Source: an optimization exercise on an open RTL-to-GDS flow (aim: small area and few clock cycles per item). Production flows keep margins and buffers that such runs may drop. Only simulation tests tie the RTL to the original design; equivalence was not proved. Power and IR drop assume default switching activity.

## design/flow/constraint.sdc

```tcl
create_clock -name core_clock -period 11.0 [get_ports {clk}]
set_input_delay 2.2000 -clock core_clock [delete_from_list [all_inputs] [get_ports {clk}]]
set_output_delay 2.2000 -clock core_clock [all_outputs]
set_load 0.01 [all_outputs]
```

## design/flow/run.sh

```bash
#!/bin/bash
# synth_recipe.tcl (not shown) runs the flow's synth.tcl, then flattens the netlist and writes it again
# the make line also repeats each setting of config.mk as NAME=value (left out here)
make -C /OpenROAD-flow-scripts/flow DESIGN_CONFIG=/design/flow/config.mk WORK_HOME=/design/flow/orfs CLKGATE_MAP_FILE= SYNTH_SCRIPT=/design/flow/synth_recipe.tcl finish
```

## design/flow/config.mk

```make
export PLATFORM = sky130hd
export DESIGN_NAME = AxiSdramCtrl
export DESIGN_NICKNAME = AxiSdramCtrl
export VERILOG_FILES = /design/flow/design.v
export SDC_FILE = /design/flow/constraint.sdc
export NUM_CORES = 4
export LEC_CHECK = 0
export CAP_MARGIN = 20
export CORE_MARGIN = 2
export CORE_UTILIZATION = 40
export SLEW_MARGIN = 20
```

## design/flow/design.v

```verilog
module AxiSdramCtrl (
  input               io_bus_aw_valid,
  output              io_bus_aw_ready,
  input      [31:0]   io_bus_aw_payload_addr,
  input      [5:0]    io_bus_aw_payload_id,
  input      [7:0]    io_bus_aw_payload_len,
  input      [2:0]    io_bus_aw_payload_size,
  input      [1:0]    io_bus_aw_payload_burst,
  input               io_bus_w_valid,
  output              io_bus_w_ready,
  input      [31:0]   io_bus_w_payload_data,
  input      [3:0]    io_bus_w_payload_strb,
  input               io_bus_w_payload_last,
  output              io_bus_b_valid,
  input               io_bus_b_ready,
  output     [5:0]    io_bus_b_payload_id,
  output     [1:0]    io_bus_b_payload_resp,
  input               io_bus_ar_valid,
  output              io_bus_ar_ready,
  input      [31:0]   io_bus_ar_payload_addr,
  input      [5:0]    io_bus_ar_payload_id,
  input      [7:0]    io_bus_ar_payload_len,
  input      [2:0]    io_bus_ar_payload_size,
  input      [1:0]    io_bus_ar_payload_burst,
  output              io_bus_r_valid,
  input               io_bus_r_ready,
  output     [31:0]   io_bus_r_payload_data,
  output     [5:0]    io_bus_r_payload_id,
  output     [1:0]    io_bus_r_payload_resp,
  output              io_bus_r_payload_last,
  output     [12:0]   io_sdram_ADDR,
  output     [1:0]    io_sdram_BA,
  input      [31:0]   io_sdram_DQ_read,
  output     [31:0]   io_sdram_DQ_write,
  output     [31:0]   io_sdram_DQ_writeEnable,
  output     [3:0]    io_sdram_DQM,
  output              io_sdram_CASn,
  output              io_sdram_CKE,
  output              io_sdram_CSn,
  output              io_sdram_RASn,
  output              io_sdram_WEn,
  input               clk,
  input               reset
);
  wire       [25:0]   _zz_1;
  wire                _zz_2;
  wire                sdramCtrl_1_io_axi_arw_ready;
  wire                sdramCtrl_1_io_axi_w_ready;
  wire                sdramCtrl_1_io_axi_b_valid;
  wire       [5:0]    sdramCtrl_1_io_axi_b_payload_id;
  wire       [1:0]    sdramCtrl_1_io_axi_b_payload_resp;
  wire                sdramCtrl_1_io_axi_r_valid;
  wire       [31:0]   sdramCtrl_1_io_axi_r_payload_data;
  wire       [5:0]    sdramCtrl_1_io_axi_r_payload_id;
  wire       [1:0]    sdramCtrl_1_io_axi_r_payload_resp;
  wire                sdramCtrl_1_io_axi_r_payload_last;
  wire       [12:0]   sdramCtrl_1_io_sdram_ADDR;
  wire       [1:0]    sdramCtrl_1_io_sdram_BA;
  wire                sdramCtrl_1_io_sdram_CASn;
  wire                sdramCtrl_1_io_sdram_CKE;
  wire                sdramCtrl_1_io_sdram_CSn;
  wire       [3:0]    sdramCtrl_1_io_sdram_DQM;
  wire                sdramCtrl_1_io_sdram_RASn;
  wire                sdramCtrl_1_io_sdram_WEn;
  wire       [31:0]   sdramCtrl_1_io_sdram_DQ_write;
  wire       [31:0]   sdramCtrl_1_io_sdram_DQ_writeEnable;
  wire                streamArbiter_1_io_inputs_0_ready;
  wire                streamArbiter_1_io_inputs_1_ready;
  wire                streamArbiter_1_io_output_valid;
  wire       [31:0]   streamArbiter_1_io_output_payload_addr;
  wire       [5:0]    streamArbiter_1_io_output_payload_id;
  wire       [7:0]    streamArbiter_1_io_output_payload_len;
  wire       [2:0]    streamArbiter_1_io_output_payload_size;
  wire       [1:0]    streamArbiter_1_io_output_payload_burst;
  wire       [0:0]    streamArbiter_1_io_chosen;
  wire       [1:0]    streamArbiter_1_io_chosenOH;
  Axi4SharedSdramCtrl sdramCtrl_1 (
    .io_axi_arw_valid            (streamArbiter_1_io_output_valid               ),  
    .io_axi_arw_ready            (sdramCtrl_1_io_axi_arw_ready                  ),  
    .io_axi_arw_payload_addr     (_zz_1[25:0]                                   ),  
    .io_axi_arw_payload_id       (streamArbiter_1_io_output_payload_id[5:0]     ),  
    .io_axi_arw_payload_len      (streamArbiter_1_io_output_payload_len[7:0]    ),  
    .io_axi_arw_payload_size     (streamArbiter_1_io_output_payload_size[2:0]   ),  
    .io_axi_arw_payload_burst    (streamArbiter_1_io_output_payload_burst[1:0]  ),  
    .io_axi_arw_payload_write    (_zz_2                                         ),  
    .io_axi_w_valid              (io_bus_w_valid                                ),  
    .io_axi_w_ready              (sdramCtrl_1_io_axi_w_ready                    ),  
    .io_axi_w_payload_data       (io_bus_w_payload_data[31:0]                   ),  
    .io_axi_w_payload_strb       (io_bus_w_payload_strb[3:0]                    ),  
    .io_axi_w_payload_last       (io_bus_w_payload_last                         ),  
    .io_axi_b_valid              (sdramCtrl_1_io_axi_b_valid                    ),  
    .io_axi_b_ready              (io_bus_b_ready                                ),  
    .io_axi_b_payload_id         (sdramCtrl_1_io_axi_b_payload_id[5:0]          ),  
    .io_axi_b_payload_resp       (sdramCtrl_1_io_axi_b_payload_resp[1:0]        ),  
    .io_axi_r_valid              (sdramCtrl_1_io_axi_r_valid                    ),  
    .io_axi_r_ready              (io_bus_r_ready                                ),  
    .io_axi_r_payload_data       (sdramCtrl_1_io_axi_r_payload_data[31:0]       ),  
    .io_axi_r_payload_id         (sdramCtrl_1_io_axi_r_payload_id[5:0]          ),  
    .io_axi_r_payload_resp       (sdramCtrl_1_io_axi_r_payload_resp[1:0]        ),  
    .io_axi_r_payload_last       (sdramCtrl_1_io_axi_r_payload_last             ),  
    .io_sdram_ADDR               (sdramCtrl_1_io_sdram_ADDR[12:0]               ),  
    .io_sdram_BA                 (sdramCtrl_1_io_sdram_BA[1:0]                  ),  
    .io_sdram_DQ_read            (io_sdram_DQ_read[31:0]                        ),  
    .io_sdram_DQ_write           (sdramCtrl_1_io_sdram_DQ_write[31:0]           ),  
    .io_sdram_DQ_writeEnable     (sdramCtrl_1_io_sdram_DQ_writeEnable[31:0]     ),  
    .io_sdram_DQM                (sdramCtrl_1_io_sdram_DQM[3:0]                 ),  
    .io_sdram_CASn               (sdramCtrl_1_io_sdram_CASn                     ),  
    .io_sdram_CKE                (sdramCtrl_1_io_sdram_CKE                      ),  
    .io_sdram_CSn                (sdramCtrl_1_io_sdram_CSn                      ),  
    .io_sdram_RASn               (sdramCtrl_1_io_sdram_RASn                     ),  
    .io_sdram_WEn                (sdramCtrl_1_io_sdram_WEn                      ),  
    .clk                         (clk                                           ),  
    .reset                       (reset                                         )   
  );
  StreamArbiter streamArbiter_1 (
    .io_inputs_0_valid            (io_bus_ar_valid                               ),  
    .io_inputs_0_ready            (streamArbiter_1_io_inputs_0_ready             ),  
    .io_inputs_0_payload_addr     (io_bus_ar_payload_addr[31:0]                  ),  
    .io_inputs_0_payload_id       (io_bus_ar_payload_id[5:0]                     ),  
    .io_inputs_0_payload_len      (io_bus_ar_payload_len[7:0]                    ),  
    .io_inputs_0_payload_size     (io_bus_ar_payload_size[2:0]                   ),  
    .io_inputs_0_payload_burst    (io_bus_ar_payload_burst[1:0]                  ),  
    .io_inputs_1_valid            (io_bus_aw_valid                               ),  
    .io_inputs_1_ready            (streamArbiter_1_io_inputs_1_ready             ),  
    .io_inputs_1_payload_addr     (io_bus_aw_payload_addr[31:0]                  ),  
    .io_inputs_1_payload_id       (io_bus_aw_payload_id[5:0]                     ),  
    .io_inputs_1_payload_len      (io_bus_aw_payload_len[7:0]                    ),  
    .io_inputs_1_payload_size     (io_bus_aw_payload_size[2:0]                   ),  
    .io_inputs_1_payload_burst    (io_bus_aw_payload_burst[1:0]                  ),  
    .io_output_valid              (streamArbiter_1_io_output_valid               ),  
    .io_output_ready              (sdramCtrl_1_io_axi_arw_ready                  ),  
    .io_output_payload_addr       (streamArbiter_1_io_output_payload_addr[31:0]  ),  
    .io_output_payload_id         (streamArbiter_1_io_output_payload_id[5:0]     ),  
    .io_output_payload_len        (streamArbiter_1_io_output_payload_len[7:0]    ),  
    .io_output_payload_size       (streamArbiter_1_io_output_payload_size[2:0]   ),  
    .io_output_payload_burst      (streamArbiter_1_io_output_payload_burst[1:0]  ),  
    .io_chosen                    (streamArbiter_1_io_chosen                     ),  
    .io_chosenOH                  (streamArbiter_1_io_chosenOH[1:0]              ),  
    .clk                          (clk                                           ),  
    .reset                        (reset                                         )   
  );
  assign io_bus_ar_ready = streamArbiter_1_io_inputs_0_ready;
  assign io_bus_aw_ready = streamArbiter_1_io_inputs_1_ready;
  assign io_bus_w_ready = sdramCtrl_1_io_axi_w_ready;
  assign io_bus_b_valid = sdramCtrl_1_io_axi_b_valid;
  assign io_bus_b_payload_id = sdramCtrl_1_io_axi_b_payload_id;
  assign io_bus_b_payload_resp = sdramCtrl_1_io_axi_b_payload_resp;
  assign io_bus_r_valid = sdramCtrl_1_io_axi_r_valid;
  assign io_bus_r_payload_data = sdramCtrl_1_io_axi_r_payload_data;
  assign io_bus_r_payload_id = sdramCtrl_1_io_axi_r_payload_id;
  assign io_bus_r_payload_resp = sdramCtrl_1_io_axi_r_payload_resp;
  assign io_bus_r_payload_last = sdramCtrl_1_io_axi_r_payload_last;
  assign _zz_1 = streamArbiter_1_io_output_payload_addr[25:0];
  assign _zz_2 = streamArbiter_1_io_chosenOH[1];
  assign io_sdram_ADDR = sdramCtrl_1_io_sdram_ADDR;
  assign io_sdram_BA = sdramCtrl_1_io_sdram_BA;
  assign io_sdram_DQ_write = sdramCtrl_1_io_sdram_DQ_write;
  assign io_sdram_DQ_writeEnable = sdramCtrl_1_io_sdram_DQ_writeEnable;
  assign io_sdram_DQM = sdramCtrl_1_io_sdram_DQM;
  assign io_sdram_CASn = sdramCtrl_1_io_sdram_CASn;
  assign io_sdram_CKE = sdramCtrl_1_io_sdram_CKE;
  assign io_sdram_CSn = sdramCtrl_1_io_sdram_CSn;
  assign io_sdram_RASn = sdramCtrl_1_io_sdram_RASn;
  assign io_sdram_WEn = sdramCtrl_1_io_sdram_WEn;
endmodule
module StreamArbiter (
  input               io_inputs_0_valid,
  output              io_inputs_0_ready,
  input      [31:0]   io_inputs_0_payload_addr,
  input      [5:0]    io_inputs_0_payload_id,
  input      [7:0]    io_inputs_0_payload_len,
  input      [2:0]    io_inputs_0_payload_size,
  input      [1:0]    io_inputs_0_payload_burst,
  input               io_inputs_1_valid,
  output              io_inputs_1_ready,
  input      [31:0]   io_inputs_1_payload_addr,
  input      [5:0]    io_inputs_1_payload_id,
  input      [7:0]    io_inputs_1_payload_len,
  input      [2:0]    io_inputs_1_payload_size,
  input      [1:0]    io_inputs_1_payload_burst,
  output              io_output_valid,
  input               io_output_ready,
  output     [31:0]   io_output_payload_addr,
  output     [5:0]    io_output_payload_id,
  output     [7:0]    io_output_payload_len,
  output     [2:0]    io_output_payload_size,
  output     [1:0]    io_output_payload_burst,
  output     [0:0]    io_chosen,
  output     [1:0]    io_chosenOH,
  input               clk,
  input               reset
);
  wire       [3:0]    _zz_6;
  wire       [1:0]    _zz_7;
  wire       [3:0]    _zz_8;
  wire       [0:0]    _zz_9;
  wire       [0:0]    _zz_10;
  reg                 locked;
  wire                maskProposal_0;
  wire                maskProposal_1;
  reg                 maskLocked_0;
  reg                 maskLocked_1;
  wire                maskRouted_0;
  wire                maskRouted_1;
  wire       [1:0]    _zz_1;
  wire       [3:0]    _zz_2;
  wire       [3:0]    _zz_3;
  wire       [1:0]    _zz_4;
  wire                _zz_5;
  assign _zz_6 = (_zz_2 - _zz_8);
  assign _zz_7 = {maskLocked_0,maskLocked_1};
  assign _zz_8 = {2'd0, _zz_7};
  assign _zz_9 = _zz_4[0 : 0];
  assign _zz_10 = _zz_4[1 : 1];
  assign maskRouted_0 = (locked ? maskLocked_0 : maskProposal_0);
  assign maskRouted_1 = (locked ? maskLocked_1 : maskProposal_1);
  assign _zz_1 = {io_inputs_1_valid,io_inputs_0_valid};
  assign _zz_2 = {_zz_1,_zz_1};
  assign _zz_3 = (_zz_2 & (~ _zz_6));
  assign _zz_4 = (_zz_3[3 : 2] | _zz_3[1 : 0]);
  assign maskProposal_0 = _zz_9[0];
  assign maskProposal_1 = _zz_10[0];
  assign io_output_valid = ((io_inputs_0_valid && maskRouted_0) || (io_inputs_1_valid && maskRouted_1));
  assign io_output_payload_addr = (maskRouted_0 ? io_inputs_0_payload_addr : io_inputs_1_payload_addr);
  assign io_output_payload_id = (maskRouted_0 ? io_inputs_0_payload_id : io_inputs_1_payload_id);
  assign io_output_payload_len = (maskRouted_0 ? io_inputs_0_payload_len : io_inputs_1_payload_len);
  assign io_output_payload_size = (maskRouted_0 ? io_inputs_0_payload_size : io_inputs_1_payload_size);
  assign io_output_payload_burst = (maskRouted_0 ? io_inputs_0_payload_burst : io_inputs_1_payload_burst);
  assign io_inputs_0_ready = (maskRouted_0 && io_output_ready);
  assign io_inputs_1_ready = (maskRouted_1 && io_output_ready);
  assign io_chosenOH = {maskRouted_1,maskRouted_0};
  assign _zz_5 = io_chosenOH[1];
  assign io_chosen = _zz_5;
  always @ (posedge clk or posedge reset) begin
    if (reset) begin
      locked <= 1'b0;
      maskLocked_0 <= 1'b0;
      maskLocked_1 <= 1'b1;
    end else begin
      if(io_output_valid)begin
        maskLocked_0 <= maskRouted_0;
        maskLocked_1 <= maskRouted_1;
      end
      if(io_output_valid)begin
        locked <= 1'b1;
      end
      if((io_output_valid && io_output_ready))begin
        locked <= 1'b0;
      end
    end
  end
endmodule
module Axi4SharedSdramCtrl (
  input               io_axi_arw_valid,
  output reg          io_axi_arw_ready,
  input      [25:0]   io_axi_arw_payload_addr,
  input      [5:0]    io_axi_arw_payload_id,
  input      [7:0]    io_axi_arw_payload_len,
  input      [2:0]    io_axi_arw_payload_size,
  input      [1:0]    io_axi_arw_payload_burst,
  input               io_axi_arw_payload_write,
  input               io_axi_w_valid,
  output              io_axi_w_ready,
  input      [31:0]   io_axi_w_payload_data,
  input      [3:0]    io_axi_w_payload_strb,
  input               io_axi_w_payload_last,
  output              io_axi_b_valid,
  input               io_axi_b_ready,
  output     [5:0]    io_axi_b_payload_id,
  output     [1:0]    io_axi_b_payload_resp,
  output              io_axi_r_valid,
  input               io_axi_r_ready,
  output     [31:0]   io_axi_r_payload_data,
  output     [5:0]    io_axi_r_payload_id,
  output     [1:0]    io_axi_r_payload_resp,
  output              io_axi_r_payload_last,
  output     [12:0]   io_sdram_ADDR,
  output     [1:0]    io_sdram_BA,
  input      [31:0]   io_sdram_DQ_read,
  output     [31:0]   io_sdram_DQ_write,
  output     [31:0]   io_sdram_DQ_writeEnable,
  output     [3:0]    io_sdram_DQM,
  output              io_sdram_CASn,
  output              io_sdram_CKE,
  output              io_sdram_CSn,
  output              io_sdram_RASn,
  output              io_sdram_WEn,
  input               clk,
  input               reset
);
  wire       [23:0]   _zz_3;
  reg        [11:0]   _zz_4;
  wire                ctrl_io_bus_cmd_ready;
  wire                ctrl_io_bus_rsp_valid;
  wire       [31:0]   ctrl_io_bus_rsp_payload_data;
  wire       [5:0]    ctrl_io_bus_rsp_payload_context_id;
  wire                ctrl_io_bus_rsp_payload_context_last;
  wire       [12:0]   ctrl_io_sdram_ADDR;
  wire       [1:0]    ctrl_io_sdram_BA;
  wire                ctrl_io_sdram_CASn;
  wire                ctrl_io_sdram_CKE;
  wire                ctrl_io_sdram_CSn;
  wire       [3:0]    ctrl_io_sdram_DQM;
  wire                ctrl_io_sdram_RASn;
  wire                ctrl_io_sdram_WEn;
  wire       [31:0]   ctrl_io_sdram_DQ_write;
  wire       [31:0]   ctrl_io_sdram_DQ_writeEnable;
  wire                _zz_5;
  wire       [1:0]    _zz_6;
  wire       [11:0]   _zz_7;
  wire       [11:0]   _zz_8;
  wire       [11:0]   _zz_9;
  wire       [2:0]    _zz_10;
  wire       [2:0]    _zz_11;
  reg                 unburstify_result_valid;
  wire                unburstify_result_ready;
  reg                 unburstify_result_payload_last;
  reg        [25:0]   unburstify_result_payload_fragment_addr;
  reg        [5:0]    unburstify_result_payload_fragment_id;
  reg        [2:0]    unburstify_result_payload_fragment_size;
  reg        [1:0]    unburstify_result_payload_fragment_burst;
  reg                 unburstify_result_payload_fragment_write;
  wire                unburstify_doResult;
  reg                 unburstify_buffer_valid;
  reg        [7:0]    unburstify_buffer_len;
  reg        [7:0]    unburstify_buffer_beat;
  reg        [25:0]   unburstify_buffer_transaction_addr;
  reg        [5:0]    unburstify_buffer_transaction_id;
  reg        [2:0]    unburstify_buffer_transaction_size;
  reg        [1:0]    unburstify_buffer_transaction_burst;
  reg                 unburstify_buffer_transaction_write;
  wire                unburstify_buffer_last;
  wire       [1:0]    Axi4Incr_validSize;
  reg        [25:0]   Axi4Incr_result;
  wire       [13:0]   Axi4Incr_highCat;
  wire       [2:0]    Axi4Incr_sizeValue;
  wire       [11:0]   Axi4Incr_alignMask;
  wire       [11:0]   Axi4Incr_base;
  wire       [11:0]   Axi4Incr_baseIncr;
  reg        [1:0]    _zz_1;
  wire       [2:0]    Axi4Incr_wrapCase;
  wire                _zz_2;
  wire                bridge_axiCmd_valid;
  wire                bridge_axiCmd_ready;
  wire                bridge_axiCmd_payload_last;
  wire       [25:0]   bridge_axiCmd_payload_fragment_addr;
  wire       [5:0]    bridge_axiCmd_payload_fragment_id;
  wire       [2:0]    bridge_axiCmd_payload_fragment_size;
  wire       [1:0]    bridge_axiCmd_payload_fragment_burst;
  wire                bridge_axiCmd_payload_fragment_write;
  wire                bridge_writeRsp_valid;
  wire                bridge_writeRsp_ready;
  wire       [5:0]    bridge_writeRsp_payload_id;
  wire       [1:0]    bridge_writeRsp_payload_resp;
  wire                bridge_writeRsp_m2sPipe_valid;
  wire                bridge_writeRsp_m2sPipe_ready;
  wire       [5:0]    bridge_writeRsp_m2sPipe_payload_id;
  wire       [1:0]    bridge_writeRsp_m2sPipe_payload_resp;
  reg                 bridge_writeRsp_m2sPipe_rValid;
  reg        [5:0]    bridge_writeRsp_m2sPipe_rData_id;
  reg        [1:0]    bridge_writeRsp_m2sPipe_rData_resp;
  assign _zz_5 = (io_axi_arw_payload_len == 8'h0);
  assign _zz_6 = {(2'b01 < Axi4Incr_validSize),(2'b00 < Axi4Incr_validSize)};
  assign _zz_7 = unburstify_buffer_transaction_addr[11 : 0];
  assign _zz_8 = _zz_7;
  assign _zz_9 = {9'd0, Axi4Incr_sizeValue};
  assign _zz_10 = {1'd0, Axi4Incr_validSize};
  assign _zz_11 = {1'd0, _zz_1};
  SdramCtrl ctrl (
    .io_bus_cmd_valid                   (bridge_axiCmd_valid                      ),  
    .io_bus_cmd_ready                   (ctrl_io_bus_cmd_ready                    ),  
    .io_bus_cmd_payload_address         (_zz_3[23:0]                              ),  
    .io_bus_cmd_payload_write           (bridge_axiCmd_payload_fragment_write     ),  
    .io_bus_cmd_payload_data            (io_axi_w_payload_data[31:0]              ),  
    .io_bus_cmd_payload_mask            (io_axi_w_payload_strb[3:0]               ),  
    .io_bus_cmd_payload_context_id      (bridge_axiCmd_payload_fragment_id[5:0]   ),  
    .io_bus_cmd_payload_context_last    (bridge_axiCmd_payload_last               ),  
    .io_bus_rsp_valid                   (ctrl_io_bus_rsp_valid                    ),  
    .io_bus_rsp_ready                   (io_axi_r_ready                           ),  
    .io_bus_rsp_payload_data            (ctrl_io_bus_rsp_payload_data[31:0]       ),  
    .io_bus_rsp_payload_context_id      (ctrl_io_bus_rsp_payload_context_id[5:0]  ),  
    .io_bus_rsp_payload_context_last    (ctrl_io_bus_rsp_payload_context_last     ),  
    .io_sdram_ADDR                      (ctrl_io_sdram_ADDR[12:0]                 ),  
    .io_sdram_BA                        (ctrl_io_sdram_BA[1:0]                    ),  
    .io_sdram_DQ_read                   (io_sdram_DQ_read[31:0]                   ),  
    .io_sdram_DQ_write                  (ctrl_io_sdram_DQ_write[31:0]             ),  
    .io_sdram_DQ_writeEnable            (ctrl_io_sdram_DQ_writeEnable[31:0]       ),  
    .io_sdram_DQM                       (ctrl_io_sdram_DQM[3:0]                   ),  
    .io_sdram_CASn                      (ctrl_io_sdram_CASn                       ),  
    .io_sdram_CKE                       (ctrl_io_sdram_CKE                        ),  
    .io_sdram_CSn                       (ctrl_io_sdram_CSn                        ),  
    .io_sdram_RASn                      (ctrl_io_sdram_RASn                       ),  
    .io_sdram_WEn                       (ctrl_io_sdram_WEn                        ),  
    .clk                                (clk                                      ),  
    .reset                              (reset                                    )   
  );
  always @(*) begin
    case(Axi4Incr_wrapCase)
      3'b000 : begin
        _zz_4 = {Axi4Incr_base[11 : 1],Axi4Incr_baseIncr[0 : 0]};
      end
      3'b001 : begin
        _zz_4 = {Axi4Incr_base[11 : 2],Axi4Incr_baseIncr[1 : 0]};
      end
      3'b010 : begin
        _zz_4 = {Axi4Incr_base[11 : 3],Axi4Incr_baseIncr[2 : 0]};
      end
      3'b011 : begin
        _zz_4 = {Axi4Incr_base[11 : 4],Axi4Incr_baseIncr[3 : 0]};
      end
      3'b100 : begin
        _zz_4 = {Axi4Incr_base[11 : 5],Axi4Incr_baseIncr[4 : 0]};
      end
      default : begin
        _zz_4 = {Axi4Incr_base[11 : 6],Axi4Incr_baseIncr[5 : 0]};
      end
    endcase
  end
  assign unburstify_buffer_last = (unburstify_buffer_beat == 8'h01);
  assign Axi4Incr_validSize = unburstify_buffer_transaction_size[1 : 0];
  assign Axi4Incr_highCat = unburstify_buffer_transaction_addr[25 : 12];
  assign Axi4Incr_sizeValue = {(2'b10 == Axi4Incr_validSize),{(2'b01 == Axi4Incr_validSize),(2'b00 == Axi4Incr_validSize)}};
  assign Axi4Incr_alignMask = {10'd0, _zz_6};
  assign Axi4Incr_base = (_zz_8 & (~ Axi4Incr_alignMask));
  assign Axi4Incr_baseIncr = (Axi4Incr_base + _zz_9);
  always @ (*) begin
    if((((unburstify_buffer_len & 8'h08) == 8'h08))) begin
        _zz_1 = 2'b11;
    end else if((((unburstify_buffer_len & 8'h04) == 8'h04))) begin
        _zz_1 = 2'b10;
    end else if((((unburstify_buffer_len & 8'h02) == 8'h02))) begin
        _zz_1 = 2'b01;
    end else begin
        _zz_1 = 2'b00;
    end
  end
  assign Axi4Incr_wrapCase = (_zz_10 + _zz_11);
  always @ (*) begin
    case(unburstify_buffer_transaction_burst)
      2'b00 : begin
        Axi4Incr_result = unburstify_buffer_transaction_addr;
      end
      2'b10 : begin
        Axi4Incr_result = {Axi4Incr_highCat,_zz_4};
      end
      default : begin
        Axi4Incr_result = {Axi4Incr_highCat,Axi4Incr_baseIncr};
      end
    endcase
  end
  always @ (*) begin
    io_axi_arw_ready = 1'b0;
    if(! unburstify_buffer_valid) begin
      io_axi_arw_ready = unburstify_result_ready;
    end
  end
  always @ (*) begin
    if(unburstify_buffer_valid)begin
      unburstify_result_valid = 1'b1;
    end else begin
      unburstify_result_valid = io_axi_arw_valid;
    end
  end
  always @ (*) begin
    if(unburstify_buffer_valid)begin
      unburstify_result_payload_last = unburstify_buffer_last;
    end else begin
      if(_zz_5)begin
        unburstify_result_payload_last = 1'b1;
      end else begin
        unburstify_result_payload_last = 1'b0;
      end
    end
  end
  always @ (*) begin
    if(unburstify_buffer_valid)begin
      unburstify_result_payload_fragment_id = unburstify_buffer_transaction_id;
    end else begin
      unburstify_result_payload_fragment_id = io_axi_arw_payload_id;
    end
  end
  always @ (*) begin
    if(unburstify_buffer_valid)begin
      unburstify_result_payload_fragment_size = unburstify_buffer_transaction_size;
    end else begin
      unburstify_result_payload_fragment_size = io_axi_arw_payload_size;
    end
  end
  always @ (*) begin
    if(unburstify_buffer_valid)begin
      unburstify_result_payload_fragment_burst = unburstify_buffer_transaction_burst;
    end else begin
      unburstify_result_payload_fragment_burst = io_axi_arw_payload_burst;
    end
  end
  always @ (*) begin
    if(unburstify_buffer_valid)begin
      unburstify_result_payload_fragment_write = unburstify_buffer_transaction_write;
    end else begin
      unburstify_result_payload_fragment_write = io_axi_arw_payload_write;
    end
  end
  always @ (*) begin
    if(unburstify_buffer_valid)begin
      unburstify_result_payload_fragment_addr = Axi4Incr_result;
    end else begin
      unburstify_result_payload_fragment_addr = io_axi_arw_payload_addr;
    end
  end
  assign _zz_2 = (! (unburstify_result_payload_fragment_write && (! io_axi_w_valid)));
  assign bridge_axiCmd_valid = (unburstify_result_valid && _zz_2);
  assign unburstify_result_ready = (bridge_axiCmd_ready && _zz_2);
  assign bridge_axiCmd_payload_last = unburstify_result_payload_last;
  assign bridge_axiCmd_payload_fragment_addr = unburstify_result_payload_fragment_addr;
  assign bridge_axiCmd_payload_fragment_id = unburstify_result_payload_fragment_id;
  assign bridge_axiCmd_payload_fragment_size = unburstify_result_payload_fragment_size;
  assign bridge_axiCmd_payload_fragment_burst = unburstify_result_payload_fragment_burst;
  assign bridge_axiCmd_payload_fragment_write = unburstify_result_payload_fragment_write;
  assign _zz_3 = bridge_axiCmd_payload_fragment_addr[25 : 2];
  assign bridge_writeRsp_valid = (((bridge_axiCmd_valid && bridge_axiCmd_ready) && bridge_axiCmd_payload_fragment_write) && bridge_axiCmd_payload_last);
  assign bridge_writeRsp_payload_resp = 2'b00;
  assign bridge_writeRsp_payload_id = bridge_axiCmd_payload_fragment_id;
  assign bridge_writeRsp_ready = ((1'b1 && (! bridge_writeRsp_m2sPipe_valid)) || bridge_writeRsp_m2sPipe_ready);
  assign bridge_writeRsp_m2sPipe_valid = bridge_writeRsp_m2sPipe_rValid;
  assign bridge_writeRsp_m2sPipe_payload_id = bridge_writeRsp_m2sPipe_rData_id;
  assign bridge_writeRsp_m2sPipe_payload_resp = bridge_writeRsp_m2sPipe_rData_resp;
  assign io_axi_b_valid = bridge_writeRsp_m2sPipe_valid;
  assign bridge_writeRsp_m2sPipe_ready = io_axi_b_ready;
  assign io_axi_b_payload_id = bridge_writeRsp_m2sPipe_payload_id;
  assign io_axi_b_payload_resp = bridge_writeRsp_m2sPipe_payload_resp;
  assign io_axi_r_valid = ctrl_io_bus_rsp_valid;
  assign io_axi_r_payload_id = ctrl_io_bus_rsp_payload_context_id;
  assign io_axi_r_payload_data = ctrl_io_bus_rsp_payload_data;
  assign io_axi_r_payload_last = ctrl_io_bus_rsp_payload_context_last;
  assign io_axi_r_payload_resp = 2'b00;
  assign io_axi_w_ready = ((unburstify_result_valid && unburstify_result_payload_fragment_write) && bridge_axiCmd_ready);
  assign bridge_axiCmd_ready = (ctrl_io_bus_cmd_ready && (! (bridge_axiCmd_payload_fragment_write && (! bridge_writeRsp_ready))));
  assign io_sdram_ADDR = ctrl_io_sdram_ADDR;
  assign io_sdram_BA = ctrl_io_sdram_BA;
  assign io_sdram_DQ_write = ctrl_io_sdram_DQ_write;
  assign io_sdram_DQ_writeEnable = ctrl_io_sdram_DQ_writeEnable;
  assign io_sdram_DQM = ctrl_io_sdram_DQM;
  assign io_sdram_CASn = ctrl_io_sdram_CASn;
  assign io_sdram_CKE = ctrl_io_sdram_CKE;
  assign io_sdram_CSn = ctrl_io_sdram_CSn;
  assign io_sdram_RASn = ctrl_io_sdram_RASn;
  assign io_sdram_WEn = ctrl_io_sdram_WEn;
  always @ (posedge clk or posedge reset) begin
    if (reset) begin
      unburstify_buffer_valid <= 1'b0;
      bridge_writeRsp_m2sPipe_rValid <= 1'b0;
    end else begin
      if(unburstify_result_ready)begin
        if(unburstify_buffer_last)begin
          unburstify_buffer_valid <= 1'b0;
        end
      end
      if(! unburstify_buffer_valid) begin
        if(! _zz_5) begin
          if(unburstify_result_ready)begin
            unburstify_buffer_valid <= io_axi_arw_valid;
          end
        end
      end
      if(bridge_writeRsp_ready)begin
        bridge_writeRsp_m2sPipe_rValid <= bridge_writeRsp_valid;
      end
    end
  end
  always @ (posedge clk) begin
    if(unburstify_result_ready)begin
      unburstify_buffer_beat <= (unburstify_buffer_beat - 8'h01);
      unburstify_buffer_transaction_addr[11 : 0] <= Axi4Incr_result[11 : 0];
    end
    if(! unburstify_buffer_valid) begin
      if(! _zz_5) begin
        if(unburstify_result_ready)begin
          unburstify_buffer_transaction_addr <= io_axi_arw_payload_addr;
          unburstify_buffer_transaction_id <= io_axi_arw_payload_id;
          unburstify_buffer_transaction_size <= io_axi_arw_payload_size;
          unburstify_buffer_transaction_burst <= io_axi_arw_payload_burst;
          unburstify_buffer_transaction_write <= io_axi_arw_payload_write;
          unburstify_buffer_beat <= io_axi_arw_payload_len;
          unburstify_buffer_len <= io_axi_arw_payload_len;
        end
      end
    end
    if(bridge_writeRsp_ready)begin
      bridge_writeRsp_m2sPipe_rData_id <= bridge_writeRsp_payload_id;
      bridge_writeRsp_m2sPipe_rData_resp <= bridge_writeRsp_payload_resp;
    end
  end
endmodule
module SdramCtrl (
  input               io_bus_cmd_valid,
  output reg          io_bus_cmd_ready,
  input      [23:0]   io_bus_cmd_payload_address,
  input               io_bus_cmd_payload_write,
  input      [31:0]   io_bus_cmd_payload_data,
  input      [3:0]    io_bus_cmd_payload_mask,
  input      [5:0]    io_bus_cmd_payload_context_id,
  input               io_bus_cmd_payload_context_last,
  output              io_bus_rsp_valid,
  input               io_bus_rsp_ready,
  output     [31:0]   io_bus_rsp_payload_data,
  output     [5:0]    io_bus_rsp_payload_context_id,
  output              io_bus_rsp_payload_context_last,
  output     [12:0]   io_sdram_ADDR,
  output     [1:0]    io_sdram_BA,
  input      [31:0]   io_sdram_DQ_read,
  output     [31:0]   io_sdram_DQ_write,
  output     [31:0]   io_sdram_DQ_writeEnable,
  output     [3:0]    io_sdram_DQM,
  output              io_sdram_CASn,
  output              io_sdram_CKE,
  output              io_sdram_CSn,
  output              io_sdram_RASn,
  output              io_sdram_WEn,
  input               clk,
  input               reset
);
  wire                _zz_17;
  reg                 _zz_18;
  reg        [12:0]   _zz_19;
  reg                 _zz_20;
  reg                 _zz_21;
  wire                chip_backupIn_fifo_io_push_ready;
  wire                chip_backupIn_fifo_io_pop_valid;
  wire       [31:0]   chip_backupIn_fifo_io_pop_payload_data;
  wire       [5:0]    chip_backupIn_fifo_io_pop_payload_context_id;
  wire                chip_backupIn_fifo_io_pop_payload_context_last;
  wire       [1:0]    chip_backupIn_fifo_io_occupancy;
  wire                _zz_22;
  wire                _zz_23;
  wire                _zz_24;
  wire       [0:0]    _zz_25;
  wire       [10:0]   _zz_26;
  wire       [0:0]    _zz_27;
  wire       [2:0]    _zz_28;
  wire                refresh_counter_willIncrement;
  wire                refresh_counter_willClear;
  reg        [10:0]   refresh_counter_valueNext;
  reg        [10:0]   refresh_counter_value;
  wire                refresh_counter_willOverflowIfInc;
  wire                refresh_counter_willOverflow;
  reg                 refresh_pending;
  reg        [13:0]   powerup_counter;
  reg                 powerup_done;
  wire       [13:0]   _zz_1;
  reg                 frontend_banks_0_active;
  reg        [12:0]   frontend_banks_0_row;
  reg                 frontend_banks_1_active;
  reg        [12:0]   frontend_banks_1_row;
  reg                 frontend_banks_2_active;
  reg        [12:0]   frontend_banks_2_row;
  reg                 frontend_banks_3_active;
  reg        [12:0]   frontend_banks_3_row;
  wire       [8:0]    frontend_address_column;
  wire       [1:0]    frontend_address_bank;
  wire       [12:0]   frontend_address_row;
  wire       [23:0]   _zz_2;
  reg                 frontend_rsp_valid;
  wire                frontend_rsp_ready;
  reg        [2:0] frontend_rsp_payload_task;
  wire       [1:0]    frontend_rsp_payload_bank;
  reg        [12:0]   frontend_rsp_payload_rowColumn;
  wire       [31:0]   frontend_rsp_payload_data;
  wire       [3:0]    frontend_rsp_payload_mask;
  wire       [5:0]    frontend_rsp_payload_context_id;
  wire                frontend_rsp_payload_context_last;
  reg        [1:0] frontend_state;
  reg                 frontend_bootRefreshCounter_willIncrement;
  wire                frontend_bootRefreshCounter_willClear;
  reg        [2:0]    frontend_bootRefreshCounter_valueNext;
  reg        [2:0]    frontend_bootRefreshCounter_value;
  wire                frontend_bootRefreshCounter_willOverflowIfInc;
  wire                frontend_bootRefreshCounter_willOverflow;
  wire                _zz_3;
  wire       [3:0]    _zz_4;
  wire                _zz_5;
  wire                _zz_6;
  wire                _zz_7;
  wire                _zz_8;
  wire                bubbleInserter_cmd_valid;
  wire                bubbleInserter_cmd_ready;
  wire       [2:0] bubbleInserter_cmd_payload_task;
  wire       [1:0]    bubbleInserter_cmd_payload_bank;
  wire       [12:0]   bubbleInserter_cmd_payload_rowColumn;
  wire       [31:0]   bubbleInserter_cmd_payload_data;
  wire       [3:0]    bubbleInserter_cmd_payload_mask;
  wire       [5:0]    bubbleInserter_cmd_payload_context_id;
  wire                bubbleInserter_cmd_payload_context_last;
  reg                 frontend_rsp_m2sPipe_rValid;
  reg        [2:0] frontend_rsp_m2sPipe_rData_task;
  reg        [1:0]    frontend_rsp_m2sPipe_rData_bank;
  reg        [12:0]   frontend_rsp_m2sPipe_rData_rowColumn;
  reg        [31:0]   frontend_rsp_m2sPipe_rData_data;
  reg        [3:0]    frontend_rsp_m2sPipe_rData_mask;
  reg        [5:0]    frontend_rsp_m2sPipe_rData_context_id;
  reg                 frontend_rsp_m2sPipe_rData_context_last;
  wire                bubbleInserter_rsp_valid;
  wire                bubbleInserter_rsp_ready;
  wire       [2:0] bubbleInserter_rsp_payload_task;
  wire       [1:0]    bubbleInserter_rsp_payload_bank;
  wire       [12:0]   bubbleInserter_rsp_payload_rowColumn;
  wire       [31:0]   bubbleInserter_rsp_payload_data;
  wire       [3:0]    bubbleInserter_rsp_payload_mask;
  wire       [5:0]    bubbleInserter_rsp_payload_context_id;
  wire                bubbleInserter_rsp_payload_context_last;
  reg                 bubbleInserter_insertBubble;
  wire                _zz_9;
  wire       [2:0] _zz_10;
  reg        [0:0]    bubbleInserter_timings_read_counter;
  wire                bubbleInserter_timings_read_busy;
  reg        [1:0]    bubbleInserter_timings_write_counter;
  wire                bubbleInserter_timings_write_busy;
  reg        [2:0]    bubbleInserter_timings_banks_0_precharge_counter;
  wire                bubbleInserter_timings_banks_0_precharge_busy;
  reg        [3:0]    bubbleInserter_timings_banks_0_active_counter;
  wire                bubbleInserter_timings_banks_0_active_busy;
  reg        [2:0]    bubbleInserter_timings_banks_1_precharge_counter;
  wire                bubbleInserter_timings_banks_1_precharge_busy;
  reg        [3:0]    bubbleInserter_timings_banks_1_active_counter;
  wire                bubbleInserter_timings_banks_1_active_busy;
  reg        [2:0]    bubbleInserter_timings_banks_2_precharge_counter;
  wire                bubbleInserter_timings_banks_2_precharge_busy;
  reg        [3:0]    bubbleInserter_timings_banks_2_active_counter;
  wire                bubbleInserter_timings_banks_2_active_busy;
  reg        [2:0]    bubbleInserter_timings_banks_3_precharge_counter;
  wire                bubbleInserter_timings_banks_3_precharge_busy;
  reg        [3:0]    bubbleInserter_timings_banks_3_active_counter;
  wire                bubbleInserter_timings_banks_3_active_busy;
  wire                chip_cmd_valid;
  wire                chip_cmd_ready;
  wire       [2:0] chip_cmd_payload_task;
  wire       [1:0]    chip_cmd_payload_bank;
  wire       [12:0]   chip_cmd_payload_rowColumn;
  wire       [31:0]   chip_cmd_payload_data;
  wire       [3:0]    chip_cmd_payload_mask;
  wire       [5:0]    chip_cmd_payload_context_id;
  wire                chip_cmd_payload_context_last;
  reg        [12:0]   chip_sdram_ADDR;
  reg        [1:0]    chip_sdram_BA;
  reg        [31:0]   chip_sdram_DQ_read;
  reg        [31:0]   chip_sdram_DQ_write;
  reg        [31:0]   chip_sdram_DQ_writeEnable;
  reg        [3:0]    chip_sdram_DQM;
  reg                 chip_sdram_CASn;
  reg                 chip_sdram_CKE;
  reg                 chip_sdram_CSn;
  reg                 chip_sdram_RASn;
  reg                 chip_sdram_WEn;
  wire                chip_remoteCke;
  wire                chip_readHistory_0;
  wire                chip_readHistory_1;
  wire                chip_readHistory_2;
  wire                chip_readHistory_3;
  wire                chip_readHistory_4;
  wire                _zz_11;
  reg                 _zz_12;
  reg                 _zz_13;
  reg                 _zz_14;
  reg                 _zz_15;
  reg        [5:0]    chip_cmd_payload_context_delay_1_id;
  reg                 chip_cmd_payload_context_delay_1_last;
  reg        [5:0]    chip_cmd_payload_context_delay_2_id;
  reg                 chip_cmd_payload_context_delay_2_last;
  reg        [5:0]    chip_cmd_payload_context_delay_3_id;
  reg                 chip_cmd_payload_context_delay_3_last;
  reg        [5:0]    chip_contextDelayed_id;
  reg                 chip_contextDelayed_last;
  wire                chip_sdramCkeNext;
  reg                 chip_sdramCkeInternal;
  reg                 chip_sdramCkeInternal_regNext;
  wire                _zz_16;
  wire                chip_backupIn_valid;
  wire                chip_backupIn_ready;
  wire       [31:0]   chip_backupIn_payload_data;
  wire       [5:0]    chip_backupIn_payload_context_id;
  wire                chip_backupIn_payload_context_last;
  assign _zz_22 = (((frontend_banks_0_active || frontend_banks_1_active) || frontend_banks_2_active) || frontend_banks_3_active);
  assign _zz_23 = (_zz_3 && (_zz_19 != frontend_address_row));
  assign _zz_24 = (! _zz_3);
  assign _zz_25 = refresh_counter_willIncrement;
  assign _zz_26 = {10'd0, _zz_25};
  assign _zz_27 = frontend_bootRefreshCounter_willIncrement;
  assign _zz_28 = {2'd0, _zz_27};
  StreamFifoLowLatency chip_backupIn_fifo (
    .io_push_valid                   (chip_backupIn_valid                                ),  
    .io_push_ready                   (chip_backupIn_fifo_io_push_ready                   ),  
    .io_push_payload_data            (chip_backupIn_payload_data[31:0]                   ),  
    .io_push_payload_context_id      (chip_backupIn_payload_context_id[5:0]              ),  
    .io_push_payload_context_last    (chip_backupIn_payload_context_last                 ),  
    .io_pop_valid                    (chip_backupIn_fifo_io_pop_valid                    ),  
    .io_pop_ready                    (io_bus_rsp_ready                                   ),  
    .io_pop_payload_data             (chip_backupIn_fifo_io_pop_payload_data[31:0]       ),  
    .io_pop_payload_context_id       (chip_backupIn_fifo_io_pop_payload_context_id[5:0]  ),  
    .io_pop_payload_context_last     (chip_backupIn_fifo_io_pop_payload_context_last     ),  
    .io_flush                        (_zz_17                                             ),  
    .io_occupancy                    (chip_backupIn_fifo_io_occupancy[1:0]               ),  
    .clk                             (clk                                                ),  
    .reset                           (reset                                              )   
  );
  always @(*) begin
    case(frontend_address_bank)
      2'b00 : begin
        _zz_18 = frontend_banks_0_active;
        _zz_19 = frontend_banks_0_row;
      end
      2'b01 : begin
        _zz_18 = frontend_banks_1_active;
        _zz_19 = frontend_banks_1_row;
      end
      2'b10 : begin
        _zz_18 = frontend_banks_2_active;
        _zz_19 = frontend_banks_2_row;
      end
      default : begin
        _zz_18 = frontend_banks_3_active;
        _zz_19 = frontend_banks_3_row;
      end
    endcase
  end
  always @(*) begin
    case(bubbleInserter_cmd_payload_bank)
      2'b00 : begin
        _zz_20 = bubbleInserter_timings_banks_0_precharge_busy;
        _zz_21 = bubbleInserter_timings_banks_0_active_busy;
      end
      2'b01 : begin
        _zz_20 = bubbleInserter_timings_banks_1_precharge_busy;
        _zz_21 = bubbleInserter_timings_banks_1_active_busy;
      end
      2'b10 : begin
        _zz_20 = bubbleInserter_timings_banks_2_precharge_busy;
        _zz_21 = bubbleInserter_timings_banks_2_active_busy;
      end
      default : begin
        _zz_20 = bubbleInserter_timings_banks_3_precharge_busy;
        _zz_21 = bubbleInserter_timings_banks_3_active_busy;
      end
    endcase
  end
  assign refresh_counter_willClear = 1'b0;
  assign refresh_counter_willOverflowIfInc = (refresh_counter_value == 11'h411);
  assign refresh_counter_willOverflow = (refresh_counter_willOverflowIfInc && refresh_counter_willIncrement);
  always @ (*) begin
    if(refresh_counter_willOverflow)begin
      refresh_counter_valueNext = 11'h0;
    end else begin
      refresh_counter_valueNext = (refresh_counter_value + _zz_26);
    end
    if(refresh_counter_willClear)begin
      refresh_counter_valueNext = 11'h0;
    end
  end
  assign refresh_counter_willIncrement = 1'b1;
  assign _zz_1[13 : 0] = 14'h3fff;
  assign _zz_2 = io_bus_cmd_payload_address;
  assign frontend_address_column = _zz_2[8 : 0];
  assign frontend_address_bank = _zz_2[10 : 9];
  assign frontend_address_row = _zz_2[23 : 11];
  always @ (*) begin
    frontend_rsp_valid = 1'b0;
    case(frontend_state)
      2'b00 : begin
        if(powerup_done)begin
          frontend_rsp_valid = 1'b1;
        end
      end
      2'b01 : begin
        frontend_rsp_valid = 1'b1;
      end
      2'b10 : begin
        frontend_rsp_valid = 1'b1;
      end
      default : begin
        if(refresh_pending)begin
          frontend_rsp_valid = 1'b1;
        end else begin
          if(io_bus_cmd_valid)begin
            frontend_rsp_valid = 1'b1;
          end
        end
      end
    endcase
  end
  always @ (*) begin
    frontend_rsp_payload_task = 3'b011;
    case(frontend_state)
      2'b00 : begin
        frontend_rsp_payload_task = 3'b001;
      end
      2'b01 : begin
        frontend_rsp_payload_task = 3'b011;
      end
      2'b10 : begin
        frontend_rsp_payload_task = 3'b000;
      end
      default : begin
        if(refresh_pending)begin
          if(_zz_22)begin
            frontend_rsp_payload_task = 3'b001;
          end else begin
            frontend_rsp_payload_task = 3'b011;
          end
        end else begin
          if(io_bus_cmd_valid)begin
            if(_zz_23)begin
              frontend_rsp_payload_task = 3'b010;
            end else begin
              if(_zz_24)begin
                frontend_rsp_payload_task = 3'b100;
              end else begin
                frontend_rsp_payload_task = (io_bus_cmd_payload_write ? 3'b110 : 3'b101);
              end
            end
          end
        end
      end
    endcase
  end
  assign frontend_rsp_payload_bank = frontend_address_bank;
  always @ (*) begin
    frontend_rsp_payload_rowColumn = frontend_address_row;
    case(frontend_state)
      2'b00 : begin
      end
      2'b01 : begin
      end
      2'b10 : begin
      end
      default : begin
        if(! refresh_pending) begin
          if(io_bus_cmd_valid)begin
            if(! _zz_23) begin
              if(! _zz_24) begin
                frontend_rsp_payload_rowColumn = {4'd0, frontend_address_column};
              end
            end
          end
        end
      end
    endcase
  end
  assign frontend_rsp_payload_data = io_bus_cmd_payload_data;
  assign frontend_rsp_payload_mask = io_bus_cmd_payload_mask;
  assign frontend_rsp_payload_context_id = io_bus_cmd_payload_context_id;
  assign frontend_rsp_payload_context_last = io_bus_cmd_payload_context_last;
  always @ (*) begin
    io_bus_cmd_ready = 1'b0;
    case(frontend_state)
      2'b00 : begin
      end
      2'b01 : begin
      end
      2'b10 : begin
      end
      default : begin
        if(! refresh_pending) begin
          if(io_bus_cmd_valid)begin
            if(! _zz_23) begin
              if(! _zz_24) begin
                io_bus_cmd_ready = frontend_rsp_ready;
              end
            end
          end
        end
      end
    endcase
  end
  always @ (*) begin
    frontend_bootRefreshCounter_willIncrement = 1'b0;
    case(frontend_state)
      2'b00 : begin
      end
      2'b01 : begin
        if(frontend_rsp_ready)begin
          frontend_bootRefreshCounter_willIncrement = 1'b1;
        end
      end
      2'b10 : begin
      end
      default : begin
      end
    endcase
  end
  assign frontend_bootRefreshCounter_willClear = 1'b0;
  assign frontend_bootRefreshCounter_willOverflowIfInc = (frontend_bootRefreshCounter_value == 3'b111);
  assign frontend_bootRefreshCounter_willOverflow = (frontend_bootRefreshCounter_willOverflowIfInc && frontend_bootRefreshCounter_willIncrement);
  always @ (*) begin
    frontend_bootRefreshCounter_valueNext = (frontend_bootRefreshCounter_value + _zz_28);
    if(frontend_bootRefreshCounter_willClear)begin
      frontend_bootRefreshCounter_valueNext = 3'b000;
    end
  end
  assign _zz_3 = _zz_18;
  assign _zz_4 = ({3'd0,1'b1} <<< frontend_address_bank);
  assign _zz_5 = _zz_4[0];
  assign _zz_6 = _zz_4[1];
  assign _zz_7 = _zz_4[2];
  assign _zz_8 = _zz_4[3];
  assign frontend_rsp_ready = ((1'b1 && (! bubbleInserter_cmd_valid)) || bubbleInserter_cmd_ready);
  assign bubbleInserter_cmd_valid = frontend_rsp_m2sPipe_rValid;
  assign bubbleInserter_cmd_payload_task = frontend_rsp_m2sPipe_rData_task;
  assign bubbleInserter_cmd_payload_bank = frontend_rsp_m2sPipe_rData_bank;
  assign bubbleInserter_cmd_payload_rowColumn = frontend_rsp_m2sPipe_rData_rowColumn;
  assign bubbleInserter_cmd_payload_data = frontend_rsp_m2sPipe_rData_data;
  assign bubbleInserter_cmd_payload_mask = frontend_rsp_m2sPipe_rData_mask;
  assign bubbleInserter_cmd_payload_context_id = frontend_rsp_m2sPipe_rData_context_id;
  assign bubbleInserter_cmd_payload_context_last = frontend_rsp_m2sPipe_rData_context_last;
  always @ (*) begin
    bubbleInserter_insertBubble = 1'b0;
    if(bubbleInserter_cmd_valid)begin
      case(bubbleInserter_cmd_payload_task)
        3'b000 : begin
          bubbleInserter_insertBubble = bubbleInserter_timings_banks_0_active_busy;
        end
        3'b001 : begin
          bubbleInserter_insertBubble = ({bubbleInserter_timings_banks_3_precharge_busy,{bubbleInserter_timings_banks_2_precharge_busy,{bubbleInserter_timings_banks_1_precharge_busy,bubbleInserter_timings_banks_0_precharge_busy}}} != 4'b0000);
        end
        3'b010 : begin
          bubbleInserter_insertBubble = _zz_20;
        end
        3'b011 : begin
          bubbleInserter_insertBubble = ({bubbleInserter_timings_banks_3_active_busy,{bubbleInserter_timings_banks_2_active_busy,{bubbleInserter_timings_banks_1_active_busy,bubbleInserter_timings_banks_0_active_busy}}} != 4'b0000);
        end
        3'b100 : begin
          bubbleInserter_insertBubble = _zz_21;
        end
        3'b101 : begin
          bubbleInserter_insertBubble = bubbleInserter_timings_read_busy;
        end
        default : begin
          bubbleInserter_insertBubble = bubbleInserter_timings_write_busy;
        end
      endcase
    end
  end
  assign _zz_9 = (! bubbleInserter_insertBubble);
  assign bubbleInserter_cmd_ready = (bubbleInserter_rsp_ready && _zz_9);
  assign _zz_10 = bubbleInserter_cmd_payload_task;
  assign bubbleInserter_rsp_valid = (bubbleInserter_cmd_valid && _zz_9);
  assign bubbleInserter_rsp_payload_task = _zz_10;
  assign bubbleInserter_rsp_payload_bank = bubbleInserter_cmd_payload_bank;
  assign bubbleInserter_rsp_payload_rowColumn = bubbleInserter_cmd_payload_rowColumn;
  assign bubbleInserter_rsp_payload_data = bubbleInserter_cmd_payload_data;
  assign bubbleInserter_rsp_payload_mask = bubbleInserter_cmd_payload_mask;
  assign bubbleInserter_rsp_payload_context_id = bubbleInserter_cmd_payload_context_id;
  assign bubbleInserter_rsp_payload_context_last = bubbleInserter_cmd_payload_context_last;
  assign bubbleInserter_timings_read_busy = (bubbleInserter_timings_read_counter != 1'b0);
  assign bubbleInserter_timings_write_busy = (bubbleInserter_timings_write_counter != 2'b00);
  assign bubbleInserter_timings_banks_0_precharge_busy = (bubbleInserter_timings_banks_0_precharge_counter != 3'b000);
  assign bubbleInserter_timings_banks_0_active_busy = (bubbleInserter_timings_banks_0_active_counter != 4'b0000);
  assign bubbleInserter_timings_banks_1_precharge_busy = (bubbleInserter_timings_banks_1_precharge_counter != 3'b000);
  assign bubbleInserter_timings_banks_1_active_busy = (bubbleInserter_timings_banks_1_active_counter != 4'b0000);
  assign bubbleInserter_timings_banks_2_precharge_busy = (bubbleInserter_timings_banks_2_precharge_counter != 3'b000);
  assign bubbleInserter_timings_banks_2_active_busy = (bubbleInserter_timings_banks_2_active_counter != 4'b0000);
  assign bubbleInserter_timings_banks_3_precharge_busy = (bubbleInserter_timings_banks_3_precharge_counter != 3'b000);
  assign bubbleInserter_timings_banks_3_active_busy = (bubbleInserter_timings_banks_3_active_counter != 4'b0000);
  assign chip_cmd_valid = bubbleInserter_rsp_valid;
  assign bubbleInserter_rsp_ready = chip_cmd_ready;
  assign chip_cmd_payload_task = bubbleInserter_rsp_payload_task;
  assign chip_cmd_payload_bank = bubbleInserter_rsp_payload_bank;
  assign chip_cmd_payload_rowColumn = bubbleInserter_rsp_payload_rowColumn;
  assign chip_cmd_payload_data = bubbleInserter_rsp_payload_data;
  assign chip_cmd_payload_mask = bubbleInserter_rsp_payload_mask;
  assign chip_cmd_payload_context_id = bubbleInserter_rsp_payload_context_id;
  assign chip_cmd_payload_context_last = bubbleInserter_rsp_payload_context_last;
  assign io_sdram_ADDR = chip_sdram_ADDR;
  assign io_sdram_BA = chip_sdram_BA;
  assign io_sdram_DQ_write = chip_sdram_DQ_write;
  assign io_sdram_DQ_writeEnable = chip_sdram_DQ_writeEnable;
  assign io_sdram_DQM = chip_sdram_DQM;
  assign io_sdram_CASn = chip_sdram_CASn;
  assign io_sdram_CKE = chip_sdram_CKE;
  assign io_sdram_CSn = chip_sdram_CSn;
  assign io_sdram_RASn = chip_sdram_RASn;
  assign io_sdram_WEn = chip_sdram_WEn;
  assign _zz_11 = (chip_cmd_valid && ((chip_cmd_payload_task == 3'b101) || 1'b0));
  assign chip_readHistory_0 = _zz_11;
  assign chip_readHistory_1 = _zz_12;
  assign chip_readHistory_2 = _zz_13;
  assign chip_readHistory_3 = _zz_14;
  assign chip_readHistory_4 = _zz_15;
  assign chip_sdramCkeNext = (! (({chip_readHistory_4,{chip_readHistory_3,{chip_readHistory_2,{chip_readHistory_1,chip_readHistory_0}}}} != 5'h0) && (! io_bus_rsp_ready)));
  assign chip_remoteCke = chip_sdramCkeInternal_regNext;
  assign _zz_16 = (! chip_readHistory_0);
  assign chip_backupIn_valid = (chip_readHistory_4 && chip_remoteCke);
  assign chip_backupIn_payload_data = chip_sdram_DQ_read;
  assign chip_backupIn_payload_context_id = chip_contextDelayed_id;
  assign chip_backupIn_payload_context_last = chip_contextDelayed_last;
  assign chip_backupIn_ready = chip_backupIn_fifo_io_push_ready;
  assign io_bus_rsp_valid = chip_backupIn_fifo_io_pop_valid;
  assign io_bus_rsp_payload_data = chip_backupIn_fifo_io_pop_payload_data;
  assign io_bus_rsp_payload_context_id = chip_backupIn_fifo_io_pop_payload_context_id;
  assign io_bus_rsp_payload_context_last = chip_backupIn_fifo_io_pop_payload_context_last;
  assign chip_cmd_ready = chip_remoteCke;
  assign _zz_17 = 1'b0;
  always @ (posedge clk or posedge reset) begin
    if (reset) begin
      refresh_counter_value <= 11'h0;
      refresh_pending <= 1'b0;
      powerup_counter <= 14'h0;
      powerup_done <= 1'b0;
      frontend_banks_0_active <= 1'b0;
      frontend_banks_1_active <= 1'b0;
      frontend_banks_2_active <= 1'b0;
      frontend_banks_3_active <= 1'b0;
      frontend_state <= 2'b00;
      frontend_bootRefreshCounter_value <= 3'b000;
      frontend_rsp_m2sPipe_rValid <= 1'b0;
      bubbleInserter_timings_read_counter <= 1'b0;
      bubbleInserter_timings_write_counter <= 2'b00;
      bubbleInserter_timings_banks_0_precharge_counter <= 3'b000;
      bubbleInserter_timings_banks_0_active_counter <= 4'b0000;
      bubbleInserter_timings_banks_1_precharge_counter <= 3'b000;
      bubbleInserter_timings_banks_1_active_counter <= 4'b0000;
      bubbleInserter_timings_banks_2_precharge_counter <= 3'b000;
      bubbleInserter_timings_banks_2_active_counter <= 4'b0000;
      bubbleInserter_timings_banks_3_precharge_counter <= 3'b000;
      bubbleInserter_timings_banks_3_active_counter <= 4'b0000;
      _zz_12 <= 1'b0;
      _zz_13 <= 1'b0;
      _zz_14 <= 1'b0;
      _zz_15 <= 1'b0;
      chip_sdramCkeInternal <= 1'b1;
      chip_sdramCkeInternal_regNext <= 1'b1;
    end else begin
      refresh_counter_value <= refresh_counter_valueNext;
      if(refresh_counter_willOverflow)begin
        refresh_pending <= 1'b1;
      end
      if((! powerup_done))begin
        powerup_counter <= (powerup_counter + 14'h0001);
        if((powerup_counter == _zz_1))begin
          powerup_done <= 1'b1;
        end
      end
      frontend_bootRefreshCounter_value <= frontend_bootRefreshCounter_valueNext;
      case(frontend_state)
        2'b00 : begin
          if(powerup_done)begin
            if(frontend_rsp_ready)begin
              frontend_state <= 2'b01;
            end
          end
        end
        2'b01 : begin
          if(frontend_rsp_ready)begin
            if(frontend_bootRefreshCounter_willOverflowIfInc)begin
              frontend_state <= 2'b10;
            end
          end
        end
        2'b10 : begin
          if(frontend_rsp_ready)begin
            frontend_state <= 2'b11;
          end
        end
        default : begin
          if(refresh_pending)begin
            if(_zz_22)begin
              if(frontend_rsp_ready)begin
                frontend_banks_0_active <= 1'b0;
                frontend_banks_1_active <= 1'b0;
                frontend_banks_2_active <= 1'b0;
                frontend_banks_3_active <= 1'b0;
              end
            end else begin
              if(frontend_rsp_ready)begin
                refresh_pending <= 1'b0;
              end
            end
          end else begin
            if(io_bus_cmd_valid)begin
              if(_zz_23)begin
                if(frontend_rsp_ready)begin
                  if(_zz_5)begin
                    frontend_banks_0_active <= 1'b0;
                  end
                  if(_zz_6)begin
                    frontend_banks_1_active <= 1'b0;
                  end
                  if(_zz_7)begin
                    frontend_banks_2_active <= 1'b0;
                  end
                  if(_zz_8)begin
                    frontend_banks_3_active <= 1'b0;
                  end
                end
              end else begin
                if(_zz_24)begin
                  if(frontend_rsp_ready)begin
                    if(_zz_5)begin
                      frontend_banks_0_active <= 1'b1;
                    end
                    if(_zz_6)begin
                      frontend_banks_1_active <= 1'b1;
                    end
                    if(_zz_7)begin
                      frontend_banks_2_active <= 1'b1;
                    end
                    if(_zz_8)begin
                      frontend_banks_3_active <= 1'b1;
                    end
                  end
                end
              end
            end
          end
        end
      endcase
      if(frontend_rsp_ready)begin
        frontend_rsp_m2sPipe_rValid <= frontend_rsp_valid;
      end
      if((bubbleInserter_timings_read_busy && bubbleInserter_rsp_ready))begin
        bubbleInserter_timings_read_counter <= (bubbleInserter_timings_read_counter - 1'b1);
      end
      if((bubbleInserter_timings_write_busy && bubbleInserter_rsp_ready))begin
        bubbleInserter_timings_write_counter <= (bubbleInserter_timings_write_counter - 2'b01);
      end
      if((bubbleInserter_timings_banks_0_precharge_busy && bubbleInserter_rsp_ready))begin
        bubbleInserter_timings_banks_0_precharge_counter <= (bubbleInserter_timings_banks_0_precharge_counter - 3'b001);
      end
      if((bubbleInserter_timings_banks_0_active_busy && bubbleInserter_rsp_ready))begin
        bubbleInserter_timings_banks_0_active_counter <= (bubbleInserter_timings_banks_0_active_counter - 4'b0001);
      end
      if((bubbleInserter_timings_banks_1_precharge_busy && bubbleInserter_rsp_ready))begin
        bubbleInserter_timings_banks_1_precharge_counter <= (bubbleInserter_timings_banks_1_precharge_counter - 3'b001);
      end
      if((bubbleInserter_timings_banks_1_active_busy && bubbleInserter_rsp_ready))begin
        bubbleInserter_timings_banks_1_active_counter <= (bubbleInserter_timings_banks_1_active_counter - 4'b0001);
      end
      if((bubbleInserter_timings_banks_2_precharge_busy && bubbleInserter_rsp_ready))begin
        bubbleInserter_timings_banks_2_precharge_counter <= (bubbleInserter_timings_banks_2_precharge_counter - 3'b001);
      end
      if((bubbleInserter_timings_banks_2_active_busy && bubbleInserter_rsp_ready))begin
        bubbleInserter_timings_banks_2_active_counter <= (bubbleInserter_timings_banks_2_active_counter - 4'b0001);
      end
      if((bubbleInserter_timings_banks_3_precharge_busy && bubbleInserter_rsp_ready))begin
        bubbleInserter_timings_banks_3_precharge_counter <= (bubbleInserter_timings_banks_3_precharge_counter - 3'b001);
      end
      if((bubbleInserter_timings_banks_3_active_busy && bubbleInserter_rsp_ready))begin
        bubbleInserter_timings_banks_3_active_counter <= (bubbleInserter_timings_banks_3_active_counter - 4'b0001);
      end
      if(bubbleInserter_cmd_valid)begin
        case(bubbleInserter_cmd_payload_task)
          3'b000 : begin
            if(bubbleInserter_cmd_ready)begin
              if((bubbleInserter_timings_banks_0_active_counter <= 4'b0001))begin
                bubbleInserter_timings_banks_0_active_counter <= 4'b0001;
              end
              if((bubbleInserter_timings_banks_1_active_counter <= 4'b0001))begin
                bubbleInserter_timings_banks_1_active_counter <= 4'b0001;
              end
              if((bubbleInserter_timings_banks_2_active_counter <= 4'b0001))begin
                bubbleInserter_timings_banks_2_active_counter <= 4'b0001;
              end
              if((bubbleInserter_timings_banks_3_active_counter <= 4'b0001))begin
                bubbleInserter_timings_banks_3_active_counter <= 4'b0001;
              end
            end
          end
          3'b001 : begin
            if(bubbleInserter_cmd_ready)begin
              if((bubbleInserter_timings_banks_0_active_counter <= 4'b0001))begin
                bubbleInserter_timings_banks_0_active_counter <= 4'b0001;
              end
            end
          end
          3'b010 : begin
            if(bubbleInserter_cmd_ready)begin
              if((bubbleInserter_cmd_payload_bank == 2'b00))begin
                if((bubbleInserter_timings_banks_0_active_counter <= 4'b0001))begin
                  bubbleInserter_timings_banks_0_active_counter <= 4'b0001;
                end
              end
              if((bubbleInserter_cmd_payload_bank == 2'b01))begin
                if((bubbleInserter_timings_banks_1_active_counter <= 4'b0001))begin
                  bubbleInserter_timings_banks_1_active_counter <= 4'b0001;
                end
              end
              if((bubbleInserter_cmd_payload_bank == 2'b10))begin
                if((bubbleInserter_timings_banks_2_active_counter <= 4'b0001))begin
                  bubbleInserter_timings_banks_2_active_counter <= 4'b0001;
                end
              end
              if((bubbleInserter_cmd_payload_bank == 2'b11))begin
                if((bubbleInserter_timings_banks_3_active_counter <= 4'b0001))begin
                  bubbleInserter_timings_banks_3_active_counter <= 4'b0001;
                end
              end
            end
          end
          3'b011 : begin
            if(bubbleInserter_cmd_ready)begin
              if((bubbleInserter_timings_banks_0_active_counter <= 4'b1000))begin
                bubbleInserter_timings_banks_0_active_counter <= 4'b1000;
              end
              if((bubbleInserter_timings_banks_1_active_counter <= 4'b1000))begin
                bubbleInserter_timings_banks_1_active_counter <= 4'b1000;
              end
              if((bubbleInserter_timings_banks_2_active_counter <= 4'b1000))begin
                bubbleInserter_timings_banks_2_active_counter <= 4'b1000;
              end
              if((bubbleInserter_timings_banks_3_active_counter <= 4'b1000))begin
                bubbleInserter_timings_banks_3_active_counter <= 4'b1000;
              end
            end
          end
          3'b100 : begin
            if(bubbleInserter_cmd_ready)begin
              if((bubbleInserter_timings_write_counter <= 2'b01))begin
                bubbleInserter_timings_write_counter <= 2'b01;
              end
              bubbleInserter_timings_read_counter <= 1'b1;
              if((bubbleInserter_cmd_payload_bank == 2'b00))begin
                if((bubbleInserter_timings_banks_0_precharge_counter <= 3'b100))begin
                  bubbleInserter_timings_banks_0_precharge_counter <= 3'b100;
                end
              end
              if((bubbleInserter_cmd_payload_bank == 2'b01))begin
                if((bubbleInserter_timings_banks_1_precharge_counter <= 3'b100))begin
                  bubbleInserter_timings_banks_1_precharge_counter <= 3'b100;
                end
              end
              if((bubbleInserter_cmd_payload_bank == 2'b10))begin
                if((bubbleInserter_timings_banks_2_precharge_counter <= 3'b100))begin
                  bubbleInserter_timings_banks_2_precharge_counter <= 3'b100;
                end
              end
              if((bubbleInserter_cmd_payload_bank == 2'b11))begin
                if((bubbleInserter_timings_banks_3_precharge_counter <= 3'b100))begin
                  bubbleInserter_timings_banks_3_precharge_counter <= 3'b100;
                end
              end
              if((bubbleInserter_cmd_payload_bank == 2'b00))begin
                if((bubbleInserter_timings_banks_0_active_counter <= 4'b0111))begin
                  bubbleInserter_timings_banks_0_active_counter <= 4'b0111;
                end
              end
              if((bubbleInserter_cmd_payload_bank == 2'b01))begin
                if((bubbleInserter_timings_banks_1_active_counter <= 4'b0111))begin
                  bubbleInserter_timings_banks_1_active_counter <= 4'b0111;
                end
              end
              if((bubbleInserter_cmd_payload_bank == 2'b10))begin
                if((bubbleInserter_timings_banks_2_active_counter <= 4'b0111))begin
                  bubbleInserter_timings_banks_2_active_counter <= 4'b0111;
                end
              end
              if((bubbleInserter_cmd_payload_bank == 2'b11))begin
                if((bubbleInserter_timings_banks_3_active_counter <= 4'b0111))begin
                  bubbleInserter_timings_banks_3_active_counter <= 4'b0111;
                end
              end
            end
          end
          3'b101 : begin
            if(bubbleInserter_cmd_ready)begin
              if((bubbleInserter_timings_write_counter <= 2'b11))begin
                bubbleInserter_timings_write_counter <= 2'b11;
              end
            end
          end
          default : begin
            if(bubbleInserter_cmd_ready)begin
              if((bubbleInserter_cmd_payload_bank == 2'b00))begin
                if((bubbleInserter_timings_banks_0_precharge_counter <= 3'b001))begin
                  bubbleInserter_timings_banks_0_precharge_counter <= 3'b001;
                end
              end
              if((bubbleInserter_cmd_payload_bank == 2'b01))begin
                if((bubbleInserter_timings_banks_1_precharge_counter <= 3'b001))begin
                  bubbleInserter_timings_banks_1_precharge_counter <= 3'b001;
                end
              end
              if((bubbleInserter_cmd_payload_bank == 2'b10))begin
                if((bubbleInserter_timings_banks_2_precharge_counter <= 3'b001))begin
                  bubbleInserter_timings_banks_2_precharge_counter <= 3'b001;
                end
              end
              if((bubbleInserter_cmd_payload_bank == 2'b11))begin
                if((bubbleInserter_timings_banks_3_precharge_counter <= 3'b001))begin
                  bubbleInserter_timings_banks_3_precharge_counter <= 3'b001;
                end
              end
            end
          end
        endcase
      end
      if(chip_remoteCke)begin
        _zz_12 <= _zz_11;
      end
      if(chip_remoteCke)begin
        _zz_13 <= _zz_12;
      end
      if(chip_remoteCke)begin
        _zz_14 <= _zz_13;
      end
      if(chip_remoteCke)begin
        _zz_15 <= _zz_14;
      end
      chip_sdramCkeInternal <= chip_sdramCkeNext;
      chip_sdramCkeInternal_regNext <= chip_sdramCkeInternal;
    end
  end
  always @ (posedge clk) begin
    case(frontend_state)
      2'b00 : begin
      end
      2'b01 : begin
      end
      2'b10 : begin
      end
      default : begin
        if(! refresh_pending) begin
          if(io_bus_cmd_valid)begin
            if(! _zz_23) begin
              if(_zz_24)begin
                if(_zz_5)begin
                  frontend_banks_0_row <= frontend_address_row;
                end
                if(_zz_6)begin
                  frontend_banks_1_row <= frontend_address_row;
                end
                if(_zz_7)begin
                  frontend_banks_2_row <= frontend_address_row;
                end
                if(_zz_8)begin
                  frontend_banks_3_row <= frontend_address_row;
                end
              end
            end
          end
        end
      end
    endcase
    if(frontend_rsp_ready)begin
      frontend_rsp_m2sPipe_rData_task <= frontend_rsp_payload_task;
      frontend_rsp_m2sPipe_rData_bank <= frontend_rsp_payload_bank;
      frontend_rsp_m2sPipe_rData_rowColumn <= frontend_rsp_payload_rowColumn;
      frontend_rsp_m2sPipe_rData_data <= frontend_rsp_payload_data;
      frontend_rsp_m2sPipe_rData_mask <= frontend_rsp_payload_mask;
      frontend_rsp_m2sPipe_rData_context_id <= frontend_rsp_payload_context_id;
      frontend_rsp_m2sPipe_rData_context_last <= frontend_rsp_payload_context_last;
    end
    if(chip_remoteCke)begin
      chip_cmd_payload_context_delay_1_id <= chip_cmd_payload_context_id;
      chip_cmd_payload_context_delay_1_last <= chip_cmd_payload_context_last;
    end
    if(chip_remoteCke)begin
      chip_cmd_payload_context_delay_2_id <= chip_cmd_payload_context_delay_1_id;
      chip_cmd_payload_context_delay_2_last <= chip_cmd_payload_context_delay_1_last;
    end
    if(chip_remoteCke)begin
      chip_cmd_payload_context_delay_3_id <= chip_cmd_payload_context_delay_2_id;
      chip_cmd_payload_context_delay_3_last <= chip_cmd_payload_context_delay_2_last;
    end
    if(chip_remoteCke)begin
      chip_contextDelayed_id <= chip_cmd_payload_context_delay_3_id;
      chip_contextDelayed_last <= chip_cmd_payload_context_delay_3_last;
    end
    chip_sdram_CKE <= chip_sdramCkeNext;
    if(chip_remoteCke)begin
      chip_sdram_DQ_read <= io_sdram_DQ_read;
      chip_sdram_CSn <= 1'b0;
      chip_sdram_RASn <= 1'b1;
      chip_sdram_CASn <= 1'b1;
      chip_sdram_WEn <= 1'b1;
      chip_sdram_DQ_write <= chip_cmd_payload_data;
      chip_sdram_DQ_writeEnable <= 32'h0;
      chip_sdram_DQM[0] <= _zz_16;
      chip_sdram_DQM[1] <= _zz_16;
      chip_sdram_DQM[2] <= _zz_16;
      chip_sdram_DQM[3] <= _zz_16;
      if(chip_cmd_valid)begin
        case(chip_cmd_payload_task)
          3'b001 : begin
            chip_sdram_ADDR[10] <= 1'b1;
            chip_sdram_CSn <= 1'b0;
            chip_sdram_RASn <= 1'b0;
            chip_sdram_CASn <= 1'b1;
            chip_sdram_WEn <= 1'b0;
          end
          3'b011 : begin
            chip_sdram_CSn <= 1'b0;
            chip_sdram_RASn <= 1'b0;
            chip_sdram_CASn <= 1'b0;
            chip_sdram_WEn <= 1'b1;
          end
          3'b000 : begin
            chip_sdram_ADDR <= 13'h0;
            chip_sdram_ADDR[2 : 0] <= 3'b000;
            chip_sdram_ADDR[3] <= 1'b0;
            chip_sdram_ADDR[6 : 4] <= 3'b010;
            chip_sdram_ADDR[8 : 7] <= 2'b00;
            chip_sdram_ADDR[9] <= 1'b0;
            chip_sdram_BA <= 2'b00;
            chip_sdram_CSn <= 1'b0;
            chip_sdram_RASn <= 1'b0;
            chip_sdram_CASn <= 1'b0;
            chip_sdram_WEn <= 1'b0;
          end
          3'b100 : begin
            chip_sdram_ADDR <= chip_cmd_payload_rowColumn;
            chip_sdram_BA <= chip_cmd_payload_bank;
            chip_sdram_CSn <= 1'b0;
            chip_sdram_RASn <= 1'b0;
            chip_sdram_CASn <= 1'b1;
            chip_sdram_WEn <= 1'b1;
          end
          3'b110 : begin
            chip_sdram_ADDR <= chip_cmd_payload_rowColumn;
            chip_sdram_ADDR[10] <= 1'b0;
            chip_sdram_DQ_writeEnable <= 32'hffffffff;
            chip_sdram_DQ_write <= chip_cmd_payload_data;
            chip_sdram_DQM <= (~ chip_cmd_payload_mask);
            chip_sdram_BA <= chip_cmd_payload_bank;
            chip_sdram_CSn <= 1'b0;
            chip_sdram_RASn <= 1'b1;
            chip_sdram_CASn <= 1'b0;
            chip_sdram_WEn <= 1'b0;
          end
          3'b101 : begin
            chip_sdram_ADDR <= chip_cmd_payload_rowColumn;
            chip_sdram_ADDR[10] <= 1'b0;
            chip_sdram_BA <= chip_cmd_payload_bank;
            chip_sdram_CSn <= 1'b0;
            chip_sdram_RASn <= 1'b1;
            chip_sdram_CASn <= 1'b0;
            chip_sdram_WEn <= 1'b1;
          end
          default : begin
            chip_sdram_BA <= chip_cmd_payload_bank;
            chip_sdram_ADDR[10] <= 1'b0;
            chip_sdram_CSn <= 1'b0;
            chip_sdram_RASn <= 1'b0;
            chip_sdram_CASn <= 1'b1;
            chip_sdram_WEn <= 1'b0;
          end
        endcase
      end
    end
  end
endmodule
module StreamFifoLowLatency (
  input               io_push_valid,
  output              io_push_ready,
  input      [31:0]   io_push_payload_data,
  input      [5:0]    io_push_payload_context_id,
  input               io_push_payload_context_last,
  output reg          io_pop_valid,
  input               io_pop_ready,
  output reg [31:0]   io_pop_payload_data,
  output reg [5:0]    io_pop_payload_context_id,
  output reg          io_pop_payload_context_last,
  input               io_flush,
  output     [1:0]    io_occupancy,
  input               clk,
  input               reset
);
  wire       [38:0]   _zz_4;
  wire                _zz_5;
  wire       [0:0]    _zz_6;
  wire       [38:0]   _zz_7;
  reg                 _zz_1;
  reg                 pushPtr_willIncrement;
  reg                 pushPtr_willClear;
  reg        [0:0]    pushPtr_valueNext;
  reg        [0:0]    pushPtr_value;
  wire                pushPtr_willOverflowIfInc;
  wire                pushPtr_willOverflow;
  reg                 popPtr_willIncrement;
  reg                 popPtr_willClear;
  reg        [0:0]    popPtr_valueNext;
  reg        [0:0]    popPtr_value;
  wire                popPtr_willOverflowIfInc;
  wire                popPtr_willOverflow;
  wire                ptrMatch;
  reg                 risingOccupancy;
  wire                empty;
  wire                full;
  wire                pushing;
  wire                popping;
  wire       [38:0]   _zz_2;
  wire       [6:0]    _zz_3;
  wire       [0:0]    ptrDif;
  (* ram_style = "distributed" *) reg [38:0] ram [0:1];
  assign _zz_5 = (! empty);
  assign _zz_6 = _zz_3[6 : 6];
  assign _zz_7 = {{io_push_payload_context_last,io_push_payload_context_id},io_push_payload_data};
  assign _zz_4 = ram[popPtr_value];
  always @ (posedge clk) begin
    if(_zz_1) begin
      ram[pushPtr_value] <= _zz_7;
    end
  end
  always @ (*) begin
    _zz_1 = 1'b0;
    if(pushing)begin
      _zz_1 = 1'b1;
    end
  end
  always @ (*) begin
    pushPtr_willIncrement = 1'b0;
    if(pushing)begin
      pushPtr_willIncrement = 1'b1;
    end
  end
  always @ (*) begin
    pushPtr_willClear = 1'b0;
    if(io_flush)begin
      pushPtr_willClear = 1'b1;
    end
  end
  assign pushPtr_willOverflowIfInc = (pushPtr_value == 1'b1);
  assign pushPtr_willOverflow = (pushPtr_willOverflowIfInc && pushPtr_willIncrement);
  always @ (*) begin
    pushPtr_valueNext = (pushPtr_value + pushPtr_willIncrement);
    if(pushPtr_willClear)begin
      pushPtr_valueNext = 1'b0;
    end
  end
  always @ (*) begin
    popPtr_willIncrement = 1'b0;
    if(popping)begin
      popPtr_willIncrement = 1'b1;
    end
  end
  always @ (*) begin
    popPtr_willClear = 1'b0;
    if(io_flush)begin
      popPtr_willClear = 1'b1;
    end
  end
  assign popPtr_willOverflowIfInc = (popPtr_value == 1'b1);
  assign popPtr_willOverflow = (popPtr_willOverflowIfInc && popPtr_willIncrement);
  always @ (*) begin
    popPtr_valueNext = (popPtr_value + popPtr_willIncrement);
    if(popPtr_willClear)begin
      popPtr_valueNext = 1'b0;
    end
  end
  assign ptrMatch = (pushPtr_value == popPtr_value);
  assign empty = (ptrMatch && (! risingOccupancy));
  assign full = (ptrMatch && risingOccupancy);
  assign pushing = (io_push_valid && io_push_ready);
  assign popping = (io_pop_valid && io_pop_ready);
  assign io_push_ready = (! full);
  always @ (*) begin
    if(_zz_5)begin
      io_pop_valid = 1'b1;
    end else begin
      io_pop_valid = io_push_valid;
    end
  end
  assign _zz_2 = _zz_4;
  assign _zz_3 = _zz_2[38 : 32];
  always @ (*) begin
    if(_zz_5)begin
      io_pop_payload_data = _zz_2[31 : 0];
    end else begin
      io_pop_payload_data = io_push_payload_data;
    end
  end
  always @ (*) begin
    if(_zz_5)begin
      io_pop_payload_context_id = _zz_3[5 : 0];
    end else begin
      io_pop_payload_context_id = io_push_payload_context_id;
    end
  end
  always @ (*) begin
    if(_zz_5)begin
      io_pop_payload_context_last = _zz_6[0];
    end else begin
      io_pop_payload_context_last = io_push_payload_context_last;
    end
  end
  assign ptrDif = (pushPtr_value - popPtr_value);
  assign io_occupancy = {(risingOccupancy && ptrMatch),ptrDif};
  always @ (posedge clk or posedge reset) begin
    if (reset) begin
      pushPtr_value <= 1'b0;
      popPtr_value <= 1'b0;
      risingOccupancy <= 1'b0;
    end else begin
      pushPtr_value <= pushPtr_valueNext;
      popPtr_value <= popPtr_valueNext;
      if((pushing != popping))begin
        risingOccupancy <= pushing;
      end
      if(io_flush)begin
        risingOccupancy <= 1'b0;
      end
    end
  end
endmodule
```

final_placement.png
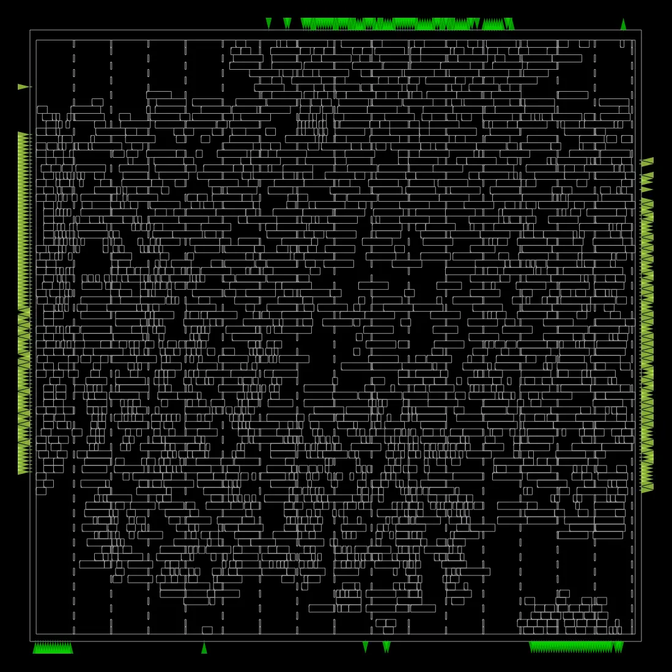
Fill cells: 4258
flip-flop and latch count: 443
Final Core Density: 0.509

registers.png
Scale: 2 px per µm. Other sequential cells in the stronger grey, the rest of the logic in the fainter grey.
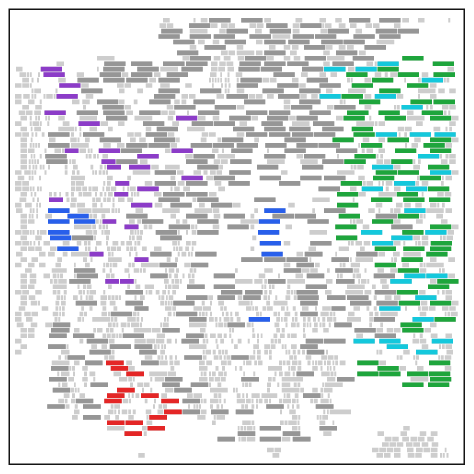
legend:
  red:
    signal: sdramCtrl_1.ctrl.powerup_counter
    placed_flops: 14
    where: bottom left
  cyan:
    signal: sdramCtrl_1.ctrl.chip_sdram_DQ_read
    placed_flops: 32
  blue:
    signal: sdramCtrl_1.ctrl.chip_sdram_ADDR
    placed_flops: 13
  green:
    signal: sdramCtrl_1.ctrl.chip_backupIn_fifo.ram
    placed_flops: 78
    where: a vertical strip on the right
  purple:
    signal: sdramCtrl_1.unburstify_buffer_transaction_addr
    placed_flops: 26
not coloured: 280

==> results.txt <==
die boundary height 227 µm; root buffer selected by CTS sky130_fd_sc_hd__clkbuf_16; initial antenna violation count 1; slack of the worst reg-to-reg path 5.73 ns; final WL 46900 µm; Synth-to-Final Area Change 25.4%; post-detailed-route via-to-cell ratio 5.12; syn_area_per_cell 12.5 µm²; worst path required time 8.80 ns; most frequent standard cell in the layout excluding fill and tap cells sky130_fd_sc_hd__edfxtp_1; standard cell with the maximum stage delay on the critical path sky130_fd_sc_hd__a211oi_4; startpoint class of the critical path input pin; clock skew after layout 0.0254 ns; buffers and inverters on the worst path 4; Synth Instances 1583; Least-Margin Pin Slew 1.09 ns; multi-input gate area in the final layout 0.00638 mm²; Worst Reg2Reg Path Length in Cells 14; final-stage net count 2085; largest incremental delay on the critical path 0.95 ns; Peak supply drop 0.000116 V; average wire per cell in the routed design 18.3 µm; number of setup violations in the final report 0; cell count of the worst hold path 0; outcome complete, no violations; Final Max Slew Viols 0; synthesized area 0.0199 mm²; power density relative to cell area 180 mW/mm²; Setup crit end io_bus_aw_ready; Layout Cells excl Fill 2561; setup bufs post-CTS 0; number of global-route vias before repair 12800; endpoint kind of the worst setup timing path output pin; row cnt 81; worst min-delay path endpoint sdramCtrl_1.ctrl.chip_sdramCkeInternal_regNext; fin area 0.0249 mm²; share of synthesized flip-flops with an asynchronous set or reset 0.185; Congestion Overflow GR 0; min-delay src sdramCtrl_1.ctrl.chip_sdramCkeInternal; HPWL reported at the end of detailed placement 32300 µm; total chip power 4.47 mW; reg-to-reg critical path startpoint sdramCtrl_1.unburstify_buffer_transaction_size[1]; cell type group with the largest total delay on the critical path buffers and inverters; remaining antenna violation count after routing 0; core region area 0.0490 mm²; final count of hold timing violations 0; worst-path fanout max 31; routability congestion estimate 0.876; Yosys cell types 76; placement-stage cell area 0.0234 mm²; arrival time at the worst endpoint 7.03 ns; setup repair after global routing missed its margin false; DRC violation count after routing 0; H-tree levels 2; Die W 227 µm; Initial Util 0.406; count of input and output buffers 299; startpoint-to-endpoint class of the critical path input pin to output pin; crit share post-route 0.839; number of flip-flops and latches in the synthesized netlist 443; pin count of the biggest net entering global routing 70; peak clock frequency supported by timing 108 MHz; IO Pins 320; Max-cap violations 0; Lkg Pwr 9.54 nW; max_slew headroom 0.273; register area 0.0128 mm²; initial detailed-routing violation count 879; total number of clock tree sinks 443; vias post-DR 13100; all-layer global routing usage 0.178; hold buffers post-CTS 0; total clock buffers created by CTS 48; TritonCTS clock tree built; number of logic stages on the critical path including buffering 16; cell count after placement 2473; crit path from io_bus_ar_valid; final period demand of the worst path 9.23 ns; fraction of layout cells with a size suffix above 1 0.0823; first-pass GRT wire length 70600 µm; number of flops mapped to enable cells by yosys 347; count of cells resized by post-cts repair 0; Primary FF master, synth sky130_fd_sc_hd__edfxtp_1; Die Outline Area 0.0514 mm²; Synth Warn # 4; Clock Path Buffers 3; DR pass1 iterations 5; leading cell types in the layout, fill and taps excluded sky130_fd_sc_hd__edfxtp_1 (347), sky130_fd_sc_hd__clkdlybuf4s50_1 (299), sky130_fd_sc_hd__nand2_1 (224), sky130_fd_sc_hd__o21ai_0 (109), sky130_fd_sc_hd__mux2i_1 (92); fraction of the yosys area taken by sequential cells 0.642; kind of path behind the tightest hold check flop to flop; clock insertion delay at the later pin of the skew report 0.59 ns; aggregate negative setup slack 0 ns; clock slew at reported path FFs 0.06 ns; critical path cell sequence clkdlybuf4s50_1 > nand2b_1 > fa_1 > nand2b_1 > a22oi_4 > mux2i_1 > a211oi_4 > mux2i_1 > xnor2_1 > nand4_1 > nor4_4 > buf_4 > nand2_1 > buf_4 > nor4_1 > clkdlybuf4s50_1
Testbench counts, summed over its fixed seeds: cycles 34,231, beats 27,548.
[flip-flops by register name (all words and copies together) (netlist names), 11 cells and up, named ones only]
register and cells:
sdramCtrl_1.ctrl.chip_backupIn_fifo.ram 78, sdramCtrl_1.ctrl.chip_sdram_DQ_read 32, sdramCtrl_1.ctrl.chip_sdram_DQ_write 32, sdramCtrl_1.ctrl.frontend_rsp_m2sPipe_rData_data 32, sdramCtrl_1.unburstify_buffer_transaction_addr 26, sdramCtrl_1.ctrl.powerup_counter 14, sdramCtrl_1.ctrl.chip_sdram_ADDR 13, sdramCtrl_1.ctrl.frontend_banks_0_row 13
sdramCtrl_1.ctrl.frontend_banks_1_row 13, sdramCtrl_1.ctrl.frontend_banks_2_row 13, sdramCtrl_1.ctrl.frontend_banks_3_row 13, sdramCtrl_1.ctrl.frontend_rsp_m2sPipe_rData_rowColumn 13, sdramCtrl_1.ctrl.refresh_counter_value 11
[metrics by stage]
stage / setup WS (ns) / util / hold slack [ns]
after floorplan: 2.25 / - / 0.345
after global placement: 1.74 / 0.477 / 0.348
after detailed placement: 1.67 / 0.477 / 0.348
after CTS: 1.67 / 0.508 / 0.357
after global routing: 1.44 / 0.508 / 0.362
final: 1.77 / 0.509 / 0.356
[cells by family (layout without fill, tap and decap cells)]
family,after synthesis,in the layout,share of synthesized area
simple gates,489,489,0.114
flops,443,443,0.642
compound gates,252,252,0.0783
buf+inv,162,470,0.0389
mux,128,128,0.0675
xor+xnor,60,60,0.0265
fa+ha+maj,48,48,0.0321
other cells,1,7,0.000189
[per-layer routing]
| layer | track usage | wire length [µm] |
|---|---|---|
| met1 | 0.237 | 20700 |
| met2 | 0.280 | 21300 |
| met3 | 0.0454 | 3530 |
| met4 | 0.0671 | 1360 |
| met5 | 0 | 0 |
[final cells by class]
type	count	share of cell area
diodes	2	0.000201
clock buffers	65	0.0537
multi-input cells	982	0.256
clock inverters	21	0.00714
repair buffers	322	0.127
inverters	62	0.00940
flip-flops and latches	443	0.513
well taps	664	0.0334
[cells in the mapped netlist, types with 4 or more instances]
library cell | instances | area, µm²
sky130_fd_sc_hd__dfrtp_1 | 79 | 1980
sky130_fd_sc_hd__ha_1 | 43 | 538
sky130_fd_sc_hd__and3_1 | 18 | 113
sky130_fd_sc_hd__dfxtp_1 | 14 | 280
sky130_fd_sc_hd__clkbuf_1 | 50 | 188
sky130_fd_sc_hd__o211ai_1 | 7 | 52.6
sky130_fd_sc_hd__edfxtp_1 | 347 | 10400
sky130_fd_sc_hd__nor4_1 | 16 | 100
sky130_fd_sc_hd__a21o_1 | 5 | 37.5
sky130_fd_sc_hd__o22ai_1 | 12 | 75.1
sky130_fd_sc_hd__o31a_1 | 4 | 35.0
sky130_fd_sc_hd__nand2b_1 | 10 | 62.6
sky130_fd_sc_hd__a21oi_1 | 45 | 225
sky130_fd_sc_hd__or3b_2 | 4 | 35.0
sky130_fd_sc_hd__nand4_1 | 16 | 100
sky130_fd_sc_hd__nor2_1 | 86 | 323
sky130_fd_sc_hd__buf_4 | 37 | 278
sky130_fd_sc_hd__a31oi_1 | 12 | 75.1
sky130_fd_sc_hd__or2_2 | 9 | 56.3
sky130_fd_sc_hd__mux2i_1 | 92 | 921
sky130_fd_sc_hd__fa_1 | 5 | 100
sky130_fd_sc_hd__xnor2_1 | 43 | 377
sky130_fd_sc_hd__o21ai_0 | 109 | 546
sky130_fd_sc_hd__or3_1 | 6 | 37.5
sky130_fd_sc_hd__nor2b_1 | 18 | 113
sky130_fd_sc_hd__nand3_1 | 36 | 180
sky130_fd_sc_hd__mux2_2 | 33 | 372
sky130_fd_sc_hd__nand4b_1 | 4 | 35.0
sky130_fd_sc_hd__inv_1 | 60 | 225
sky130_fd_sc_hd__nand2_1 | 224 | 841
sky130_fd_sc_hd__buf_2 | 7 | 35.0
sky130_fd_sc_hd__a31o_2 | 4 | 35.0
sky130_fd_sc_hd__xor2_1 | 17 | 149
sky130_fd_sc_hd__nor3_1 | 23 | 115
sky130_fd_sc_hd__a211oi_1 | 9 | 67.6
sky130_fd_sc_hd__and2_1 | 6 | 37.5
[power breakdown]
group          leakage [nW]  internal (mW)  switching (mW)
logic                  4.20          0.421           0.487
registers              4.59           1.96          0.0504
clock network         0.750          0.900           0.651
total                  9.54           3.28            1.19

[separate check: timing with driven ports]
No port has a modelled driver above. Below, the same layout with a new extraction and two added sets of constraints. Step 1 sets driving cells, clkbuf_16 on the clock port and buf_2 on the other inputs (assumed; they add their load-dependent delay and slew). Step 2 times the ports against the registers' clock, not the clock port: input delays grow and output delays shrink by t, the midpoint of the rising clock arrivals with the driver on. Slacks: ideal ports / drivers / drivers and shift; pairs: ideal ports / drivers.
t, ns: 0.632
slack for setup (ns): 1.772 / 1.742 / 1.742
worst setup path at the end: input to output
After both steps this run still meets setup and hold. For this run, drivers alone change the setup slack by -0.030 ns; drivers and shift together by -0.030 ns.
